What follows belongs to an exercise in optimizing a design on an open flow for small area, a short achievable clock period and few clock cycles; a production flow would make more cautious choices. Only simulation tests tie the RTL to the original design; equivalence was not proved. The series may have gaps, and a smaller design here may also do less where the tests do not look. Treat power and IR drop as tool artefacts here; the default activity estimate runs too high for this design.

[run.sh]
#!/bin/bash
# synth_recipe.tcl (not shown) runs the flow's synth.tcl, then flattens the netlist and writes it again
# the make line also repeats each setting of config.mk as NAME=value (left out here)
make -C /OpenROAD-flow-scripts/flow DESIGN_CONFIG=/design/flow/config.mk WORK_HOME=/design/flow/orfs CLKGATE_MAP_FILE= SYNTH_SCRIPT=/design/flow/synth_recipe.tcl finish
[config.mk]
export PLATFORM = sky130hd
export DESIGN_NAME = MS
export DESIGN_NICKNAME = MS
export VERILOG_FILES = /design/flow/design.v
export SDC_FILE = /design/flow/constraint.sdc
export NUM_CORES = 4
export LEC_CHECK = 0
export CAP_MARGIN = 20
export CORE_MARGIN = 2
export CORE_UTILIZATION = 40
export SLEW_MARGIN = 20
export SYNTH_MEMORY_MAX_BITS = 8192
[constraint.sdc]
create_clock -name core_clock -period 12.0 [get_ports {clk}]
set_input_delay 2.4000 -clock core_clock [delete_from_list [all_inputs] [get_ports {clk}]]
set_output_delay 2.4000 -clock core_clock [all_outputs]
set_load 0.01 [all_outputs]
[design.v]
module RA1SH(Q, CLK, CEN, WEN, A, D, OEN);
output reg [7:0] Q;
input CLK, CEN, WEN, OEN;
input [7:0] A;
input [7:0] D;
reg [7:0] mem [0:255];
always @(posedge CLK) begin
	if (!CEN) begin
		if (!WEN) mem[A] <= D;
		else Q <= mem[A];
	end
end
endmodule
module MS(
	rst_n,
	clk,
	in_valid,
	maze,
	player_x,
	player_y,
	prize_x_1,
	prize_y_1,
	prize_x_2,
	prize_y_2,
	prize_x_3,
	prize_y_3,
	out_valid,
	out_x,
	out_y
);
input rst_n, clk, in_valid;
input [14:0] maze;
input [3:0] player_x, player_y;
input [3:0] prize_x_1, prize_y_1;
input [3:0] prize_x_2, prize_y_2;
input [3:0] prize_x_3, prize_y_3;
output reg out_valid;
output reg [3:0] out_x, out_y;
localparam ST_IDLE  = 3'd0,
           ST_LOAD  = 3'd1,
           ST_INJ   = 3'd2,
           ST_FLOOD = 3'd3,
           ST_WALK  = 3'd4;
reg [2:0] st;
reg [3:0] cnt;
reg [2:0] rem;      
reg [2:0] pend;     
reg       clrf;     
reg       par;      
reg [1:0] wd;       
reg [3:0] qx1, qy1, qx2, qy2, qx3, qy3;
reg [55:0] hw, vw;
wire [6:0] hrow = {maze[13], maze[11], maze[9], maze[7], maze[5], maze[3], maze[1]};
wire [7:0] vrow = {maze[14], maze[12], maze[10], maze[8], maze[6], maze[4], maze[2], maze[0]};
always @(posedge clk) begin
	if (in_valid & ~par) hw <= {hrow, hw[55:7]};
	if (in_valid &  par) vw <= {vrow, vw[55:8]};
end
always @(posedge clk or negedge rst_n) begin
	if (!rst_n) par <= 1'b0;
	else par <= in_valid & ~par;
end
wire [2:0] pfirst = pend[0] ? 3'b001 : pend[1] ? 3'b010 : 3'b100;
wire inj = (st == ST_INJ) || (st == ST_LOAD && cnt >= 4'd2 && pend != 3'b000);
wire [3:0] sx = pfirst[0] ? qx1 : pfirst[1] ? qx2 : qx3;
wire [3:0] sy = pfirst[0] ? qy1 : pfirst[1] ? qy2 : qy3;
wire s_hp = sx[0];
wire s_vp = sy[0];
wire s_nd = ~sx[0] & ~sy[0];
wire [7:0] ca = 8'b1 << sx[3:1];
wire [7:0] ra = 8'b1 << sy[3:1];
wire [7:0] cb = s_hp ? {ca[6:0], 1'b0} : (s_vp ? ca : 8'b0);
wire [7:0] rb = s_vp ? {ra[6:0], 1'b0} : ra;
wire fl = (st == ST_FLOOD) || (st == ST_WALK);
reg [63:0] R, F, D0, D1;
genvar gi, gj;
generate
for (gj = 0; gj < 8; gj = gj + 1) begin : row
	for (gi = 0; gi < 8; gi = gi + 1) begin : col
		localparam integer N = gj * 8 + gi;
		wire nr = (gi < 7) ? (~hw[(gj*7+gi) % 56]   & R[(N+1) % 64]) : 1'b0;
		wire nl = (gi > 0) ? (~hw[(gj*7+gi+55) % 56] & R[(N+63) % 64]) : 1'b0;
		wire nd = (gj < 7) ? (~vw[(gj*8+gi) % 56]   & R[(N+8) % 64]) : 1'b0;
		wire nu = (gj > 0) ? (~vw[(gj*8+gi+48) % 56] & R[(N+56) % 64]) : 1'b0;
		wire er = nr & ~F[(N+1) % 64];
		wire el = nl & ~F[(N+63) % 64];
		wire ed = nd & ~F[(N+8) % 64];
		wire eu = nu & ~F[(N+56) % 64];
		wire anye = er | el | ed | eu;
		wire anyn = nr | nl | nd | nu;
		wire sr = anye ? er : nr;
		wire sl = anye ? el : nl;
		wire sd = anye ? ed : nd;
		wire nax = ~(sr | sl);
		wire nng = nax ? ~sd : sl;
		wire isA = ca[gi] & ra[gj];
		wire isB = cb[gi] & rb[gj];
		wire Rb = R[N] & ~clrf;
		wire Fb = F[N] & ~clrf;
		always @(posedge clk) begin
			if (inj) begin
				if (isA & s_nd) begin
					R[N] <= 1'b1; F[N] <= 1'b0;
				end else if ((isA | isB) & ~s_nd & ~Rb) begin
					R[N] <= 1'b1; F[N] <= 1'b1;
					D0[N] <= s_vp; D1[N] <= isB;
				end else begin
					R[N] <= Rb; F[N] <= Fb;
				end
			end else if (fl) begin
				if (~R[N] & anyn) begin
					R[N] <= 1'b1; F[N] <= ~anye;
					D0[N] <= nax; D1[N] <= nng;
				end else begin
					F[N] <= 1'b0;
				end
			end
		end
	end
end
endgenerate
wire [5:0] ia = {out_y[3:1], out_x[3:1]};
wire at_node = ~out_x[0] & ~out_y[0];
wire w_vp = out_y[0];
wire [5:0] ib = ia + (w_vp ? 6'd8 : 6'd1);
wire RA = R[ia];
wire FA = F[ia];
wire RB = R[ib];
wire FB = F[ib];
wire [1:0] DA = {D0[ia], D1[ia]};
wire goA = RA & (~RB | ~FA);
wire sdet = at_node ? RA : (RA | RB);
wire [1:0] pdir = {w_vp, goA};
wire [1:0] dir = at_node ? DA : ((st == ST_FLOOD) ? pdir : wd);
wire [3:0] nx = dir[1] ? out_x : (dir[0] ? out_x - 4'd1 : out_x + 4'd1);
wire [3:0] ny = dir[1] ? (dir[0] ? out_y - 4'd1 : out_y + 4'd1) : out_y;
wire m1 = rem[0] && out_x == qx1 && out_y == qy1;
wire m2 = rem[1] && out_x == qx2 && out_y == qy2;
wire m3 = rem[2] && out_x == qx3 && out_y == qy3;
wire [2:0] mv = {m3, m2, m1};
wire match = m1 | m2 | m3;
wire [2:0] rem_n = rem & ~mv;
wire start = in_valid && (st != ST_LOAD);
wire step = ((st == ST_FLOOD) && sdet) || ((st == ST_WALK) && !match);
always @(posedge clk or negedge rst_n) begin
	if (!rst_n) begin
		st <= ST_IDLE;
		cnt <= 4'd0;
		rem <= 3'b000;
		pend <= 3'b000;
		clrf <= 1'b0;
		out_valid <= 1'b0;
	end else begin
		out_valid <= 1'b0;
		if (inj) begin
			pend <= pend & ~pfirst;
			clrf <= 1'b0;
		end
		if (start) begin
			st <= ST_LOAD;
			cnt <= 4'd1;
			rem <= 3'b111;
			pend <= 3'b111;
			clrf <= 1'b1;
		end else begin
			case (st)
			ST_LOAD: begin
				cnt <= cnt + 4'd1;
				if (cnt == 4'd1) out_valid <= 1'b1;
				if (cnt == 4'd14) st <= ST_FLOOD;
			end
			ST_INJ: begin
				if ((pend & ~pfirst) == 3'b000) st <= ST_FLOOD;
			end
			ST_FLOOD: begin
				if (sdet) begin
					st <= ST_WALK;
					out_valid <= 1'b1;
				end
			end
			ST_WALK: begin
				if (match) begin
					rem <= rem_n;
					if (rem_n == 3'b000) st <= ST_IDLE;
					else begin
						st <= ST_INJ;
						pend <= rem_n;
						clrf <= 1'b1;
					end
				end else out_valid <= 1'b1;
			end
			default: st <= ST_IDLE;
			endcase
		end
	end
end
always @(posedge clk) begin
	if (st == ST_LOAD) begin
		qx1 <= prize_x_1; qy1 <= prize_y_1;
		qx2 <= prize_x_2; qy2 <= prize_y_2;
		qx3 <= prize_x_3; qy3 <= prize_y_3;
	end
	if (st == ST_LOAD && cnt == 4'd1) begin
		out_x <= player_x; out_y <= player_y;
	end else if (step) begin
		out_x <= nx; out_y <= ny;
		wd <= dir;
	end
end
endmodule
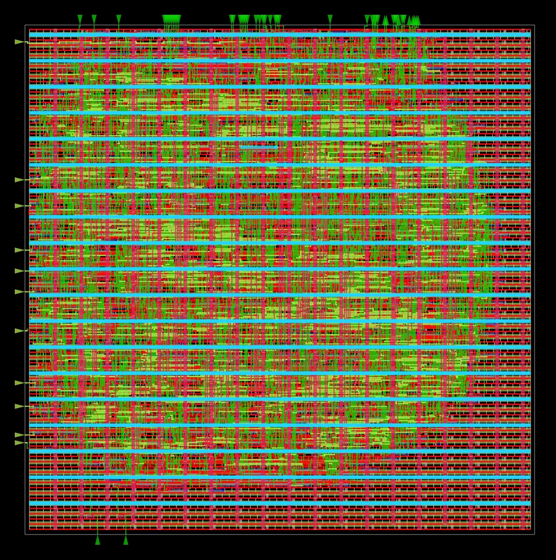
*The whole layout, all layers, run 1*
IO Count: 59
die area: 70900 um^2
cell area after layout: 30400 um^2
final wirelength: 112000 um

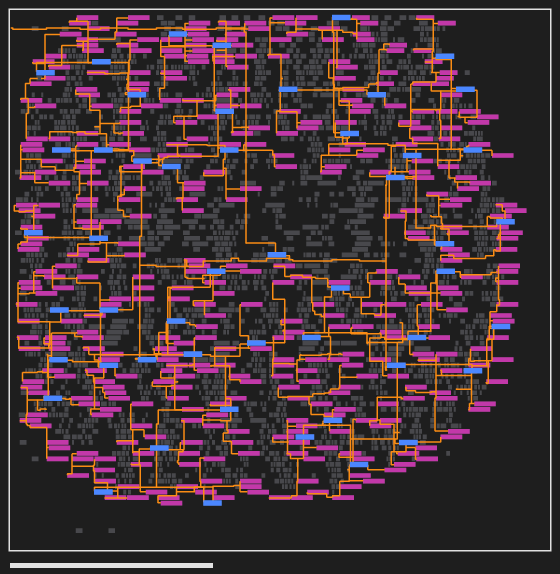
*Clock network drawn from the DEF, run 1*
The bar under the picture is 100 um long.
[flip-flops] magenta | count: 418
[cells driving clock nets] blue | count: 50
[clock wires] orange | length: 6400 um
flops lie: all over the die
routed clock nets: 51

==> run notes, run 1 <==
CP max-delay cell=buf_4; endpoints failing hold=0; M1 GR Usage=between 40% and 50%; CP Capture Type=output port; TNS Setup=0 ps; worst hold path type=register to register; Resized cells post-CTS=0; Placeable Area=68300 um^2; syn_nets=approximately 2900; post-synth top area share=between 40% and 50%; max cap viols=0; antenna diode count=0; met1 wire length=43000 um; DIE WIDTH=approximately 270 um; GR Util met2=between 40% and 50%; RePlAce Congestion=just under 1; GR Overflow Total=0; status=complete, no violations; Main synth FF type=edfxtp_1; synth cell count leaders=edfxtp_1 (402), nor2_1 (261), nand2_1 (255); cells after synthesis=approximately 2800; CTS tree=done; Wirelength per Cell=29.9 um; DRC=0; Final Max Slew Viols=0; Setup Fix Bufs, Post-CTS=0; 1st-iter DRT viols=3531; most crowded layer after global routing=met2; worst rel slew slack=~11%; CP startpoint kind=register; RSZ-0062 raised after global routing=no; Vias/cell=around 6.8; routed length on met3=approximately 13000 um; CTS Hold Bufs=0; #FFs+latches synth=418; area delta synth->final=10.5%; Most common cell on crit path=buf_4; biggest area consumer among synthesized cells=edfxtp_1; Netlist cell types=80; Vias=between 20000 and 30000; initial antenna violation count=1; first-pass GRT wire length=about 160000 um; Post-DP HPWL=between 70000 and 80000 um; Initial DRT Pass Iterations=7; vias in the first global route=24200; Post-Syn Area=27500 um^2; met2 WL=48400 um; root buffer cell=clkbuf_16; largest cells by area after synthesis=edfxtp_1 (44%), mux4_2 (5.2%), a21oi_1 (4.3%); Tcrit/Tclk final=46.6%; Sink Count=between 400 and 500; crit path time final=about 5600 ps; Setup Viol. Count Final=0; Worst Skew=between 20 and 25 ps; max incr delay on CP=790 ps; most common cell after layout, fill and taps aside=edfxtp_1; clk buf depth=3; EDFF count, synth=about 400; largest net degree at the start of global routing=between 90 and 100; Max Clock Freq=179 MHz; clk latency of the worst-skew pair=620 ps; Max Fanout on Critical Path=41; Rows=96; final net count=between 2000 and 3000; ANT nets after route=0; CTS H-tree lvls=2; most frequent cells in the layout=edfxtp_1 (402), nor2_1 (257), nand2_1 (252), a21oi_1 (239), o21ai_0 (174); Worst Path Required=between 9000 and 10000 ps; count leader, synth=edfxtp_1; worst path arrival time=about 3200 ps; CP cell instances=buf_4, buf_4, clkdlybuf4s50_1; Layout fillers=6310; Initial Util=between 40% and 50%; Total Routing Usage GR=between 30 and 40%; clk slew on worst S/H paths=~60 ps; routing usage on met3=~6%; Warnings, synthesis=1; share of cells above drive strength 1=9.73%; kind of critical path=register to output port; Die H=between 200 and 300 um; IO Port Bufs=58; number of buffers created by CTS=50; syn avg cell area=slightly below 10 um^2; post-synthesis sequential area ratio=between 40 and 50%; fraction of registers with async set/reset=under 10%; Worst Max-Slew Pin Slew=1320 ps; highest metal used=met5
Testbench counts for the RTL of run 1, summed over its fixed seeds: cycles 7,026.
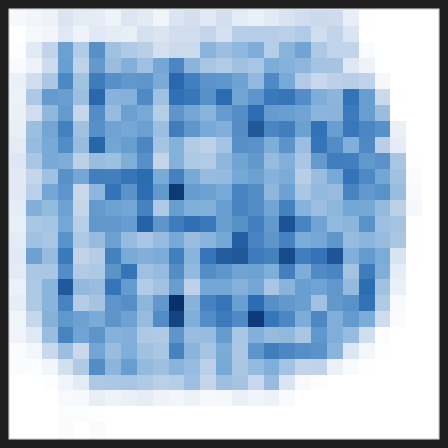
*Wiring heat map, run 1*
The die is cut into 27 by 27 equal tiles; white is low, dark blue is high, scaled to the fullest tile. Values are wire area over tile area, all layers added.
mean over tiles: 0.28
densest ninth of the die: centre
emptiest ninth of the die: south-east
fullest tile: 0.80
tiles over half the peak: 33%
nearly empty tiles: 19%

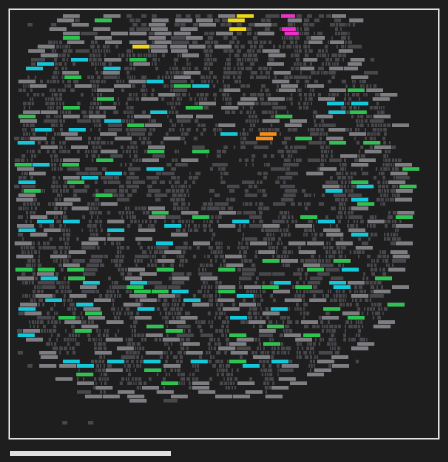
*Register map, names as in the netlist, run 1*
The bar under the picture is 100 um long.
[rem] magenta | sequential cells: 3
[wd] orange | sequential cells: 2
[D0] green | sequential cells: 64
[qx1] yellow | sequential cells: 4 | where: north
[hw] cyan | sequential cells: 56 | where: all over the die
not coloured: 289
fin util: 44.5%
register area: 12500 um^2
sequential cell area share: 41.0%

==> run 1: final timing paths <==
path,end,depth (start not counted),slack [ps],start
min in group asynchronous,cnt[0]$_DFFE_PN0P_,1,2230,rst_n
min,vw[44]$_DFFE_PP_,0,470,vw[52]$_DFFE_PP_
max,out_x[1],3,6400,out_x[1]$_DFFE_PP_
max in group asynchronous,st[0]$_DFFE_PN0P_,1,9300,rst_n
max reg2reg,out_y[3]$_DFFE_PP_,14,6820,out_x[1]$_DFFE_PP_
min reg2reg,vw[44]$_DFFE_PP_,0,470,vw[52]$_DFFE_PP_
==> run 1: area by class of cell <==
| cell class | instances | area (um^2) | share of cell area, % |
|---|---|---|---|
| flip-flops and latches | 418 | 12500 | 41.0 |
| multi-input cells | 2154 | 14000 | 45.9 |
| repair buffers | 102 | 911 | 3.00 |
| well taps | 882 | 1100 | 3.63 |
| inverters | 81 | 308 | 1.01 |
| clock buffers | 65 | 1330 | 4.37 |
| clock inverters | 26 | 309 | 1.02 |
==> run 1: cells by family (layout without fill, tap and decap cells) <==
family | count (synthesis) | after routing | synth area share, %
AO/OA/AOI/OAI | 925 | 925 | 21.8
XOR/XNOR | 39 | 39 | 1.31
adder cells (fa/ha/maj) | 12 | 12 | 0.601
buffers and inverters | 263 | 274 | 4.13
flip-flops | 418 | 418 | 45.4
AND/OR/NAND/NOR | 1049 | 1049 | 19.1
multiplexers | 129 | 129 | 7.71
==> run 1: registers in the layout, summed over array words and instances (netlist names), 4 cells and up <==
signal / count
D0: 64
R: 64
qy3: 4
hw: 56
vw: 56
D1: 64
qx3: 4
cnt: 4
out_y: 4
qy2: 4
qy1: 4
qx2: 4
out_x: 4
F: 64
qx1: 4
==> run 1: critical path, delay by kind of cell, from the launching register on <==
family	cells	cell delay (ps)
buffers and inverters	3	2100
flip-flops	1	400
==> run 1: through the flow <==
stage	instance area, um^2	hold WS, ps	instances	utilization (%)	setup WS [ps]
2_1_floorplan	27500	431	2835	-	6310
3_3_place_gp	28700	440	3636	42.0	6890
3_5_place_dp	28800	450	3637	42.1	6860
4_1_cts	30400	461	3728	44.5	6380
5_1_grt	30400	473	3728	44.5	6280
6_report	30400	467	3728	44.5	6400
### The metal 2 layer, run 1

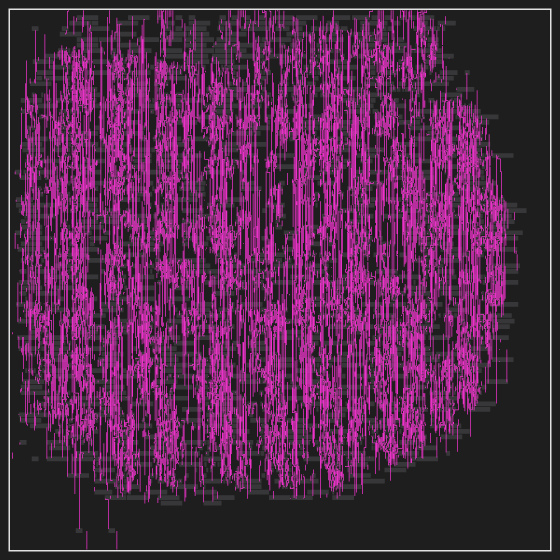

==> run 2: a larger rewrite; changed files in full <==
==> design.v <==
module RA1SH(Q, CLK, CEN, WEN, A, D, OEN);
output reg [7:0] Q;
input CLK, CEN, WEN, OEN;
input [7:0] A;
input [7:0] D;
reg [7:0] mem [0:255];
always @(posedge CLK) begin
	if (!CEN) begin
		if (!WEN) mem[A] <= D;
		else Q <= mem[A];
	end
end
endmodule
module MS(
	rst_n,
	clk,
	in_valid,
	maze,
	player_x,
	player_y,
	prize_x_1,
	prize_y_1,
	prize_x_2,
	prize_y_2,
	prize_x_3,
	prize_y_3,
	out_valid,
	out_x,
	out_y
);
input rst_n, clk, in_valid;
input [14:0] maze;
input [3:0] player_x, player_y;
input [3:0] prize_x_1, prize_y_1;
input [3:0] prize_x_2, prize_y_2;
input [3:0] prize_x_3, prize_y_3;
output reg out_valid;
output reg [3:0] out_x, out_y;
localparam ST_IDLE  = 3'd0,
           ST_LOAD  = 3'd1,
           ST_INJ   = 3'd2,
           ST_FLOOD = 3'd3,
           ST_WALK  = 3'd4,
           ST_PRE   = 3'd5;
reg [2:0] st;
reg [3:0] cnt;
reg [2:0] rem;      
reg [2:0] pend;     
reg       clrf;     
reg       par;      
reg       sv;       
reg [3:0] wx, wy;   
reg [1:0] wd;       
reg [5:0] ia, ib;   
reg       sRA, sFA, sRB, sFB, sD0, sD1;
reg       ij, jclr;
reg [3:0] jx, jy;
reg [3:0] qx1, qy1, qx2, qy2, qx3, qy3;
reg [55:0] hw, vw;
wire [6:0] hrow = {maze[13], maze[11], maze[9], maze[7], maze[5], maze[3], maze[1]};
wire [7:0] vrow = {maze[14], maze[12], maze[10], maze[8], maze[6], maze[4], maze[2], maze[0]};
always @(posedge clk) begin
	if (in_valid & ~par) hw <= {hrow, hw[55:7]};
	if (in_valid &  par) vw <= {vrow, vw[55:8]};
end
always @(posedge clk or negedge rst_n) begin
	if (!rst_n) par <= 1'b0;
	else par <= in_valid & ~par;
end
wire [2:0] pfirst = pend[0] ? 3'b001 : pend[1] ? 3'b010 : 3'b100;
wire pgo = (st == ST_INJ) || (st == ST_LOAD && cnt >= 4'd2);
wire s_hp = jx[0];
wire s_vp = jy[0];
wire s_nd = ~jx[0] & ~jy[0];
wire [7:0] ca = 8'b1 << jx[3:1];
wire [7:0] ra = 8'b1 << jy[3:1];
wire [7:0] cb = s_hp ? {ca[6:0], 1'b0} : (s_vp ? ca : 8'b0);
wire [7:0] rb = s_vp ? {ra[6:0], 1'b0} : ra;
wire fl = (st == ST_FLOOD) || (st == ST_WALK) || (st == ST_PRE);
reg [63:0] R, F, D0, D1;
genvar gi, gj;
generate
for (gj = 0; gj < 8; gj = gj + 1) begin : row
	for (gi = 0; gi < 8; gi = gi + 1) begin : col
		localparam integer N = gj * 8 + gi;
		wire nr = (gi < 7) ? (~hw[(gj*7+gi) % 56]   & R[(N+1) % 64]) : 1'b0;
		wire nl = (gi > 0) ? (~hw[(gj*7+gi+55) % 56] & R[(N+63) % 64]) : 1'b0;
		wire nd = (gj < 7) ? (~vw[(gj*8+gi) % 56]   & R[(N+8) % 64]) : 1'b0;
		wire nu = (gj > 0) ? (~vw[(gj*8+gi+48) % 56] & R[(N+56) % 64]) : 1'b0;
		wire er = nr & ~F[(N+1) % 64];
		wire el = nl & ~F[(N+63) % 64];
		wire ed = nd & ~F[(N+8) % 64];
		wire eu = nu & ~F[(N+56) % 64];
		wire anye = er | el | ed | eu;
		wire anyn = nr | nl | nd | nu;
		wire sr = anye ? er : nr;
		wire sl = anye ? el : nl;
		wire sd = anye ? ed : nd;
		wire nax = ~(sr | sl);
		wire nng = nax ? ~sd : sl;
		wire isA = ca[gi] & ra[gj];
		wire isB = cb[gi] & rb[gj];
		wire Rb = R[N] & ~jclr;
		wire Fb = F[N] & ~jclr;
		always @(posedge clk) begin
			if (ij) begin
				if (isA & s_nd) begin
					R[N] <= 1'b1; F[N] <= 1'b0;
				end else if ((isA | isB) & ~s_nd & ~Rb) begin
					R[N] <= 1'b1; F[N] <= 1'b1;
					D0[N] <= s_vp; D1[N] <= isB;
				end else begin
					R[N] <= Rb; F[N] <= Fb;
				end
			end else if (fl) begin
				if (~R[N] & anyn) begin
					R[N] <= 1'b1; F[N] <= ~anye;
					D0[N] <= nax; D1[N] <= nng;
				end else begin
					F[N] <= 1'b0;
				end
			end
		end
	end
end
endgenerate
wire at_node = ~wx[0] & ~wy[0];
wire w_vp = wy[0];
wire goA = sRA & (~sRB | ~sFA);
wire sdet = sv & (at_node ? sRA : (sRA | sRB));
wire [1:0] pdir = {w_vp, goA};
wire [1:0] dir = at_node ? {sD0, sD1} : wd;
wire [3:0] nx = dir[1] ? wx : (dir[0] ? wx - 4'd1 : wx + 4'd1);
wire [3:0] ny = dir[1] ? (dir[0] ? wy - 4'd1 : wy + 4'd1) : wy;
wire [2:0] hx = dir[0] ? wx[3:1] - 3'd1 : wx[3:1] + 3'd1;
wire [2:0] hy = dir[0] ? wy[3:1] - 3'd1 : wy[3:1] + 3'd1;
wire [5:0] ahead = dir[1] ? {hy, wx[3:1]} : {wy[3:1], hx};
wire [5:0] pa = {wy[3:1], wx[3:1]};
wire [5:0] pb = pa + (w_vp ? 6'd8 : 6'd1);
wire m1 = rem[0] && wx == qx1 && wy == qy1;
wire m2 = rem[1] && wx == qx2 && wy == qy2;
wire m3 = rem[2] && wx == qx3 && wy == qy3;
wire [2:0] mv = {m3, m2, m1};
wire match = m1 | m2 | m3;
wire [2:0] rem_n = rem & ~mv;
wire start = in_valid && (st != ST_LOAD);
wire step = (st == ST_PRE) || ((st == ST_FLOOD) && sdet && at_node) ||
            ((st == ST_WALK) && !match);
always @(posedge clk) begin
	sRA <= R[ia]; sFA <= F[ia]; sD0 <= D0[ia]; sD1 <= D1[ia];
	sRB <= R[ib]; sFB <= F[ib];
end
always @(posedge clk or negedge rst_n) begin
	if (!rst_n) begin
		st <= ST_IDLE;
		cnt <= 4'd0;
		rem <= 3'b000;
		pend <= 3'b000;
		clrf <= 1'b0;
		ij <= 1'b0;
		sv <= 1'b0;
		out_valid <= 1'b0;
	end else begin
		out_valid <= step;
		sv <= ((st == ST_FLOOD) || (st == ST_LOAD)) && !ij;
		ij <= 1'b0;
		if (pgo && pend != 3'b000) begin
			ij <= 1'b1;
			pend <= pend & ~pfirst;
			clrf <= 1'b0;
		end
		if (start) begin
			st <= ST_LOAD;
			cnt <= 4'd1;
			rem <= 3'b111;
			pend <= 3'b111;
			clrf <= 1'b1;
		end else begin
			case (st)
			ST_LOAD: begin
				cnt <= cnt + 4'd1;
				if (cnt == 4'd1) out_valid <= 1'b1;
				if (cnt == 4'd14) st <= ST_FLOOD;
			end
			ST_INJ: begin
				if ((pend & ~pfirst) == 3'b000) st <= ST_FLOOD;
			end
			ST_FLOOD: begin
				if (sdet) st <= at_node ? ST_WALK : ST_PRE;
			end
			ST_PRE: st <= ST_WALK;
			ST_WALK: begin
				if (match) begin
					rem <= rem_n;
					if (rem_n == 3'b000) st <= ST_IDLE;
					else begin
						st <= ST_INJ;
						pend <= rem_n;
						clrf <= 1'b1;
					end
				end
			end
			default: st <= ST_IDLE;
			endcase
		end
	end
end
always @(posedge clk) begin
	if (pgo) begin
		jx <= pfirst[0] ? qx1 : pfirst[1] ? qx2 : qx3;
		jy <= pfirst[0] ? qy1 : pfirst[1] ? qy2 : qy3;
		jclr <= clrf;
	end
	if (st == ST_LOAD) begin
		qx1 <= prize_x_1; qy1 <= prize_y_1;
		qx2 <= prize_x_2; qy2 <= prize_y_2;
		qx3 <= prize_x_3; qy3 <= prize_y_3;
	end
	if (st == ST_FLOOD && sdet && !at_node) begin
		ia <= goA ? pa : pb;
		wd <= pdir;
	end else if (step) begin
		if (at_node) ia <= ahead;
		wd <= dir;
	end else if (st != ST_FLOOD && st != ST_WALK) begin
		ia <= pa;
		ib <= pb;
	end
	if (st == ST_LOAD && cnt == 4'd1) begin
		wx <= player_x; wy <= player_y;
		out_x <= player_x; out_y <= player_y;
	end else if (step) begin
		wx <= nx; wy <= ny;
		out_x <= nx; out_y <= ny;
	end else begin
		out_x <= 4'd0; out_y <= 4'd0;
	end
end
endmodule
==> config.mk <==
export PLATFORM = sky130hd
export DESIGN_NAME = MS
export DESIGN_NICKNAME = MS
export VERILOG_FILES = /design/flow/design.v
export SDC_FILE = /design/flow/constraint.sdc
export NUM_CORES = 4
export LEC_CHECK = 0
export ABC_CLOCK_PERIOD_IN_PS = 3000
export CAP_MARGIN = 20
export CORE_MARGIN = 2
export CORE_UTILIZATION = 40
export SLEW_MARGIN = 20
export SYNTH_MEMORY_MAX_BITS = 8192
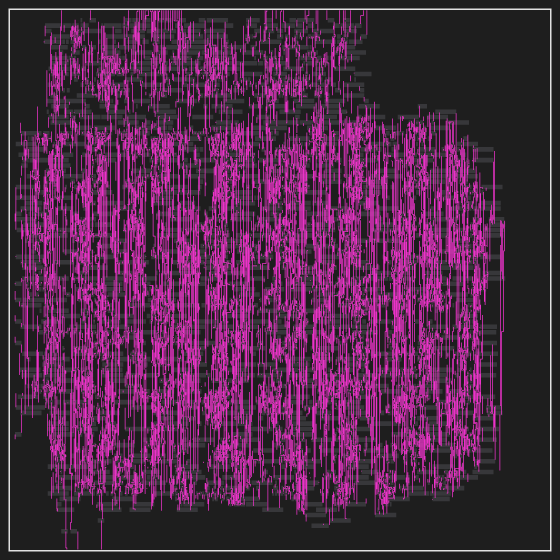
*The metal 2 layer, run 2*
share of all routed wire: 45%
longest straight run: 95.2 um
nets with wire on the layer: 2603
main direction: vertical
final wirelength: 103000 um
GR Util met2: 42.2%
Vias: 25500

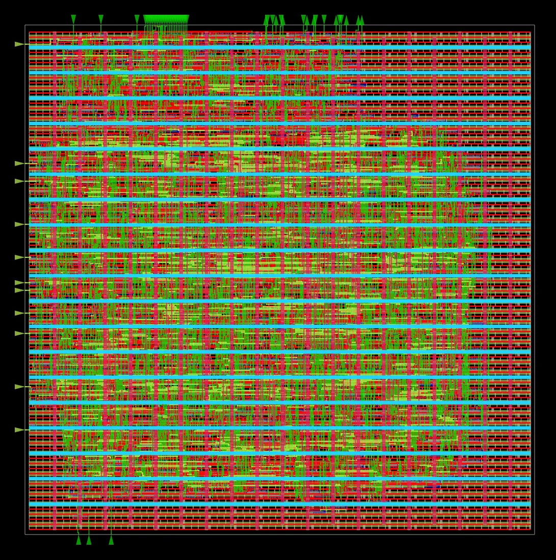
*The whole layout, all layers, run 2*
DIE WIDTH: 273 um
Die H: 273 um
final cell count without fillers: 3939
Rows: 98

==> run notes, run 2 <==
CP cell instances=buf_4, buf_4, buf_12, buf_4, o21ai_0, a221o_1; Worst Setup SP=ij$_DFF_PN0_; post-synth top area share=43.8% (-0.051 points); largest cells by area after synthesis=edfxtp_1 (44%), mux4_2 (7.9%), nand2_1 (5.0%); Worst Path Required=12360 ps (+2760 ps); die area=74600 um^2 (+5.3%); reg2reg start=ij$_DFF_PN0_; most common cell after layout, fill and taps aside=edfxtp_1; count leader, synth=edfxtp_1; worst path arrival time=4620 ps (+1420 ps); CP max-delay cell=buf_4; kind of critical path=register to register; placed cell area=30400 um^2 (+5.6%); CP startpoint kind=register; max cap viols=0 (unchanged); first-pass GRT wire length=152000 um (-5.8%); Netlist cell types=79 (-1.3%); Wirelength per Cell=26.2 um (-13%); Resized cells post-CTS=0 (unchanged); Final Max Slew Viols=0 (unchanged); TNS Setup=0 ps (unchanged); placed insts=3839 (+5.6%); RSZ-0062 raised after global routing=no; Worst Skew=39.0 ps (+17.6 ps); Post-Syn Area=29000 um^2 (+5.3%); EDFF count, synth=423 (+5.2%); syn_nets=3037 (+4.8%); synth cell count leaders=edfxtp_1 (423), nand2_1 (386), o21ai_0 (262); Initial DRT Pass Iterations=8 (+1); number of buffers created by CTS=54 (+8.0%); Placeable Area=71600 um^2 (+4.8%); max incr delay on CP=730 ps (-60 ps); CTS Hold Bufs=0 (unchanged); biggest area consumer among synthesized cells=edfxtp_1; IO Count=59 (unchanged); CTS H-tree lvls=2 (unchanged); clk slew on worst S/H paths=60 ps (about the same); crit path time final=4260 ps (-1330 ps); status=complete, no violations; antenna diode count=0 (unchanged); Vias/cell=6.47 (-5.0%); RePlAce Congestion=0.924 (-5.2%); fraction of registers with async set/reset=3.96% (+0.14 points); HP Start=clrf$_DFF_PN0_; syn avg cell area=9.74 um^2 (+0.46%); Initial Util=40.5% (+0.22 points); CP Capture Type=register; Final WS setup=7740 ps (+1330 ps); Setup Viol. Count Final=0 (unchanged); #FFs+latches synth=454 (+8.6%); Post-DP HPWL=70400 um (-9.1%); initial antenna violation count=0 (-1); Sink Count=454 (+8.6%); cells after synthesis=2973 (+4.9%); Total Routing Usage GR=27.1% (-3.7 points); share of cells above drive strength 1=9.50% (-0.23 points); largest net degree at the start of global routing=158 (+70%); Max Clock Freq=235 MHz (+31%); clk buf depth=3 (unchanged); Tcrit/Tclk final=35.5% (-11 points); worst rel slew slack=22.1% (+11 points); worst hold path type=register to register; Most common cell on crit path=buf_4; ANT nets after route=0 (unchanged); GR Overflow Total=0 (unchanged); Main synth FF type=edfxtp_1; endpoints failing hold=0 (unchanged); CTS tree=done; post-synthesis sequential area ratio=46.3% (+0.95 points); Warnings, synthesis=1 (unchanged); area delta synth->final=11.1%; most frequent cells in the layout=edfxtp_1 (423), nand2_1 (384), o21ai_0 (262), nor2_1 (241), a21oi_1 (198); Post-Place Worst Slack=7240 ps (+379 ps); minimum hold slack=446 ps (-21.5 ps); 1st-iter DRT viols=3230 (-8.5%); Worst Max-Slew Pin Slew=1160 ps (-159 ps); cell area after layout=32200 um^2 (+5.9%); Max Fanout on Critical Path=157 (+280%); Setup Fix Bufs, Post-CTS=0 (unchanged); IO Port Bufs=58 (unchanged); final net count=3009 (+4.9%); root buffer cell=clkbuf_16; clk latency of the worst-skew pair=640 ps (+20 ps); vias in the first global route=24400 (+0.90%); DRC=0 (unchanged)
Testbench counts for the RTL of run 2, summed over its fixed seeds: cycles 7,456.
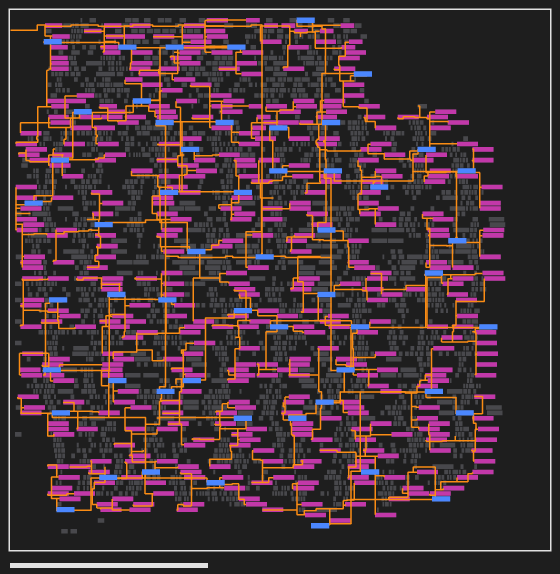
*Clock network drawn from the DEF, run 2*
The bar under the picture is 100 um long.
[flip-flops] magenta | count: 454
[cells driving clock nets] blue | count: 54
[clock wires] orange | length: 6910 um
flops lie: all over the die

[run 2: cell count changes after synthesis, sizes merged, moves of 29 or more]
| cell | change |
|---|---|
| or3 | -30 |
| nor3 | +54 |
| mux4 | +36 |
| mux2i | -42 |
| a22oi | +30 |
| nand2 | +132 |
| nand3b | +59 |
| o21ai | +71 |
| nand3 | -52 |
| a21boi | -40 |
| and2 | +29 |
| a21oi | -38 |
| inv | -33 |
[run 2: cell families after synthesis]
kind of cell / after synthesis / synth area share [%]
flip-flops: 454 / 46.3
multiplexers: 122 / 8.64
AND/OR/NAND/NOR: 1257 / 21.7
XOR/XNOR: 39 / 1.18
adder cells (fa/ha/maj): 14 / 0.708
buffers and inverters: 230 / 3.27
AO/OA/AOI/OAI: 857 / 18.3
[run 2: area by class of cell]
cell class,count,area [um^2]
multi-input cells,2289,14700
inverters,48,183
repair buffers,98,893
clock buffers,75,1490
well taps,950,1190
clock inverters,25,317
fillers,6742,39400
flip-flops and latches,454,13400
[run 2: worst paths after layout]
kind	endpoint	slack [ps]	cells past startpoint
max in group asynchronous	ij$_DFF_PN0_	9110	1
min in group asynchronous	st[2]$_DFFE_PN0P_	2270	1
max	R[5]$_SDFFCE_PN1P_	7740	6
min reg2reg	jclr$_DFFE_PP_	450	0
min	jclr$_DFFE_PP_	450	0
max reg2reg	R[5]$_SDFFCE_PN1P_	7740	6
[run 2: metrics by stage]
step                      utilization (%)
final                                44.9
after global routing                 44.9
after CTS                            44.9
after detailed placement             42.4
after global placement               42.4
after floorplan                         -
[run 2: worst max-delay path: cells and delay by family, from the launching register on]
kind	cells	cell delay, ps
AO/OA/AOI/OAI	2	570
flip-flops	1	700
buffers and inverters	4	2510
[run 2: per-layer routing]
layer | global-route usage [%] | wire (um) | vias to the layer above
met5 | 0 | 0 | -
met4 | 13.3 | 4940 | 0
met3 | 4.49 | 10800 | 299
met2 | 42.2 | 46500 | 1691
met1 | 36.7 | 40900 | 12400
li1 | - | - | 11100
### Wiring heat map, run 2

The die is cut into 27 by 27 equal tiles; white is low, dark blue is high, scaled to the fullest tile. Values are wire area over tile area, all layers added.
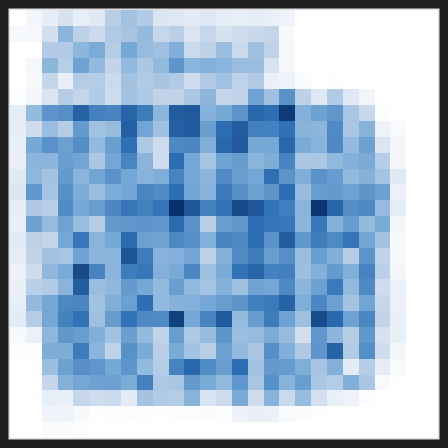

==> run 2 -> run 3 <==
--- a/config.mk
+++ b/config.mk
@@ -6,5 +6,5 @@
 export NUM_CORES = 4
 export LEC_CHECK = 0
-export ABC_CLOCK_PERIOD_IN_PS = 3000
+export ABC_AREA = 1
 export CAP_MARGIN = 20
 export CORE_MARGIN = 2
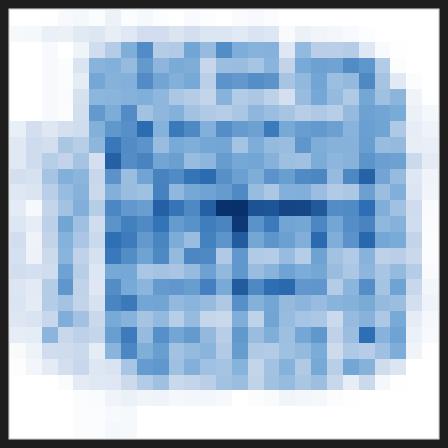
*Wiring heat map, run 3*
The die is cut into 27 by 27 equal tiles; white is low, dark blue is high, scaled to the fullest tile. Values are wire area over tile area, all layers added.
densest ninth of the die: centre
nearly empty tiles: 16%
tiles over half the peak: 25%

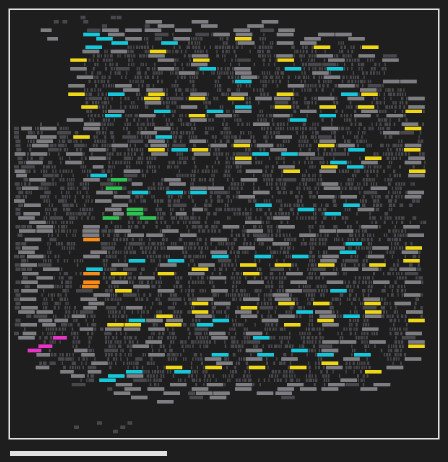
*Register map, names as in the netlist, run 3*
The bar under the picture is 100 um long.
[rem] magenta | sequential cells: 3
[hw] cyan | sequential cells: 56
[D0] yellow | sequential cells: 64 | where: all over the die
[ib] green | sequential cells: 6 | where: west
[jx] orange | sequential cells: 4

==> run notes, run 3 <==
status=complete, no violations; clk buf depth=3 (unchanged); GR Overflow Total=0 (unchanged); initial antenna violation count=0 (unchanged); largest cells by area after synthesis=edfxtp_1 (44%), nand2_1 (11%), o21ai_0 (9.6%); Setup Fix Bufs, Post-CTS=0 (unchanged); Total Routing Usage GR=26.9% (-0.19 points); syn_nets=3868 (+27%); CTS Hold Bufs=0 (unchanged); Min-Delay Endpoint=vw[6]$_DFFE_PP_; clk latency of the worst-skew pair=630 ps (about the same); placed cell area=30300 um^2 (-0.30%); Worst Skew=20.9 ps (-18.1 ps); final net count=3841 (+28%); first-pass GRT wire length=154000 um (+0.99%); IO Port Bufs=58 (unchanged); Vias/cell=5.78 (-11%); cells after synthesis=3804 (+28%); synth cell count leaders=nand2_1 (868), o21ai_0 (552), edfxtp_1 (423); IO Count=59 (unchanged); worst path arrival time=4600 ps (-20 ps); crit path time final=4350 ps (+90.3 ps); ANT nets after route=0 (unchanged); R2R depth=7 (+1); reg2reg setup slack=8640 ps (+900 ps); biggest area consumer among synthesized cells=edfxtp_1; CTS H-tree lvls=2 (unchanged); Placeable Area=71500 um^2 (-0.17%); Rows=98 (unchanged); placed insts=4671 (+22%); RePlAce Congestion=0.901 (-2.6%); fin util=44.7% (-0.20 points); syn avg cell area=7.59 um^2 (-22%); Setup Viol. Count Final=0 (unchanged); Worst Path Required=12240 ps (-120 ps); vias in the first global route=26300 (+8.1%); die area=74300 um^2 (-0.34%); Max Fanout on Critical Path=34 (-78%); post-synthesis sequential area ratio=46.5% (+0.16 points); area delta synth->final=10.8%; reg2reg start=jx[1]$_DFFE_PP_; DRC=0 (unchanged); Sink Count=454 (unchanged); Main synth FF type=edfxtp_1; 1st-iter DRT viols=3266 (+1.1%); Tcrit/Tclk final=36.3% (+0.75 points); kind of critical path=input pin to register; CTS tree=done; highest metal used=met4; Post-DP HPWL=70100 um (-0.33%); Resized cells post-CTS=0 (unchanged); Worst Max-Slew Pin Slew=1190 ps (+24.3 ps); final cell count without fillers=4769 (+21%); RSZ-0062 raised after global routing=no; Post-Syn Area=28900 um^2 (-0.35%); Warnings, synthesis=1 (unchanged); TNS Setup=0 ps (unchanged); HP Start=vw[14]$_DFFE_PP_; count leader, synth=nand2_1; clk slew on worst S/H paths=50 ps (about the same); root buffer cell=clkbuf_16; number of buffers created by CTS=54 (unchanged); met2 WL=47600 um (+2.3%); met1 wire length=40300 um (-1.5%); routed length on met3=9600 um (-11%); largest net degree at the start of global routing=128 (-19%); share of cells above drive strength 1=4.37% (-5.1 points); Die H=273 um (-0.17%); Final Max Slew Viols=0 (unchanged); Initial DRT Pass Iterations=6 (-2); antenna diode count=0 (unchanged); Netlist cell types=43 (-46%); #FFs+latches synth=454 (unchanged); fraction of registers with async set/reset=3.96% (unchanged); CP startpoint kind=input pin; Initial Util=40.4% (-0.071 points); endpoints failing hold=0 (unchanged)
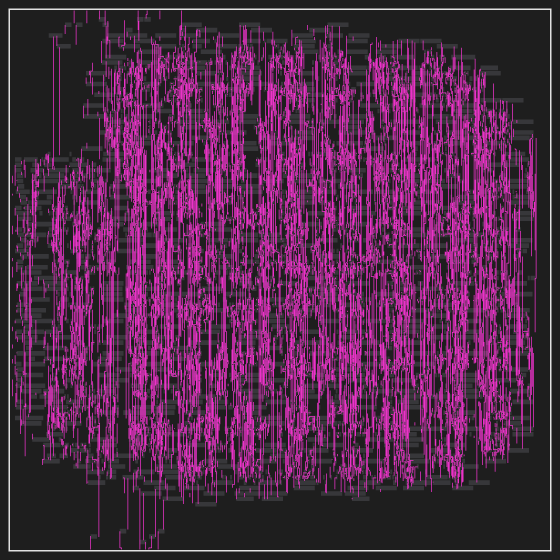
*The metal 2 layer, run 3*
share of all routed wire: 47%
wire length on this layer: 47.6 mm
nets with wire on the layer: 3002
main direction: vertical
longest straight run: 103 um
final wirelength: 102000 um
GR Util met2: 44.6%

==> run 3: changes by cell type after synthesis, moves of 101 or more <==
cell,delta
a21oi_1,+146
inv_1,+374
mux4_2,-101
nand2_1,+482
nand2b_1,-193
nand3_1,+105
nor2_1,+136
nor2b_1,-119
o21ai_0,+290
==> run 3: worst max-delay path by stage <==
stage | from | endpoint | slack (ps) | cells after the start
finish | in_valid | hw[28]$_DFFE_PP_ | 7650 | 4
global route | in_valid | hw[28]$_DFFE_PP_ | 7590 | 4
CTS | in_valid | hw[28]$_DFFE_PP_ | 7680 | 4
detailed placement | in_valid | hw[7]$_DFFE_PP_ | 7030 | 4
global placement | in_valid | hw[7]$_DFFE_PP_ | 7020 | 4
floorplan | in_valid | hw[0]$_DFFE_PP_ | 6690 | 2
==> run 3: kinds of logic after synthesis <==
| kind of cell | share of synthesized area (%) |
|---|---|
| compound gates | 23.7 |
| xor+xnor | 0.576 |
| fa+ha+maj | 0.711 |
| buf+inv | 8.05 |
| flops | 46.5 |
| simple gates | 20.5 |
==> run 3: critical path, cell delays in order <==
cell and delay (ps):
clkdlybuf4s50_1 540, inv_1 120, nor2_4 800, buf_4 700
==> run 3: layout make-up <==
class                           instances  area (um^2)
Tap cell                              950         1190
Multi-Input combinational cell       2738        13200
Clock inverter                         19          118
Clock buffer                           79         1600
Timing Repair Buffer                   94          863
Inverter                              435         1640
Sequential cell                       454        13400
Fill cell                            7145        39500
==> run 3: layer usage <==
metal	up-vias	global-route usage [%]
li1	13100	-
met1	12800	34.4
met2	1468	44.6
met3	249	5.03
met4	0	11.4
met5	-	0
==> run 3: through the flow <==
| step | hold WS, ps | setup WS (ps) |
|---|---|---|
| 6_report | 447 | 7650 |
| 5_1_grt | 464 | 7590 |
| 4_1_cts | 447 | 7680 |
| 3_5_place_dp | 434 | 7030 |
| 3_3_place_gp | 432 | 7020 |
| 2_1_floorplan | 425 | 6690 |
### IR drop map, run 3

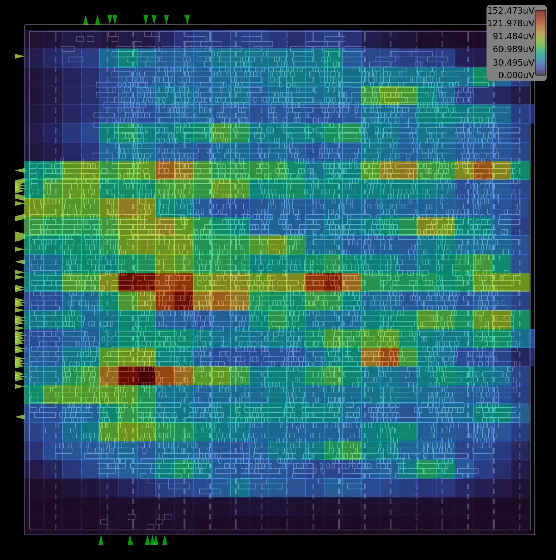

==> run 3 -> run 4 <==
--- a/config.mk
+++ b/config.mk
@@ -6,5 +6,4 @@
 export NUM_CORES = 4
 export LEC_CHECK = 0
-export ABC_AREA = 1
 export CAP_MARGIN = 20
 export CORE_MARGIN = 2
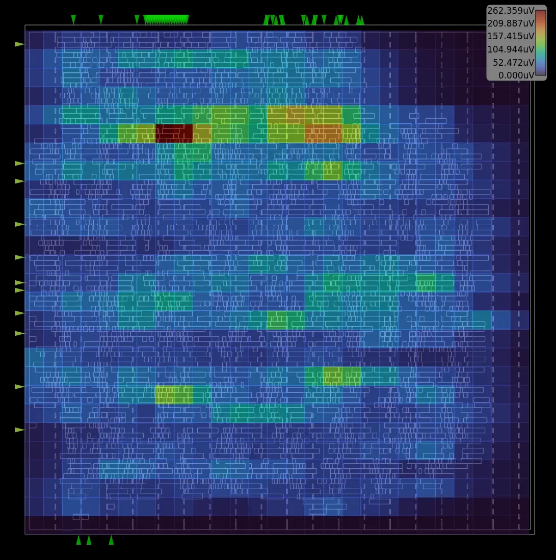
*IR drop map, run 4*

==> run notes, run 4 <==
Max Fanout on Critical Path=157 (+360%); Sink Count=454 (unchanged); Resized cells post-CTS=0 (unchanged); Die H=273 um (+0.17%); Worst Skew=39.0 ps (+18.1 ps); area delta synth->final=11.1%; endpoints failing hold=0 (unchanged); Setup Fix Bufs, Post-CTS=0 (unchanged); largest net degree at the start of global routing=158 (+23%); Post-Syn Area=29000 um^2 (+0.35%); Rows=98 (unchanged); clk slew on worst S/H paths=60 ps (about the same); Main synth FF type=edfxtp_1; final wirelength=103000 um (+1.2%); Worst Path Required=12360 ps (+120 ps); kind of critical path=register to register; status=complete, no violations; cells after synthesis=2973 (-22%); IO Port Bufs=58 (unchanged); placed cell area=30400 um^2 (+0.30%); root buffer cell=clkbuf_16; Post-DP HPWL=70400 um (+0.33%); RSZ-0062 raised after global routing=no; placed insts=3839 (-18%); post-synthesis sequential area ratio=46.3% (-0.16 points); share of cells above drive strength 1=9.50% (+5.1 points); fraction of registers with async set/reset=3.96% (unchanged); biggest area consumer among synthesized cells=edfxtp_1; largest family of logic cells by synthesized area=simple AND/OR/NAND/NOR gates; Synth Area in XOR/XNOR=1.18% (+0.60 points); worst path arrival time=4620 ps (+20 ps); count leader, synth=edfxtp_1; IO Count=59 (unchanged); clk latency of the worst-skew pair=640 ps (about the same); CTS H-tree lvls=2 (unchanged); vias in the first global route=24400 (-7.5%); ANT nets after route=0 (unchanged); #FFs+latches synth=454 (unchanged); Simple-Gate Fraction of Synth Area=21.7% (+1.1 points); die area=74600 um^2 (+0.34%); Initial Util=40.5% (+0.071 points); CTS Hold Bufs=0 (unchanged); 1st-iter DRT viols=3230 (-1.1%); Placeable Area=71600 um^2 (+0.17%); largest cells by area after synthesis=edfxtp_1 (44%), mux4_2 (7.9%), nand2_1 (5.0%); CTS tree=done
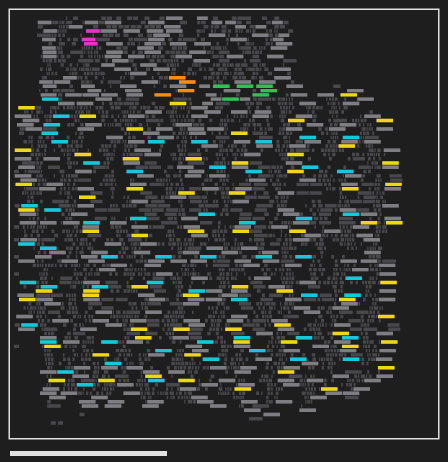
*Register map, names as in the netlist, run 4*
The bar under the picture is 100 um long.
[D0] yellow | sequential cells: 64
[jx] orange | sequential cells: 4 | where: north
[hw] cyan | sequential cells: 56
[rem] magenta | sequential cells: 3
[ib] green | sequential cells: 6 | where: north
not coloured: 321
fin util: 44.9%
sequential cell area share: 41.7%

run 4: cell count changes after synthesis, sizes merged, moves of 61 or more:
cell | before | now
nand2 | 868 | 387
inv | 432 | 48
o21ai | 588 | 262
nand2b | 0 | 193
a21oi | 346 | 201
nor2 | 378 | 242
nor2b | 0 | 119
nand3 | 161 | 56
mux4 | 0 | 101
nand3b | 3 | 64
run 4: kinds of logic (layout without fill, tap and decap cells):
| group | after synthesis | after routing |
|---|---|---|
| and+or+nand+nor | 1257 | 1257 |
| AOI/OAI and AO/OA | 857 | 857 |
| DFF | 454 | 454 |
| buffers and inverters | 230 | 246 |
| muxes | 122 | 122 |
| xor gates and xnor gates | 39 | 39 |
| adders and majority gates | 14 | 14 |
run 4: final cells by class:
cell class              instances  area, um^2
repair buffers                 98         893
inverters                      48         183
flip-flops and latches        454       13400
clock inverters                25         317
well taps                     950        1190
fillers                      6742       39400
clock buffers                  75        1490
multi-input cells            2289       14700
run 4: path summary, 6_finish.rpt:
check,start,end,slack (ps),cells after the start
max,ij$_DFF_PN0_,R[5]$_SDFFCE_PN1P_,7740,6
min,clrf$_DFF_PN0_,jclr$_DFFE_PP_,450,0
max reg2reg,ij$_DFF_PN0_,R[5]$_SDFFCE_PN1P_,7740,6
min reg2reg,clrf$_DFF_PN0_,jclr$_DFFE_PP_,450,0
max in group asynchronous,rst_n,ij$_DFF_PN0_,9110,1
min in group asynchronous,rst_n,st[2]$_DFFE_PN0P_,2270,1
run 4: through the flow:
step           setup slack (ps)  hold WS (ps)  utilization [%]
6_report                   7740           446             44.9
5_1_grt                    7550           474             44.9
3_3_place_gp               7250           440             42.4
2_1_floorplan              6310           425                -
4_1_cts                    7870           452             44.9
3_5_place_dp               7240           442             42.4
run 4: metal layers:
metal	vias to the layer above	global-route usage [%]	wire length (um)
met5	-	0	0
met4	0	13.3	4940
met3	299	4.49	10800
met2	1691	42.2	46500
met1	12400	36.7	40900
li1	11100	-	-
run 4: critical path, stage by stage (launching register included):
cell and delay, ps:
dfrtp_4 700, buf_4 630, buf_4 660, buf_12 490, buf_4 730, o21ai_0 260, a221o_1 310
==> run 4 -> run 5 <==
==> flow/run.sh (new file) <==
#!/bin/bash
bash standard.sh SETUP_SLACK_MARGIN=8 finish > standard.log 2>&1
==> standard.sh (new file) <==
#!/bin/bash
# synth_recipe.tcl (not shown) runs the flow's synth.tcl, then flattens the netlist and writes it again
# the make line also repeats each setting of config.mk as NAME=value (left out here)
make -C /OpenROAD-flow-scripts/flow DESIGN_CONFIG=/design/flow/config.mk WORK_HOME=/design/flow/orfs CLKGATE_MAP_FILE= SYNTH_SCRIPT=/design/flow/synth_recipe.tcl "${@:-finish}"
removed: run.sh
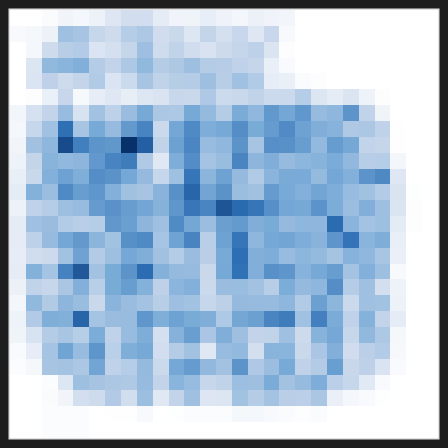
*Wiring heat map, run 5*
The die is cut into 27 by 27 equal tiles; white is low, dark blue is high, scaled to the fullest tile. Values are wire area over tile area, all layers added.
densest ninth of the die: centre
mean over tiles: 0.24
tiles over half the peak: 17%
emptiest ninth of the die: north-east

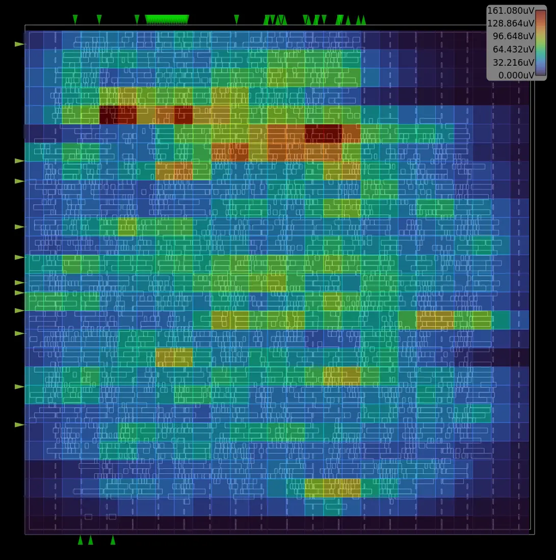
*IR drop map, run 5*

==> run notes, run 5 <==
status=complete, no violations; Simple-Gate Fraction of Synth Area=21.7% (unchanged); Total Routing Usage GR=~27%; Vias/cell=6.49; share of cells above drive strength 1=9.31% (-0.19 points); post-synthesis compound-gate area fraction=18.3%; post-synthesis sequential area ratio=46.3% (unchanged); reg2reg start=jy[0]$_DFFE_PP_; reg2reg setup slack=8280 ps (+540 ps); met1 wire length=40800 um (-0.32%); Die H=273 um (unchanged); Post-Syn Area=29000 um^2 (unchanged); Worst Path Required=9600 ps (-2760 ps); RePlAce Congestion=a little under 1; Initial DRT Pass Iterations=6; final wirelength=105000 um (+1.8%); ANT nets after route=0 (unchanged); worst hold path type=register to register; Synth Area in XOR/XNOR=1.18% (unchanged); WP buf/inv=1 (-3); worst rel slew slack=between 15 and 20%; HP Start=hw[23]$_DFFE_PP_; Tcrit/Tclk final=about a third; endpoints failing hold=0 (unchanged); largest family of logic cells by synthesized area=simple AND/OR/NAND/NOR gates; clk latency of the worst-skew pair=620 ps (-20 ps); Setup Viol. Count Final=0; post-synth top area share=43.8%; placed insts=3843 (+0.10%); largest cells by area after synthesis=edfxtp_1 (44%), mux4_2 (7.9%), nand2_1 (5.0%); Max Fanout on Critical Path=1 (-99%); IO Port Bufs=58 (unchanged); vias in the first global route=24200 (-0.55%); final net count=approximately 3000; kind of critical path=register to output port; antenna diode count=0; CP Capture Type=output port; max cap viols=0; Final Max Slew Viols=0; Warnings, synthesis=1; biggest area consumer among synthesized cells=edfxtp_1; count leader, synth=edfxtp_1; area delta synth->final=10.5%; CTS H-tree lvls=2 (unchanged); CP cell instances=clkdlybuf4s50_1; met2 WL=48100 um (+3.4%); clk buf depth=3; 1st-iter DRT viols=3540 (+9.6%); crit path time final=roughly 4000 ps; EDFF count, synth=423; mux share of post-synthesis cell area=a little under 9%; Rows=98 (unchanged); multi-input logic area=14700 um^2 (about the same); CP startpoint kind=register; clk slew on worst S/H paths=60 ps (about the same); Wirelength per Cell=approximately 27 um; DRC=0; syn avg cell area=just under 10 um^2; highest metal used=met4; Post-DP HPWL=71200 um (+1.2%); Worst Setup SP=out_valid$_DFF_PN0_; IO Count=59 (unchanged); GR Overflow Total=0; DIE WIDTH=~270 um; TNS Setup=0 ps; number of buffers created by CTS=52; worst path arrival time=1550 ps (-3070 ps); first-pass GRT wire length=154000 um; Sink Count=454 (unchanged); cells after synthesis=2973 (unchanged); fraction of registers with async set/reset=3.96% (unchanged); most common cell after layout, fill and taps aside=edfxtp_1; syn_nets=3037; initial antenna violation count=0; adder and majority gate portion of the synthesized area=0.708%; Placeable Area=71600 um^2 (unchanged); max incr delay on CP=560 ps (-170 ps); RSZ-0062 raised after global routing=no; routed length on met3=11500 um (+6.9%); register area=13400 um^2 (unchanged); Main synth FF type=edfxtp_1; Initial Util=40.5% (unchanged); Netlist cell types=79; most frequent cells in the layout=edfxtp_1 (423), nand2_1 (384), o21ai_0 (262), nor2_1 (241), a21oi_1 (198); critical path's top delay family=buffers and inverters; Max Clock Freq=~250 MHz; Layout fillers=6753 (+0.16%); Worst Skew=21.7 ps (-17.4 ps); largest net degree at the start of global routing=211 (+34%); root buffer cell=clkbuf_16; Worst Max-Slew Pin Slew=1250 ps; CTS tree=done; Vias=25500; synth cell count leaders=edfxtp_1 (423), nand2_1 (386), o21ai_0 (262); #FFs+latches synth=454 (unchanged); CP max-delay cell=clkdlybuf4s50_1
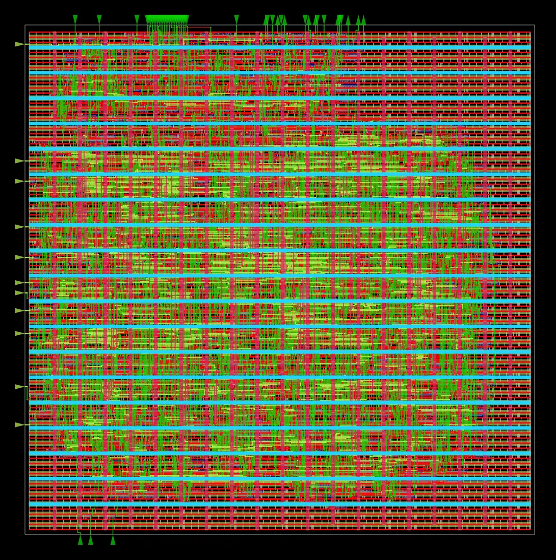
*The whole layout, all layers, run 5*
fin util: 44.7%
final cell count without fillers: 3936
die area: 74600 um^2
cell area after layout: 32000 um^2

-- run 5: repair_timing --
action | CTS | global route
resized for setup | 2 | 1
pin swaps | 0 | 1
setup buffers | 1 | 0
hold buffers | 0 | 0
cloned | 0 | 1
endpoints found under the setup margin | 75 | 35
-- run 5: cell type report --
cell class	instances	share of cell area, %
Clock buffer	71	4.45
Sequential cell	454	41.9
Multi-Input combinational cell	2290	45.9
Clock inverter	20	0.516
Timing Repair Buffer	103	2.94
Inverter	48	0.571
Tap cell	950	3.71
-- run 5: kinds of logic (layout without fill, tap and decap cells) --
logic type / Yosys count / count (layout)
xor+xnor: 39 / 39
compound gates: 857 / 857
fa+ha+maj: 14 / 14
flops: 454 / 454
simple gates: 1257 / 1258
mux: 122 / 122
buf+inv: 230 / 242
-- run 5: per-layer routing --
metal / GRT usage (%) / vias to the layer above
met5: 0 / -
met4: 11.6 / 0
met3: 5.42 / 316
met2: 43.3 / 1703
met1: 36.8 / 12400
li1: - / 11100
-- run 5: worst register-to-register path, cell delays in order, from the launching register on --
cell	delay, ps
edfxtp_1	700
nor2_4	780
buf_4	690
nand2_1	640
o21ai_0	470
o22ai_1	140
-- run 5: worst paths after layout --
check                      depth (start not counted)                  to
min                                                0    hw[16]$_DFFE_PP_
max in group asynchronous                          1        ij$_DFF_PN0_
max                                                1           out_valid
min reg2reg                                        0    hw[16]$_DFFE_PP_
max reg2reg                                        5      F[6]$_DFFE_PP_
min in group asynchronous                          1  cnt[0]$_DFFE_PN0P_
-- run 5: through the flow --
step	utilization [%]	setup slack (ps)	hold slack (ps)	area [um^2]
after global placement	42.4	7020	435	30400
final	44.7	8050	445	32000
after CTS	44.7	8020	448	32000
after detailed placement	42.4	6970	443	30400
after floorplan	-	8000	425	29000
after global routing	44.7	8020	468	32000
### The metal 2 layer, run 5

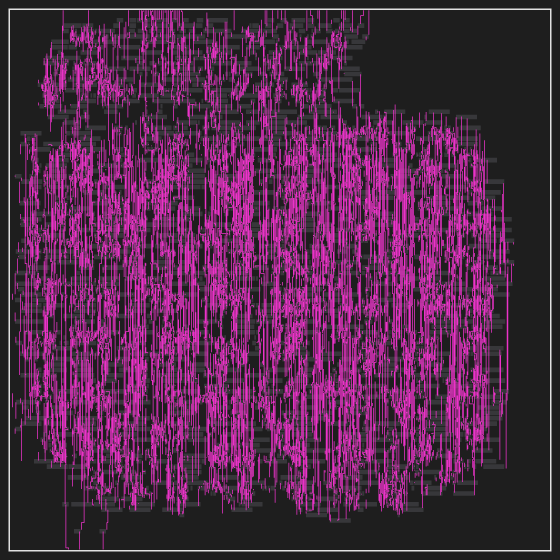

==> run 5 -> run 6 <==
--- a/design.v
+++ b/design.v
@@ -54,5 +54,8 @@
 reg [5:0] ia, ib;   
 reg       sRA, sFA, sRB, sFB, sD0, sD1;
-reg       ij, jclr;
+reg       ij;
+reg [7:0] irow;     
+reg [7:0] krow;     
+reg [7:0] erow;     
 reg [3:0] jx, jy;
 reg [3:0] qx1, qy1, qx2, qy2, qx3, qy3;
@@ -77,5 +80,11 @@
 wire [7:0] cb = s_hp ? {ca[6:0], 1'b0} : (s_vp ? ca : 8'b0);
 wire [7:0] rb = s_vp ? {ra[6:0], 1'b0} : ra;
-wire fl = (st == ST_FLOOD) || (st == ST_WALK) || (st == ST_PRE);
+wire ij_n = pgo && pend != 3'b000;
+wire [2:0] py_n3 = (pfirst[0] ? qy1[3:1] : pfirst[1] ? qy2[3:1] : qy3[3:1]);
+wire pv_n = pfirst[0] ? qy1[0] : pfirst[1] ? qy2[0] : qy3[0];
+wire [7:0] hitA = 8'b1 << py_n3;
+wire [7:0] hit_n = hitA | (pv_n ? {hitA[6:0], 1'b0} : 8'b0);
+reg [2:0] st_n;
+wire fl_n = (st_n == ST_FLOOD) || (st_n == ST_WALK) || (st_n == ST_PRE);
 reg [63:0] R, F, D0, D1;
 genvar gi, gj;
@@ -101,8 +110,9 @@
 		wire isA = ca[gi] & ra[gj];
 		wire isB = cb[gi] & rb[gj];
-		wire Rb = R[N] & ~jclr;
-		wire Fb = F[N] & ~jclr;
+		wire Rb = R[N] & krow[gj];
+		wire Fb = F[N] & krow[gj];
 		always @(posedge clk) begin
-			if (ij) begin
+			if (erow[gj]) begin
+			if (irow[gj]) begin
 				if (isA & s_nd) begin
 					R[N] <= 1'b1; F[N] <= 1'b0;
@@ -113,5 +123,5 @@
 					R[N] <= Rb; F[N] <= Fb;
 				end
-			end else if (fl) begin
+			end else begin
 				if (~R[N] & anyn) begin
 					R[N] <= 1'b1; F[N] <= ~anye;
@@ -120,4 +130,5 @@
 					F[N] <= 1'b0;
 				end
+			end
 			end
 		end
@@ -151,4 +162,21 @@
 	sRB <= R[ib]; sFB <= F[ib];
 end
+always @(*) begin
+	st_n = st;
+	if (start) st_n = ST_LOAD;
+	else case (st)
+	ST_LOAD:  if (cnt == 4'd14) st_n = ST_FLOOD;
+	ST_INJ:   if ((pend & ~pfirst) == 3'b000) st_n = ST_FLOOD;
+	ST_FLOOD: if (sdet) st_n = at_node ? ST_WALK : ST_PRE;
+	ST_PRE:   st_n = ST_WALK;
+	ST_WALK:  if (match) st_n = (rem_n == 3'b000) ? ST_IDLE : ST_INJ;
+	default:  st_n = ST_IDLE;
+	endcase
+end
+always @(posedge clk) begin
+	irow <= {8{ij_n}} & ({8{clrf}} | hit_n);
+	krow <= {8{ij_n & ~clrf}} & hit_n;
+	erow <= ({8{ij_n}} & ({8{clrf}} | hit_n)) | {8{fl_n & ~ij_n}};
+end
 always @(posedge clk or negedge rst_n) begin
 	if (!rst_n) begin
@@ -162,14 +190,13 @@
 		out_valid <= 1'b0;
 	end else begin
+		st <= st_n;
 		out_valid <= step;
 		sv <= ((st == ST_FLOOD) || (st == ST_LOAD)) && !ij;
-		ij <= 1'b0;
-		if (pgo && pend != 3'b000) begin
-			ij <= 1'b1;
+		ij <= ij_n;
+		if (ij_n) begin
 			pend <= pend & ~pfirst;
 			clrf <= 1'b0;
 		end
 		if (start) begin
-			st <= ST_LOAD;
 			cnt <= 4'd1;
 			rem <= 3'b111;
@@ -177,30 +204,15 @@
 			clrf <= 1'b1;
 		end else begin
-			case (st)
-			ST_LOAD: begin
+			if (st == ST_LOAD) begin
 				cnt <= cnt + 4'd1;
 				if (cnt == 4'd1) out_valid <= 1'b1;
-				if (cnt == 4'd14) st <= ST_FLOOD;
-			end
-			ST_INJ: begin
-				if ((pend & ~pfirst) == 3'b000) st <= ST_FLOOD;
-			end
-			ST_FLOOD: begin
-				if (sdet) st <= at_node ? ST_WALK : ST_PRE;
-			end
-			ST_PRE: st <= ST_WALK;
-			ST_WALK: begin
-				if (match) begin
-					rem <= rem_n;
-					if (rem_n == 3'b000) st <= ST_IDLE;
-					else begin
-						st <= ST_INJ;
-						pend <= rem_n;
-						clrf <= 1'b1;
-					end
+			end
+			if (st == ST_WALK && match) begin
+				rem <= rem_n;
+				if (rem_n != 3'b000) begin
+					pend <= rem_n;
+					clrf <= 1'b1;
 				end
 			end
-			default: st <= ST_IDLE;
-			endcase
 		end
 	end
@@ -210,5 +222,4 @@
 		jx <= pfirst[0] ? qx1 : pfirst[1] ? qx2 : qx3;
 		jy <= pfirst[0] ? qy1 : pfirst[1] ? qy2 : qy3;
-		jclr <= clrf;
 	end
 	if (st == ST_LOAD) begin
==> run.sh (new file) <==
#!/bin/bash
# synth_recipe.tcl (not shown) runs the flow's synth.tcl, then flattens the netlist and writes it again
# the make line also repeats each setting of config.mk as NAME=value (left out here)
make -C /OpenROAD-flow-scripts/flow DESIGN_CONFIG=/design/flow/config.mk WORK_HOME=/design/flow/orfs CLKGATE_MAP_FILE= SYNTH_SCRIPT=/design/flow/synth_recipe.tcl finish
removed: flow/run.sh
removed: standard.sh
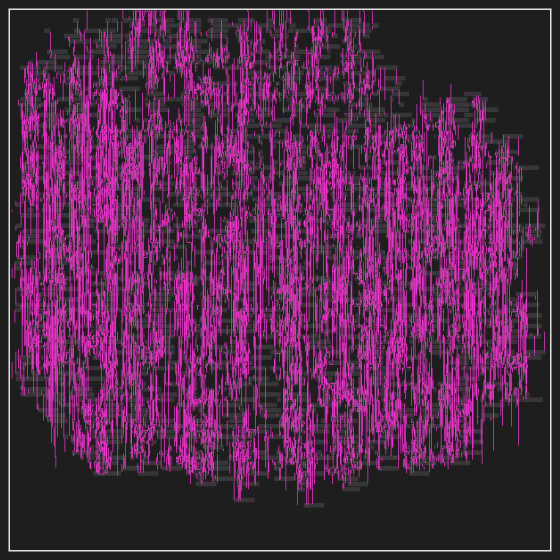
*The metal 2 layer, run 6*
nets with wire on the layer: 2627
share of all routed wire: 44%
main direction: vertical
longest straight run: 94.2 um
wire length on this layer: 49.4 mm
GR Util met2: 43.4%
final wirelength: 112000 um
Vias: 25900

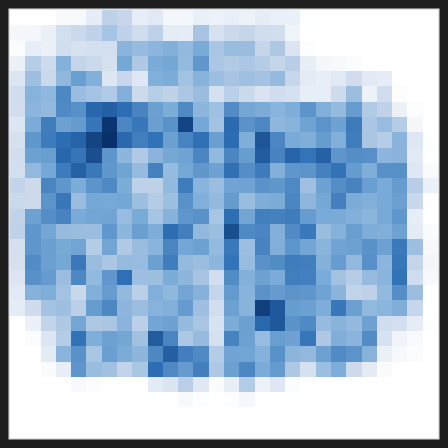
*Wiring heat map, run 6*
The die is cut into 28 by 28 equal tiles; white is low, dark blue is high, scaled to the fullest tile. Values are wire area over tile area, all layers added.
fullest tile: 0.72
mean over tiles: 0.25
emptiest ninth of the die: north-east
Total Routing Usage GR: 28.1%
Wirelength per Cell: 28.1 um

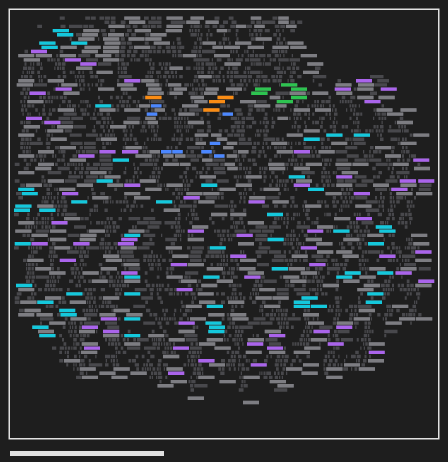
*Register map, names as in the netlist, run 6*
The bar under the picture is 100 um long.
[ib] green | sequential cells: 6
[erow] blue | sequential cells: 8
[jx] orange | sequential cells: 4 | where: north
[D0] purple | sequential cells: 64 | where: all over the die
[hw] cyan | sequential cells: 56
not coloured: 339

==> run notes, run 6 <==
cell area after layout=33300 um^2 (+4.0%); CP cell instances=clkdlybuf4s50_1, nor2b_4, buf_4; HP Start=ij$_DFF_PN0_; vias in the first global route=24900 (+2.5%); 1st-iter DRT viols=3628 (+2.5%); max cap viols=0 (unchanged); multi-input logic area=15200 um^2 (+3.5%); number of cells on the critical path=3 (+2); Resized cells post-CTS=0 (-2); worst rel slew slack=17.8% (+1.4 points); Post-Syn Area=30200 um^2 (+4.1%); Placeable Area=74600 um^2 (+4.1%); CP Capture Type=register; endpoints failing hold=0 (unchanged); R2R depth=6 (+1); CP startpoint kind=input pin; share of cells above drive strength 1=11.9% (+2.6 points); area delta synth->final=10.4% (about the same); Worst Skew=32.6 ps (+10.9 ps); Sink Count=477 (+5.1%); antenna diode count=0 (unchanged); Worst Max-Slew Pin Slew=1230 ps (-13.9 ps); first-pass GRT wire length=164000 um (+6.2%); final net count=3024 (+0.37%); max incr delay on CP=830 ps (+270 ps); root buffer cell=clkbuf_16; Layout fillers=6954 (+3.0%); clk buf depth=3 (unchanged); largest cells by area after synthesis=edfxtp_1 (42%), mux4_2 (7.8%), nand2b_1 (4.3%); placed cell area=31500 um^2 (+3.6%); minimum hold slack=403 ps (-41.2 ps); CP max-delay cell=nor2b_4; RePlAce Congestion=0.936 (-2.8%); count leader, synth=edfxtp_1; DIE WIDTH=279 um (+2.0%); CTS Hold Bufs=0 (unchanged); Worst Path Required=12260 ps (+2660 ps); Warnings, synthesis=1 (unchanged); DRC=0 (unchanged); syn avg cell area=10.0 um^2 (+2.9%); Initial Util=40.5% (about the same); Tcrit/Tclk final=36.4% (+3.4 points); IO Port Bufs=58 (unchanged); status=complete, no violations; Setup Fix Bufs, Post-CTS=0 (-1); CTS H-tree lvls=2 (unchanged); WHS Path Cells=1 (+1); Max Clock Freq=229 MHz (-9.4%); post-synthesis sequential area ratio=46.0% (-0.34 points); Final Max Slew Viols=0 (unchanged); GR Overflow Total=0 (unchanged); TNS Setup=0 ps (unchanged); die area=77600 um^2 (+4.1%); Netlist cell types=84 (+6.3%); CTS tree=done; Die H=279 um (+2.0%); Initial DRT Pass Iterations=7 (+1); EDFF count, synth=422 (-0.24%); most frequent cells in the layout=edfxtp_1 (422), nand2_1 (295), a21oi_1 (243), nor2_1 (214), nand2b_1 (208); WP buf/inv=2 (+1); Setup Viol. Count Final=0 (unchanged); worst path arrival time=4620 ps (+3070 ps); biggest area consumer among synthesized cells=edfxtp_1; register area=13900 um^2 (+3.3%); Main synth FF type=edfxtp_1; #FFs+latches synth=477 (+5.1%); number of buffers created by CTS=55 (+5.8%); post-synth top area share=42.0% (-1.8 points); reg2reg start=jx[1]$_DFFE_PP_; IO Count=59 (unchanged); Post-DP HPWL=78100 um (+9.6%); Max Fanout on Critical Path=35 (+34); syn_nets=3071 (+1.1%); crit path time final=4360 ps (+409 ps); clk latency of the worst-skew pair=640 ps (+20 ps); clk slew on worst S/H paths=60 ps (about the same); Rows=100 (+2.0%); initial antenna violation count=5 (+5); Worst Setup SP=in_valid; largest net degree at the start of global routing=65 (-69%); RSZ-0062 raised after global routing=no; synth cell count leaders=edfxtp_1 (422), nand2_1 (295), a21oi_1 (244); critical path's top delay family=buffers and inverters; Vias/cell=6.52 (+0.48%); fraction of registers with async set/reset=3.77% (-0.19 points); ANT nets after route=0 (unchanged); most common cell after layout, fill and taps aside=edfxtp_1; worst hold path type=register to register; Post-Place Worst Slack=7010 ps (+40.7 ps); kind of critical path=input pin to register; cells after synthesis=3007 (+1.1%); Final WS setup=7640 ps (-409 ps)
Testbench counts for the RTL of run 6, summed over its fixed seeds: cycles 7,456.
-- run 6: final cells by class --
cell class,instances,share of cell area (%)
clock buffer,79,4.80
timing repair buffer,100,2.76
inverter,84,0.947
tap,969,3.64
clock inverter,25,0.556
multi-input combinational,2242,45.7
sequential,477,41.6
-- run 6: worst paths after layout --
kind / slack (ps) / end
setup / recovery: 7640 / hw[50]$_DFFE_PP_
min in group asynchronous: 2270 / cnt[0]$_DFFE_PN0P_
max in group asynchronous: 9190 / clrf$_DFF_PN0_
setup reg to reg: 7860 / D1[60]$_DFFE_PP_
hold reg to reg: 400 / sv$_DFF_PN0_
hold / removal: 400 / sv$_DFF_PN0_
-- run 6: per-layer routing --
metal	part of all wire, %	track usage (%)
met5	0.024	0
met4	5.4	14.1
met3	11	5.43
met2	44	43.4
met1	40	37.7
-- run 6: stage by stage --
step,instances,util (%)
CTS,3974,44.6
global placement,3869,42.2
finish,3976,44.7
detailed placement,3870,42.2
floorplan,3007,-
global route,3976,44.7
-- run 6: kinds of logic (layout without fill, tap and decap cells) --
kind of cell,Yosys count,count (layout),share of synthesized area (%)
compound gates,936,936,20.1
xor+xnor,38,38,1.10
fa+ha+maj,15,15,0.713
buf+inv,288,288,3.89
flops,477,477,46.0
mux,123,123,8.49
simple gates,1130,1130,19.8
-- run 6: worst register-to-register path: stages, from the launching register on --
cell and delay (ps):
edfxtp_1 810, and3b_1 990, a22o_1 770, buf_4 370
a22oi_1 120, or3b_1 420, a21boi_0 330
### The whole layout, all layers, run 6

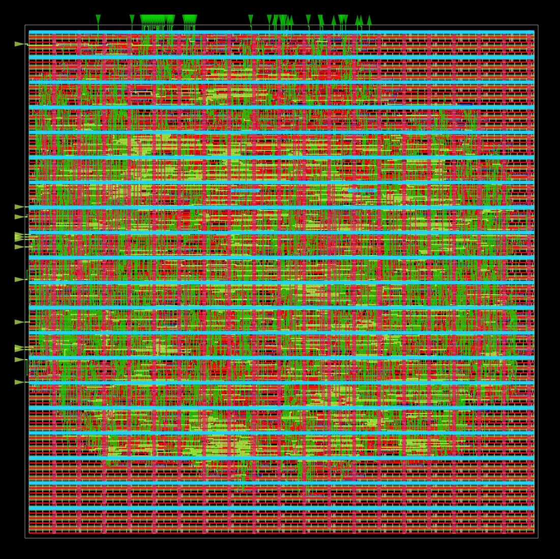

## Run 7: files that changed since run 6, shown whole
==> design.v <==
module RA1SH(Q, CLK, CEN, WEN, A, D, OEN);
output reg [7:0] Q;
input CLK, CEN, WEN, OEN;
input [7:0] A;
input [7:0] D;
reg [7:0] mem [0:255];
always @(posedge CLK) begin
	if (!CEN) begin
		if (!WEN) mem[A] <= D;
		else Q <= mem[A];
	end
end
endmodule
module MS(
	rst_n,
	clk,
	in_valid,
	maze,
	player_x,
	player_y,
	prize_x_1,
	prize_y_1,
	prize_x_2,
	prize_y_2,
	prize_x_3,
	prize_y_3,
	out_valid,
	out_x,
	out_y
);
input rst_n, clk, in_valid;
input [14:0] maze;
input [3:0] player_x, player_y;
input [3:0] prize_x_1, prize_y_1;
input [3:0] prize_x_2, prize_y_2;
input [3:0] prize_x_3, prize_y_3;
output reg out_valid;
output reg [3:0] out_x, out_y;
localparam ST_IDLE  = 3'd0,
           ST_LOAD  = 3'd1,
           ST_INJ   = 3'd2,
           ST_FLOOD = 3'd3,
           ST_CHASE = 3'd4,
           ST_WAIT  = 3'd5;
reg [2:0] st;
reg [3:0] cnt;
reg [2:0] remc;     
reg [2:0] pend;     
reg       clrf;     
reg       sv;       
reg       ij;
reg [3:0] jx, jy;   
reg [3:0] sx, sy;   
reg [5:0] ci;       
reg       sRA, sFA, sRB, sFB;
reg [3:0] qx1, qy1, qx2, qy2, qx3, qy3;
reg       wact, wstart;
reg [2:0] remw;     
reg [3:0] wx, wy;
reg [1:0] wd;
reg [1:0] fm [0:7];
reg [2:0] wp, rp;
reg [3:0] fc;
reg [55:0] hw, vw;
wire [6:0] hrow = {maze[13], maze[11], maze[9], maze[7], maze[5], maze[3], maze[1]};
wire [7:0] vrow = {maze[14], maze[12], maze[10], maze[8], maze[6], maze[4], maze[2], maze[0]};
wire idl = (st == ST_IDLE) || (st == ST_WAIT);
wire ldh = idl || (st == ST_LOAD && !cnt[0]);
wire ldv = idl || (st == ST_LOAD && cnt[0]);
always @(posedge clk) begin
	if (ldh) hw <= {hrow, hw[55:7]};
	if (ldv) vw <= {vrow, vw[55:8]};
end
wire [2:0] pfirst = pend[0] ? 3'b001 : pend[1] ? 3'b010 : 3'b100;
wire pgo = (st == ST_INJ) || (st == ST_LOAD && cnt >= 4'd2);
wire s_hp = jx[0];
wire s_vp = jy[0];
wire s_nd = ~jx[0] & ~jy[0];
wire [7:0] ca = 8'b1 << jx[3:1];
wire [7:0] ra = 8'b1 << jy[3:1];
wire [7:0] cb = s_hp ? {ca[6:0], 1'b0} : (s_vp ? ca : 8'b0);
wire [7:0] rb = s_vp ? {ra[6:0], 1'b0} : ra;
wire fl = (st == ST_FLOOD);
reg [63:0] R, F, D0, D1;
genvar gi, gj;
generate
for (gj = 0; gj < 8; gj = gj + 1) begin : row
	for (gi = 0; gi < 8; gi = gi + 1) begin : col
		localparam integer N = gj * 8 + gi;
		wire nr = (gi < 7) ? (~hw[(gj*7+gi) % 56]   & R[(N+1) % 64]) : 1'b0;
		wire nl = (gi > 0) ? (~hw[(gj*7+gi+55) % 56] & R[(N+63) % 64]) : 1'b0;
		wire nd = (gj < 7) ? (~vw[(gj*8+gi) % 56]   & R[(N+8) % 64]) : 1'b0;
		wire nu = (gj > 0) ? (~vw[(gj*8+gi+48) % 56] & R[(N+56) % 64]) : 1'b0;
		wire er = nr & ~F[(N+1) % 64];
		wire el = nl & ~F[(N+63) % 64];
		wire ed = nd & ~F[(N+8) % 64];
		wire eu = nu & ~F[(N+56) % 64];
		wire anye = er | el | ed | eu;
		wire anyn = nr | nl | nd | nu;
		wire sr = anye ? er : nr;
		wire sl = anye ? el : nl;
		wire sd = anye ? ed : nd;
		wire nax = ~(sr | sl);
		wire nng = nax ? ~sd : sl;
		wire isA = ca[gi] & ra[gj];
		wire isB = cb[gi] & rb[gj];
		wire Rb = R[N] & ~clrf_j;
		wire Fb = F[N] & ~clrf_j;
		always @(posedge clk) begin
			if (ij) begin
				if (isA & s_nd) begin
					R[N] <= 1'b1; F[N] <= 1'b0;
				end else if ((isA | isB) & ~s_nd & ~Rb) begin
					R[N] <= 1'b1; F[N] <= 1'b1;
					D0[N] <= s_vp; D1[N] <= isB;
				end else begin
					R[N] <= Rb; F[N] <= Fb;
				end
			end else if (fl) begin
				if (~R[N] & anyn) begin
					R[N] <= 1'b1; F[N] <= ~anye;
					D0[N] <= nax; D1[N] <= nng;
				end else begin
					F[N] <= 1'b0;
				end
			end
		end
	end
end
endgenerate
reg clrf_j;
wire s_pv = sy[0];
wire s_node = ~sx[0] & ~sy[0];
wire [5:0] ciB = {sy[3:1] + {2'b00, sy[0]}, sx[3:1] + {2'b00, sx[0]}};
wire goA = sRA & (~sRB | ~sFA);
wire sdet = sv & (s_node ? sRA : (sRA | sRB));
wire [1:0] cd = {D0[ci], D1[ci]};
wire [2:0] cxp = cd[0] ? ci[2:0] - 3'd1 : ci[2:0] + 3'd1;
wire [2:0] cyp = cd[0] ? ci[5:3] - 3'd1 : ci[5:3] + 3'd1;
wire [5:0] cnext = cd[1] ? {cyp, ci[2:0]} : {ci[5:3], cxp};
function [1:0] pend_at;    
	input [5:0] n;
	input [3:0] x, y;
	begin
		pend_at[1] = ~x[0] & ~y[0] & (n == {y[3:1], x[3:1]});
		pend_at[0] = (x[0] | y[0]) & ((n == {y[3:1], x[3:1]}) ||
		             (n == {y[3:1] + {2'b00, y[0]}, x[3:1] + {2'b00, x[0]}}));
	end
endfunction
wire [1:0] e1 = pend_at(ci, qx1, qy1);
wire [1:0] e2 = pend_at(ci, qx2, qy2);
wire [1:0] e3 = pend_at(ci, qx3, qy3);
wire [2:0] fnode = remc & {e3[1], e2[1], e1[1]};
wire [2:0] fpass = remc & {e3[0], e2[0], e1[0]};
wire [2:0] fid = (|fnode) ? fnode : fpass;
wire found = |fid;
wire [2:0] remc_n = remc & ~fid;
wire [3:0] fx = fid[0] ? qx1 : fid[1] ? qx2 : qx3;
wire [3:0] fy = fid[0] ? qy1 : fid[1] ? qy2 : qy3;
wire full = fc[3];
wire chase = (st == ST_CHASE);
wire c_push = chase & ~(|fnode) & ~full;
wire c_fin = chase & ((|fnode) | ((|fpass) & ~full));
wire d_push = (st == ST_FLOOD) & sdet & ~s_node & ~full;
wire d_go = (st == ST_FLOOD) & sdet & (s_node | ~full);
wire push = c_push | d_push;
wire [1:0] pdat = chase ? cd : {s_pv, goA};
wire w_node = ~wx[0] & ~wy[0];
wire m1 = remw[0] && wx == qx1 && wy == qy1;
wire m2 = remw[1] && wx == qx2 && wy == qy2;
wire m3 = remw[2] && wx == qx3 && wy == qy3;
wire [2:0] mv = {m3, m2, m1};
wire match = wact & (m1 | m2 | m3);
wire [2:0] remw_n = remw & ~mv;
wire last = match & (remw_n == 3'b000);
wire need_pop = w_node | match | wstart;
wire [1:0] fhead = fm[rp];
wire move = wact & ~last & (need_pop ? (fc != 4'd0) : 1'b1);
wire pop = move & need_pop;
wire [1:0] mdir = need_pop ? fhead : wd;
wire [3:0] nx = mdir[1] ? wx : (mdir[0] ? wx - 4'd1 : wx + 4'd1);
wire [3:0] ny = mdir[1] ? (mdir[0] ? wy - 4'd1 : wy + 4'd1) : wy;
wire start = in_valid && (st != ST_LOAD);
always @(posedge clk) begin
	sRA <= R[ci]; sFA <= F[ci];
	sRB <= R[ciB]; sFB <= F[ciB];
	if (push) fm[wp] <= pdat;
end
always @(posedge clk or negedge rst_n) begin
	if (!rst_n) begin
		st <= ST_IDLE;
		cnt <= 4'd0;
		remc <= 3'b000;
		remw <= 3'b000;
		pend <= 3'b000;
		clrf <= 1'b0;
		ij <= 1'b0;
		sv <= 1'b0;
		wact <= 1'b0;
		wstart <= 1'b0;
		wp <= 3'd0;
		rp <= 3'd0;
		fc <= 4'd0;
		out_valid <= 1'b0;
	end else begin
		out_valid <= move;
		sv <= ((st == ST_FLOOD) || (st == ST_LOAD)) && !ij;
		ij <= 1'b0;
		if (pgo && pend != 3'b000) begin
			ij <= 1'b1;
			pend <= pend & ~pfirst;
			clrf <= 1'b0;
		end
		if (push) wp <= wp + 3'd1;
		if (pop) rp <= rp + 3'd1;
		fc <= fc + {3'b000, push} - {3'b000, pop};
		if (move) wstart <= 1'b0;
		if (match && (move || last)) remw <= remw_n;
		if (last) wact <= 1'b0;
		if (start) begin
			st <= ST_LOAD;
			cnt <= 4'd1;
			remc <= 3'b111;
			remw <= 3'b111;
			pend <= 3'b111;
			clrf <= 1'b1;
			wact <= 1'b0;
			wp <= 3'd0;
			rp <= 3'd0;
			fc <= 4'd0;
		end else begin
			case (st)
			ST_LOAD: begin
				cnt <= cnt + 4'd1;
				if (cnt == 4'd1) begin
					out_valid <= 1'b1;
					wstart <= 1'b1;
				end
				if (cnt == 4'd14) begin
					st <= ST_FLOOD;
					wact <= 1'b1;
				end
			end
			ST_INJ: begin
				if ((pend & ~pfirst) == 3'b000) st <= ST_FLOOD;
			end
			ST_FLOOD: begin
				if (d_go) st <= ST_CHASE;
			end
			ST_CHASE: begin
				if (c_fin) begin
					remc <= remc_n;
					if (remc_n == 3'b000) st <= ST_WAIT;
					else begin
						st <= ST_INJ;
						pend <= remc_n;
						clrf <= 1'b1;
					end
				end
			end
			ST_WAIT: ;
			default: st <= ST_IDLE;
			endcase
		end
	end
end
always @(posedge clk) begin
	if (pgo) begin
		jx <= pfirst[0] ? qx1 : pfirst[1] ? qx2 : qx3;
		jy <= pfirst[0] ? qy1 : pfirst[1] ? qy2 : qy3;
		clrf_j <= clrf;
	end
	if (st == ST_LOAD) begin
		qx1 <= prize_x_1; qy1 <= prize_y_1;
		qx2 <= prize_x_2; qy2 <= prize_y_2;
		qx3 <= prize_x_3; qy3 <= prize_y_3;
	end
	if (st == ST_LOAD && cnt == 4'd1) begin
		sx <= player_x; sy <= player_y;
		ci <= {player_y[3:1], player_x[3:1]};
	end else if (d_go) begin
		if (!s_node && !goA) ci <= ciB;
	end else if (c_fin) begin
		sx <= fx; sy <= fy;
		ci <= {fy[3:1], fx[3:1]};
	end else if (c_push) begin
		ci <= cnext;
	end
	if (st == ST_LOAD && cnt == 4'd1) begin
		wx <= player_x; wy <= player_y;
		out_x <= player_x; out_y <= player_y;
	end else if (move) begin
		wx <= nx; wy <= ny;
		wd <= mdir;
		out_x <= nx; out_y <= ny;
	end else begin
		out_x <= 4'd0; out_y <= 4'd0;
	end
end
endmodule
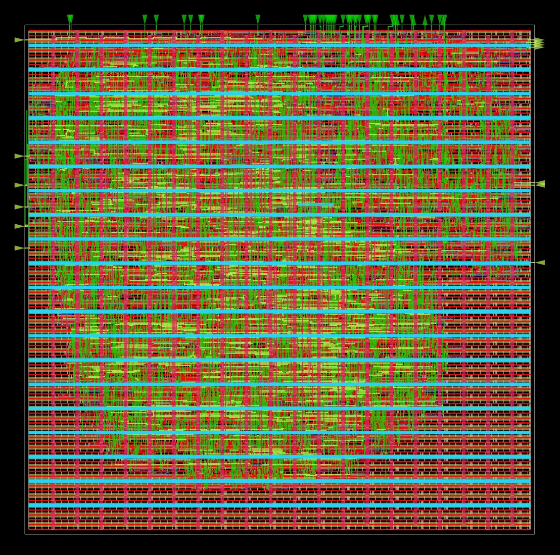
*The whole layout, all layers, run 7*
Rows: 103
die area: 81900 um^2
final cell count without fillers: 4344
Die H: 286 um

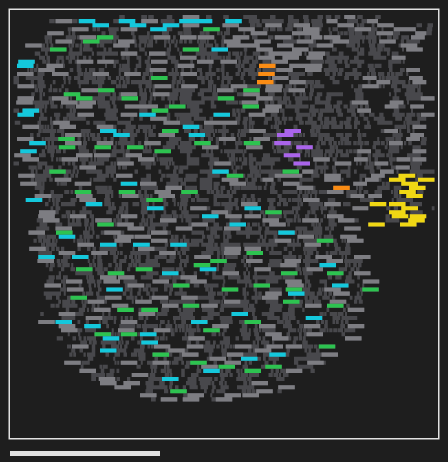
*Register map, names as in the netlist, run 7*
The bar under the picture is 100 um long.
[D0] green | sequential cells: 64
[jx] orange | sequential cells: 4 | where: north
[ci] purple | sequential cells: 6
[hw] cyan | sequential cells: 56
[fm] yellow | sequential cells: 16 | where: east
not coloured: 338

==> run notes, run 7 <==
vias in the first global route=25900 (+4.0%); CP max-delay cell=buf_4; largest cells by area after synthesis=edfxtp_1 (42%), mux4_2 (7.0%), nand2b_1 (5.2%); Vias=27600 (+6.3%); synth cell count leaders=edfxtp_1 (441), nand2_1 (301), nor2_1 (283); initial antenna violation count=1 (-4); max cap viols=0 (unchanged); clk slew on worst S/H paths=60 ps (about the same); Main synth FF type=edfxtp_1; largest family of logic cells by synthesized area=simple AND/OR/NAND/NOR gates; Warnings, synthesis=1 (unchanged); Worst Path Required=12370 ps (+110 ps); area delta synth->final=10.6%; biggest area consumer among synthesized cells=edfxtp_1; worst hold path type=register to register; number of buffers created by CTS=58 (+5.5%); mux share of post-synthesis cell area=8.25% (-0.25 points); Post-DP HPWL=78800 um (+0.93%); Layout fillers=7581 (+9.0%); Max Fanout on Critical Path=31 (-11%); RePlAce Congestion=0.934 (-0.12%); Netlist cell types=84 (unchanged); syn_nets=3356 (+9.3%); adder and majority gate portion of the synthesized area=1.49% (+0.78 points); endpoints failing hold=0 (unchanged); root buffer cell=clkbuf_16; first-pass GRT wire length=170000 um (+4.1%); Wirelength per Cell=26.6 um (-5.1%); most common cell after layout, fill and taps aside=edfxtp_1; CTS Hold Bufs=0 (unchanged); placed cell area=33500 um^2 (+6.3%); IO Port Bufs=58 (unchanged); Initial Util=40.4% (-0.052 points); status=complete, no violations; worst path arrival time=5240 ps (+620 ps); Post-Syn Area=31900 um^2 (+5.6%); crit path time final=4880 ps (+515 ps); final wirelength=116000 um (+3.7%); DIE WIDTH=286 um (+2.7%); Tcrit/Tclk final=40.7% (+4.3 points)
Testbench counts for the RTL of run 7, summed over its fixed seeds: cycles 6,564.
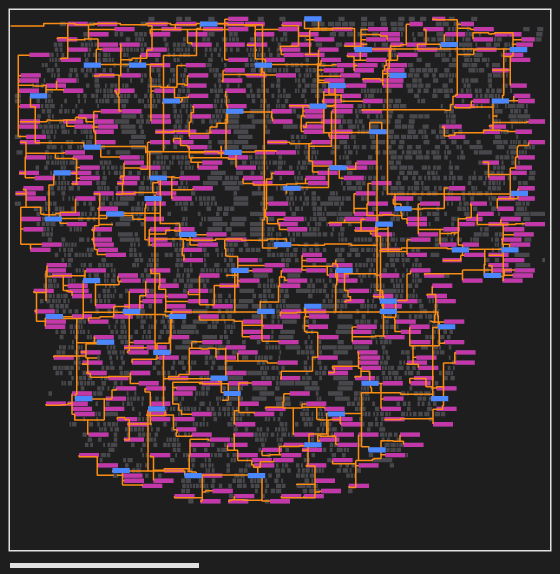
*Clock network drawn from the DEF, run 7*
The bar under the picture is 100 um long.
[clock wires] orange | length: 7510 um
[flip-flops] magenta | count: 484
[cells driving clock nets] blue | count: 58
routed clock nets: 59
flops lie: all over the die
clk latency of the worst-skew pair: 640 ps
Worst Skew: 26.6 ps

## run 7: cell types whose count changed after synthesis, moves of 64 or more
| cell | change |
|---|---|
| a21boi_0 | -70 |
| nand3_1 | -65 |
| nor2_1 | +64 |
| nor2b_1 | +98 |
| o21ai_0 | +82 |
| or3b_2 | -73 |
## run 7: routing by layer
metal,GRT usage [%],share of wire (%),up-vias
met4,12.3,4.9,2
met1,38.5,40,13400
met5,0,0.016,-
met3,4.48,10,320
li1,-,-,12200
met2,42.4,44,1711
## run 7: worst max-delay path, delay by kind of cell (launching register included)
family / cells / cell delay, ps
buffers and inverters: 3 / 1240
muxes: 2 / 1130
and+or+nand+nor: 3 / 620
DFF: 1 / 550
AOI/OAI and AO/OA: 3 / 490
adders and majority gates: 1 / 370
xor gates and xnor gates: 1 / 150
## run 7: area by class of cell
type / instances / area, um^2 / area share (%)
Clock buffer: 88 / 1670 / 4.73
Timing Repair Buffer: 113 / 1030 / 2.91
Multi-Input combinational cell: 2506 / 16500 / 46.9
Tap cell: 1050 / 1310 / 3.73
Inverter: 82 / 308 / 0.873
Clock inverter: 21 / 126 / 0.358
Sequential cell: 484 / 14300 / 40.5
## run 7: stage by stage
step | setup slack [ps] | std cells | util, % | hold slack (ps)
after floorplan | 6560 | 3271 | - | 419
after global placement | 7150 | 4235 | 42.4 | 439
after detailed placement | 7090 | 4235 | 42.4 | 444
after CTS | 7060 | 4344 | 44.7 | 458
after global routing | 6750 | 4344 | 44.7 | 470
final | 7120 | 4344 | 44.7 | 464
## run 7: path summary, 6_finish.rpt
path / from / end / slack, ps / depth (start not counted)
max: ci[0]$_DFFE_PP_ / ci[2]$_DFFE_PP_ / 7120 / 13
min: clrf$_DFF_PN0_ / clrf_j$_DFFE_PP_ / 460 / 0
max reg2reg: ci[0]$_DFFE_PP_ / ci[2]$_DFFE_PP_ / 7120 / 13
min reg2reg: clrf$_DFF_PN0_ / clrf_j$_DFFE_PP_ / 460 / 0
max in group asynchronous: rst_n / ij$_DFF_PN0_ / 9560 / 1
min in group asynchronous: rst_n / remw[2]$_DFFE_PN0P_ / 1850 / 1
### IR drop map, run 7

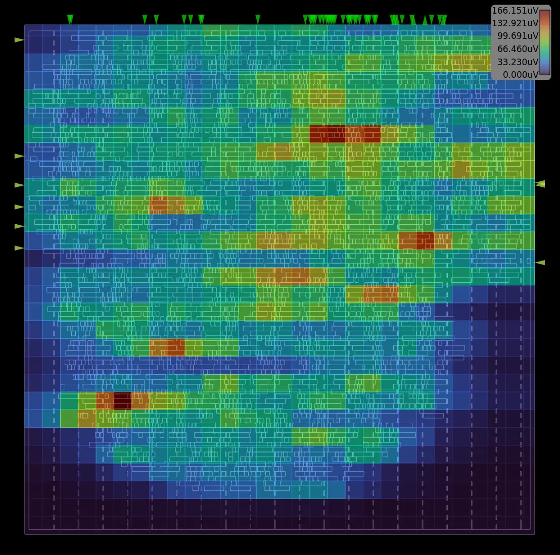

==> run 7 -> run 8 <==
--- a/design.v
+++ b/design.v
@@ -53,4 +53,5 @@
 reg [3:0] sx, sy;   
 reg [5:0] ci;       
+reg [7:0] cr, cc;   
 reg       sRA, sFA, sRB, sFB;
 reg [3:0] qx1, qy1, qx2, qy2, qx3, qy3;
@@ -134,6 +135,18 @@
 wire [5:0] ciB = {sy[3:1] + {2'b00, sy[0]}, sx[3:1] + {2'b00, sx[0]}};
 wire goA = sRA & (~sRB | ~sFA);
+wire [7:0] crB = s_pv ? {cr[6:0], 1'b0} : cr;
+wire [7:0] ccB = s_pv ? cc : {cc[6:0], 1'b0};
+function sel64;    
+	input [63:0] v;
+	input [7:0] r, c;
+	integer j;
+	begin
+		sel64 = 1'b0;
+		for (j = 0; j < 8; j = j + 1)
+			sel64 = sel64 | (r[j] & |(v[j*8 +: 8] & c));
+	end
+endfunction
 wire sdet = sv & (s_node ? sRA : (sRA | sRB));
-wire [1:0] cd = {D0[ci], D1[ci]};
+wire [1:0] cd = {sel64(D0, cr, cc), sel64(D1, cr, cc)};
 wire [2:0] cxp = cd[0] ? ci[2:0] - 3'd1 : ci[2:0] + 3'd1;
 wire [2:0] cyp = cd[0] ? ci[5:3] - 3'd1 : ci[5:3] + 3'd1;
@@ -183,6 +196,6 @@
 wire start = in_valid && (st != ST_LOAD);
 always @(posedge clk) begin
-	sRA <= R[ci]; sFA <= F[ci];
-	sRB <= R[ciB]; sFB <= F[ciB];
+	sRA <= sel64(R, cr, cc); sFA <= sel64(F, cr, cc);
+	sRB <= sel64(R, crB, ccB); sFB <= sel64(F, crB, ccB);
 	if (push) fm[wp] <= pdat;
 end
@@ -279,11 +292,21 @@
 		sx <= player_x; sy <= player_y;
 		ci <= {player_y[3:1], player_x[3:1]};
+		cr <= 8'b1 << player_y[3:1];
+		cc <= 8'b1 << player_x[3:1];
 	end else if (d_go) begin
-		if (!s_node && !goA) ci <= ciB;
+		if (!s_node && !goA) begin
+			ci <= ciB;
+			cr <= crB;
+			cc <= ccB;
+		end
 	end else if (c_fin) begin
 		sx <= fx; sy <= fy;
 		ci <= {fy[3:1], fx[3:1]};
+		cr <= 8'b1 << fy[3:1];
+		cc <= 8'b1 << fx[3:1];
 	end else if (c_push) begin
 		ci <= cnext;
+		if (cd[1]) cr <= cd[0] ? {1'b0, cr[7:1]} : {cr[6:0], 1'b0};
+		else       cc <= cd[0] ? {1'b0, cc[7:1]} : {cc[6:0], 1'b0};
 	end
 	if (st == ST_LOAD && cnt == 4'd1) begin
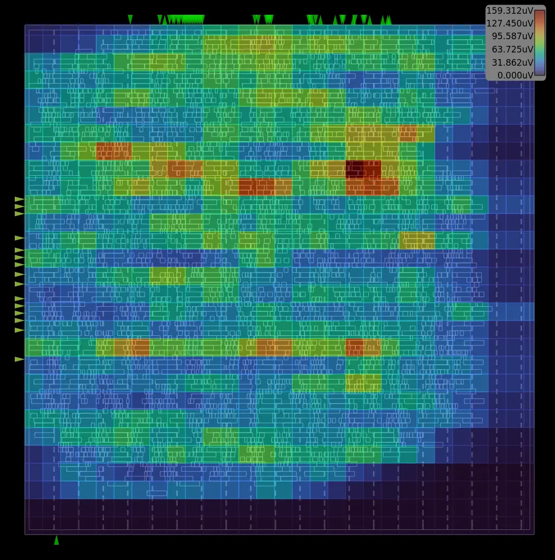
*IR drop map, run 8*

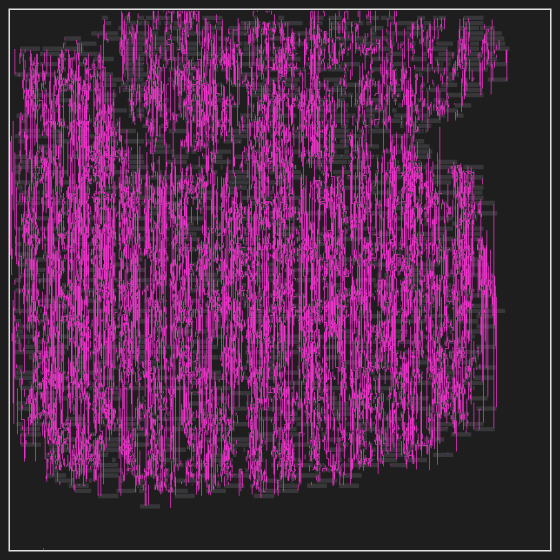
*The metal 2 layer, run 8*
share of all routed wire: 43%
wire length on this layer: 55.2 mm
main direction: vertical

==> run notes, run 8 <==
clk buf depth=3; reg2reg start=wy[0]$_DFFE_PP_; Max Fanout on Critical Path=6 (-81%); WHS Path Cells=0 (unchanged); RSZ-0062 raised after global routing=no; endpoints failing hold=0 (unchanged); crit path time final=4370 ps (-509 ps); max cap viols=0 (unchanged); Post-DP HPWL=88000 um (+12%); kind of critical path=register to register; placed cell area=33100 um^2 (-1.1%); Initial DRT Pass Iterations=9; area delta synth->final=10.0%; final wirelength=128000 um (+10%); Min-Delay Endpoint=vw[11]$_DFFE_PP_; Warnings, synthesis=1 (unchanged); share of cells above drive strength 1=under 10%; clk slew on worst S/H paths=60 ps (about the same); Vias=29600 (+7.2%); Initial Util=40.3% (-0.086 points); IO Count=59; syn_nets=3556 (+6.0%); Final Max Slew Viols=0; root buffer cell=clkbuf_16; CTS H-tree lvls=2; Final WS setup=7630 ps (+509 ps); worst hold path type=register to register; reg2reg setup slack=7630 ps (+510 ps); Rows=103 (unchanged); worst path arrival time=4760 ps (-480 ps); TNS Setup=0 ps; R2R depth=14 (+1); die area=81600 um^2 (-0.37%); synth cell count leaders=edfxtp_1 (457), nand2_1 (401), a21oi_1 (304); DRC=0; HP Start=vw[19]$_DFFE_PP_; Layout fillers=7518 (-0.83%); most common cell after layout, fill and taps aside=edfxtp_1; cells after synthesis=approximately 3500; #FFs+latches synth=500; DIE WIDTH=286 um (-0.19%); CP max-delay cell=nor4_1; Wirelength per Cell=28.5 um (+6.8%); first-pass GRT wire length=184000 um (+8.2%); Main synth FF type=edfxtp_1; multi-input logic area=15900 um^2 (-3.7%); Placeable Area=about 79000 um^2; CP Capture Type=register; GR Overflow Total=0; largest cells by area after synthesis=edfxtp_1 (43%), a22oi_1 (5.0%), a21oi_1 (4.8%); biggest area consumer among synthesized cells=edfxtp_1; Die H=286 um (-0.19%); RePlAce Congestion=0.968 (+3.6%); Worst Path Required=12390 ps (+20 ps); Post-Place Worst Slack=7600 ps (+518 ps); number of buffers created by CTS=59 (+1.7%); largest net degree at the start of global routing=between 90 and 100; IO Port Bufs=58 (unchanged); Post-Syn Area=31700 um^2 (-0.38%); Reg-to-Reg End=wx[3]$_DFFE_PP_; CTS Hold Bufs=0 (unchanged); Netlist cell types=86 (+2.4%); 1st-iter DRT viols=4804; status=complete, no violations; post-synth top area share=about 43%; initial antenna violation count=2 (+1); Worst Skew=34.6 ps (+7.97 ps); minimum hold slack=460 ps (-3.92 ps); Tcrit/Tclk final=36.4% (-4.2 points); vias in the first global route=27500 (+6.2%); Worst Max-Slew Pin Slew=1230 ps; clk latency of the worst-skew pair=660 ps (+20 ps)
Testbench counts for the RTL of run 8, summed over its fixed seeds: cycles 6,564.
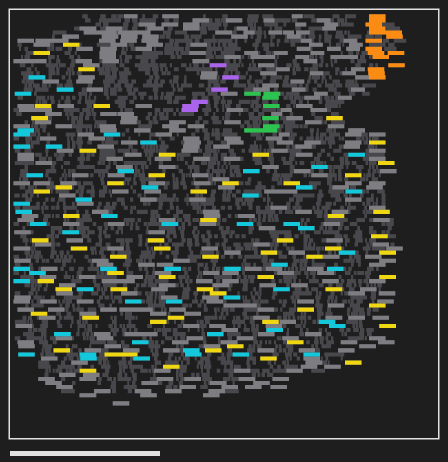
*Register map, names as in the netlist, run 8*
The bar under the picture is 100 um long.
[cc] green | sequential cells: 8 | where: north
[ci] purple | sequential cells: 6 | where: north
[hw] cyan | sequential cells: 56
[D0] yellow | sequential cells: 64
[fm] orange | sequential cells: 16 | where: north-east
not coloured: 350
register area: 14700 um^2
sequential cell area share: 42.2%
fin util: 44.4%

## run 8: metrics by stage
step | instances
2_1_floorplan | 3471
3_3_place_gp | 4376
3_5_place_dp | 4377
4_1_cts | 4485
5_1_grt | 4485
6_report | 4487
## run 8: cell families (layout without fill, tap and decap cells)
kind of cell / count (synthesis) / after routing / synth area share [%]
buffers and inverters: 297 / 261 / 3.65
flip-flops: 500 / 500 / 46.4
multiplexers: 51 / 51 / 1.91
adder cells (fa/ha/maj): 35 / 35 / 1.50
XOR/XNOR: 83 / 83 / 2.29
other: 0 / 2 / 0
AO/OA/AOI/OAI: 1123 / 1123 / 22.5
AND/OR/NAND/NOR: 1382 / 1382 / 21.7
## run 8: final cells by class
| type | instances | area share [%] |
|---|---|---|
| inverter | 50 | 0.548 |
| tap | 1050 | 3.76 |
| sequential | 500 | 42.2 |
| antenna | 2 | 0.0143 |
| timing repair buffer | 103 | 2.63 |
| clock buffer | 82 | 4.68 |
| clock inverter | 26 | 0.534 |
| multi-input combinational | 2674 | 45.6 |
## run 8: routing by layer
metal | up-vias | track usage, % | wire, um
li1 | 12800 | - | -
met1 | 14200 | 41.6 | 50400
met2 | 2134 | 45.5 | 55200
met3 | 391 | 6.79 | 15500
met4 | 4 | 14.5 | 6570
met5 | - | 0.465 | 61
## run 8: worst max-delay path by stage
stage | slack [ps] | endpoint | from | cells after the start
detailed placement | 7600 | st[1]$_DFFE_PN0P_ | in_valid | 6
global route | 7340 | wx[3]$_DFFE_PP_ | wx[2]$_DFFE_PP_ | 14
global placement | 7630 | st[1]$_DFFE_PN0P_ | in_valid | 6
CTS | 7740 | wx[3]$_DFFE_PP_ | wx[2]$_DFFE_PP_ | 14
finish | 7630 | wx[3]$_DFFE_PP_ | wy[0]$_DFFE_PP_ | 14
floorplan | 6580 | hw[0]$_DFFE_PP_ | st[2]$_DFFE_PN0P_ | 3
## run 8: critical path: cells and delay by family (launching register included)
family                     cells  cell delay [ps]
and+or+nand+nor                4             1150
DFF                            1              520
adders and majority gates      1              290
muxes                          2              630
xor gates and xnor gates       3              590
AOI/OAI and AO/OA              4              920
### Clock network drawn from the DEF, run 8

The bar under the picture is 100 um long.
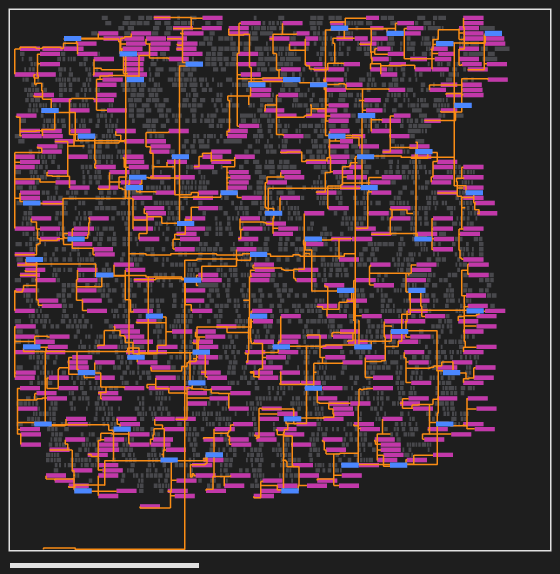

==> run 8 -> run 9 <==
--- a/design.v
+++ b/design.v
@@ -74,5 +74,5 @@
 end
 wire [2:0] pfirst = pend[0] ? 3'b001 : pend[1] ? 3'b010 : 3'b100;
-wire pgo = (st == ST_INJ) || (st == ST_LOAD && cnt >= 4'd2);
+wire pgo = (st == ST_INJ) || (st == ST_LOAD && cnt >= 4'd11);
 wire s_hp = jx[0];
 wire s_vp = jy[0];
@@ -82,5 +82,4 @@
 wire [7:0] cb = s_hp ? {ca[6:0], 1'b0} : (s_vp ? ca : 8'b0);
 wire [7:0] rb = s_vp ? {ra[6:0], 1'b0} : ra;
-wire fl = (st == ST_FLOOD);
 reg [63:0] R, F, D0, D1;
 genvar gi, gj;
@@ -108,21 +107,12 @@
 		wire Rb = R[N] & ~clrf_j;
 		wire Fb = F[N] & ~clrf_j;
+		wire ns = isA & s_nd;
+		wire pe = (isA | isB) & ~s_nd & ~Rb;
 		always @(posedge clk) begin
-			if (ij) begin
-				if (isA & s_nd) begin
-					R[N] <= 1'b1; F[N] <= 1'b0;
-				end else if ((isA | isB) & ~s_nd & ~Rb) begin
-					R[N] <= 1'b1; F[N] <= 1'b1;
-					D0[N] <= s_vp; D1[N] <= isB;
-				end else begin
-					R[N] <= Rb; F[N] <= Fb;
-				end
-			end else if (fl) begin
-				if (~R[N] & anyn) begin
-					R[N] <= 1'b1; F[N] <= ~anye;
-					D0[N] <= nax; D1[N] <= nng;
-				end else begin
-					F[N] <= 1'b0;
-				end
+			R[N] <= ij ? (Rb | ns | pe) : (R[N] | anyn);
+			F[N] <= ij ? ((Fb & ~ns) | pe) : (~R[N] & anyn & ~anye);
+			if (ij ? pe : ~R[N]) begin
+				D0[N] <= ij ? s_vp : nax;
+				D1[N] <= ij ? isB : nng;
 			end
 		end
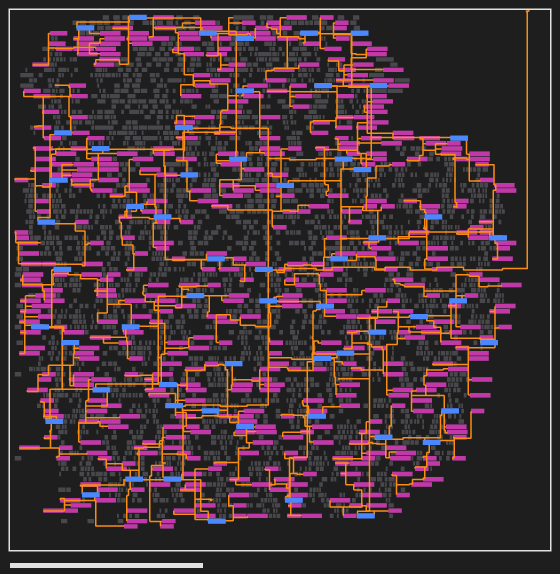
*Clock network drawn from the DEF, run 9*
The bar under the picture is 100 um long.
[cells driving clock nets] blue | count: 58
[flip-flops] magenta | count: 500
[clock wires] orange | length: 7470 um
flops lie: all over the die
routed clock nets: 59

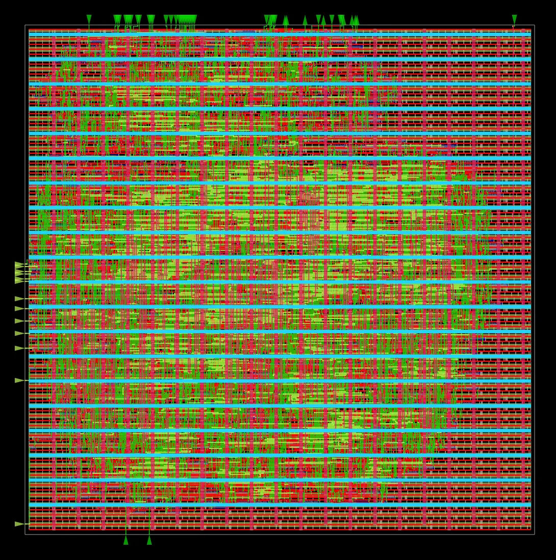
*The whole layout, all layers, run 9*
final wirelength: 128000 um
die area: 78400 um^2
Rows: 101
final cell count without fillers: 4382
DIE WIDTH: 280 um

==> run notes, run 9 <==
reg2reg start=qx2[0]$_DFFE_PP_; Netlist cell types=98 (+14%); Post-Place Worst Slack=7780 ps (+172 ps); Worst Max-Slew Pin Slew=1190 ps (-40.6 ps); Main synth FF type=edfxtp_1; 1st-iter DRT viols=4256 (-11%); RePlAce Congestion=0.967 (-0.17%); R2R depth=10 (-4); number of cells on the critical path=10 (-4); share of cells above drive strength 1=6.53% (-0.083 points); first-pass GRT wire length=184000 um (-0.36%); Vias=29400 (-0.67%); Placeable Area=75700 um^2 (-3.9%); Warnings, synthesis=1 (unchanged); Final WS setup=7880 ps (+251 ps); IO Count=59 (unchanged); max cap viols=0 (unchanged); post-synth top area share=32.4% (-11 points); HP Start=clrf$_DFF_PN0_; most common cell after layout, fill and taps aside=nand2_1; largest net degree at the start of global routing=90 (-6.3%); #FFs+latches synth=500 (unchanged); most crowded layer after global routing=met2; M1 GR Usage=42.4% (+0.74 points); GR Overflow Total=0 (unchanged); Max Fanout on Critical Path=25 (+19); WP buf/inv=0 (unchanged); biggest area consumer among synthesized cells=edfxtp_1; critical path's top delay family=simple AND/OR/NAND/NOR gates; Min-Delay Endpoint=clrf_j$_DFFE_PP_; placed insts=4270 (-2.4%); synth cell count leaders=nand2_1 (341), nor2_1 (330), edfxtp_1 (329); worst path arrival time=4380 ps (-380 ps); area delta synth->final=10.5%; Post-DP HPWL=85900 um (-2.4%); CP max-delay cell=nor2b_1; CP Capture Type=register; Initial DRT Pass Iterations=9 (unchanged); TNS Setup=0 ps (unchanged); RSZ-0062 raised after global routing=no; Post-Syn Area=30500 um^2 (-4.1%); status=complete, no violations; WHS Path Cells=0 (unchanged); clk latency of the worst-skew pair=650 ps (about the same); clk slew on worst S/H paths=70 ps (about the same); Worst Skew=24.9 ps (-9.67 ps); CTS H-tree lvls=2 (unchanged); reg2reg setup slack=7880 ps (+250 ps); routing usage on met3=8.25% (+1.5 points); worst hold path type=register to register; kind of critical path=register to register; crit path time final=4120 ps (-251 ps)
Testbench counts for the RTL of run 9, summed over its fixed seeds: cycles 6,569.
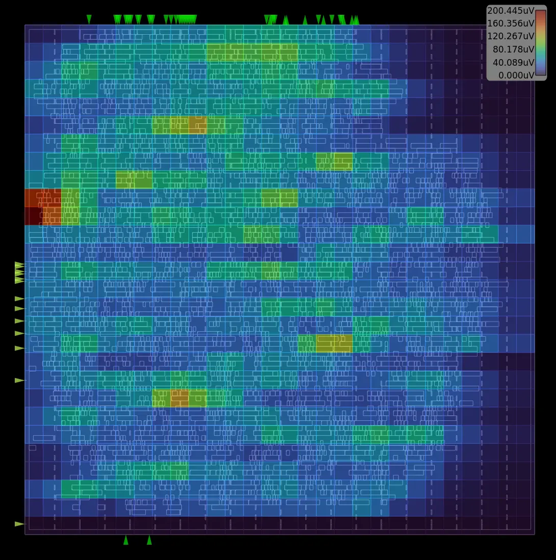
*IR drop map, run 9*

==> run 9: changes by cell type in the layout (fill, tap and decap cells not counted), moves of 28 or more <==
| cell | before | now |
|---|---|---|
| a22oi_1 | 210 | 178 |
| and2_1 | 48 | 20 |
| dfxtp_1 | 11 | 139 |
| edfxtp_1 | 457 | 329 |
| nand2_1 | 399 | 339 |
| nand3_1 | 35 | 115 |
| nand3b_1 | 80 | 13 |
| nor2_1 | 288 | 324 |
| nor3_1 | 116 | 46 |
| o211ai_1 | 10 | 49 |
| o221ai_1 | 6 | 61 |
| o22a_1 | 0 | 32 |
| o22ai_1 | 87 | 38 |
| o31ai_1 | 82 | 16 |
==> run 9: how the worst max path moves through the flow <==
stage	end	slack (ps)
after floorplan	hw[0]$_DFFE_PP_	6570
after global placement	st[0]$_DFFE_PN0P_	7700
final	cr[1]$_DFFE_PP_	7880
after CTS	cr[1]$_DFFE_PP_	7940
after detailed placement	st[0]$_DFFE_PN0P_	7780
after global routing	cr[1]$_DFFE_PP_	7580
==> run 9: layer usage <==
metal  up-vias  wire [um]
met1     14100      50000
li1      12700          -
met3       446      16100
met2      2099      53500
met5         -          0
met4         0       8110
==> run 9: stage by stage <==
step	hold WS, ps	instance area, um^2
floorplan	419	30500
global placement	431	31700
detailed placement	433	31700
CTS	447	33600
global route	451	33600
finish	444	33600
==> run 9: final cells by class <==
class,instances,area (um^2)
antenna,2,5.00
clock buffer,77,1600
clock inverter,33,312
fill,7287,42100
inverter,68,258
multi-input combinational,2620,15900
sequential,500,13500
tap,978,1220
timing repair buffer,104,921
==> run 9: cell families (layout without fill, tap and decap cells) <==
family / after synthesis / count (layout) / synth area share (%)
AND/OR/NAND/NOR: 1299 / 1299 / 20.9
multiplexers: 48 / 48 / 1.85
buffers and inverters: 319 / 282 / 4.08
XOR/XNOR: 77 / 77 / 2.30
AO/OA/AOI/OAI: 1161 / 1161 / 25.1
adder cells (fa/ha/maj): 35 / 35 / 1.56
flip-flops: 500 / 500 / 44.2
other: 0 / 2 / 0

==> notes/layouts.md <==
Pictures saved along the way, in no particular order.

Clock network drawn from the DEF.
The bar under the picture is 100 um long.
panel A
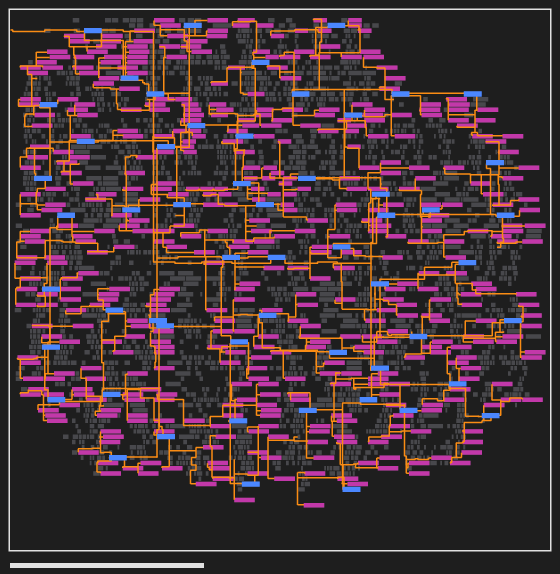
panel B
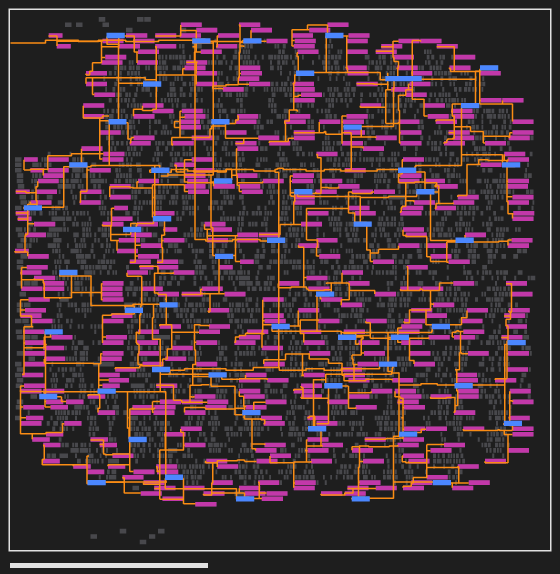
panel B -> run 3
panel A -> run 6

re-timing with driven ports:
No port has a modelled driver above. Below, the same layouts with a new extraction and two added sets of constraints. Step 1: set_driving_cell puts a clkbuf_16 on clk and a buf_2 on each other input, an assumption about the parent block. Step 2, shift: input delay + t, output delay - t, t = (earliest + latest rising clock arrival at the registers) / 2. This alone moves slack from input paths to output paths. Slacks: ideal / step 1 / step 2; pairs: ideal / step 1.
run	t (ns)	setup WS [ns]	hold slack, ns	worst setup path after step 2	clock arrival spread, ns
run 1	0.677	6.404 / 6.340 / 6.820	0.467 / 0.467 / 0.467	register to register	0.022 / 0.022
run 2	0.688	7.738 / 7.738 / 7.201	0.446 / 0.446 / 0.446	input to register	0.039 / 0.040
run 3	0.681	7.647 / 7.686 / 7.005	0.447 / 0.447 / 0.447	input to register	0.024 / 0.024
run 4	0.688	7.738 / 7.738 / 7.201	0.446 / 0.446 / 0.446	input to register	0.039 / 0.040
run 5	0.675	8.046 / 7.977 / 7.449	0.445 / 0.445 / 0.445	input to register	0.023 / 0.023
run 6	0.691	7.637 / 7.675 / 6.984	0.403 / 0.403 / 0.403	input to register	0.035 / 0.034
run 7	0.691	7.122 / 7.122 / 7.122	0.464 / 0.464 / 0.464	register to register	0.028 / 0.027
run 8	0.706	7.631 / 7.631 / 7.454	0.460 / 0.460 / 0.460	input to register	0.035 / 0.035
run 9	0.703	7.882 / 7.882 / 7.755	0.444 / 0.444 / 0.444	input to register	0.025 / 0.026
After both steps every run listed still meets setup and hold. For run 6, which loses most, drivers alone change the setup slack by +0.038 ns; drivers and shift together by -0.653 ns.
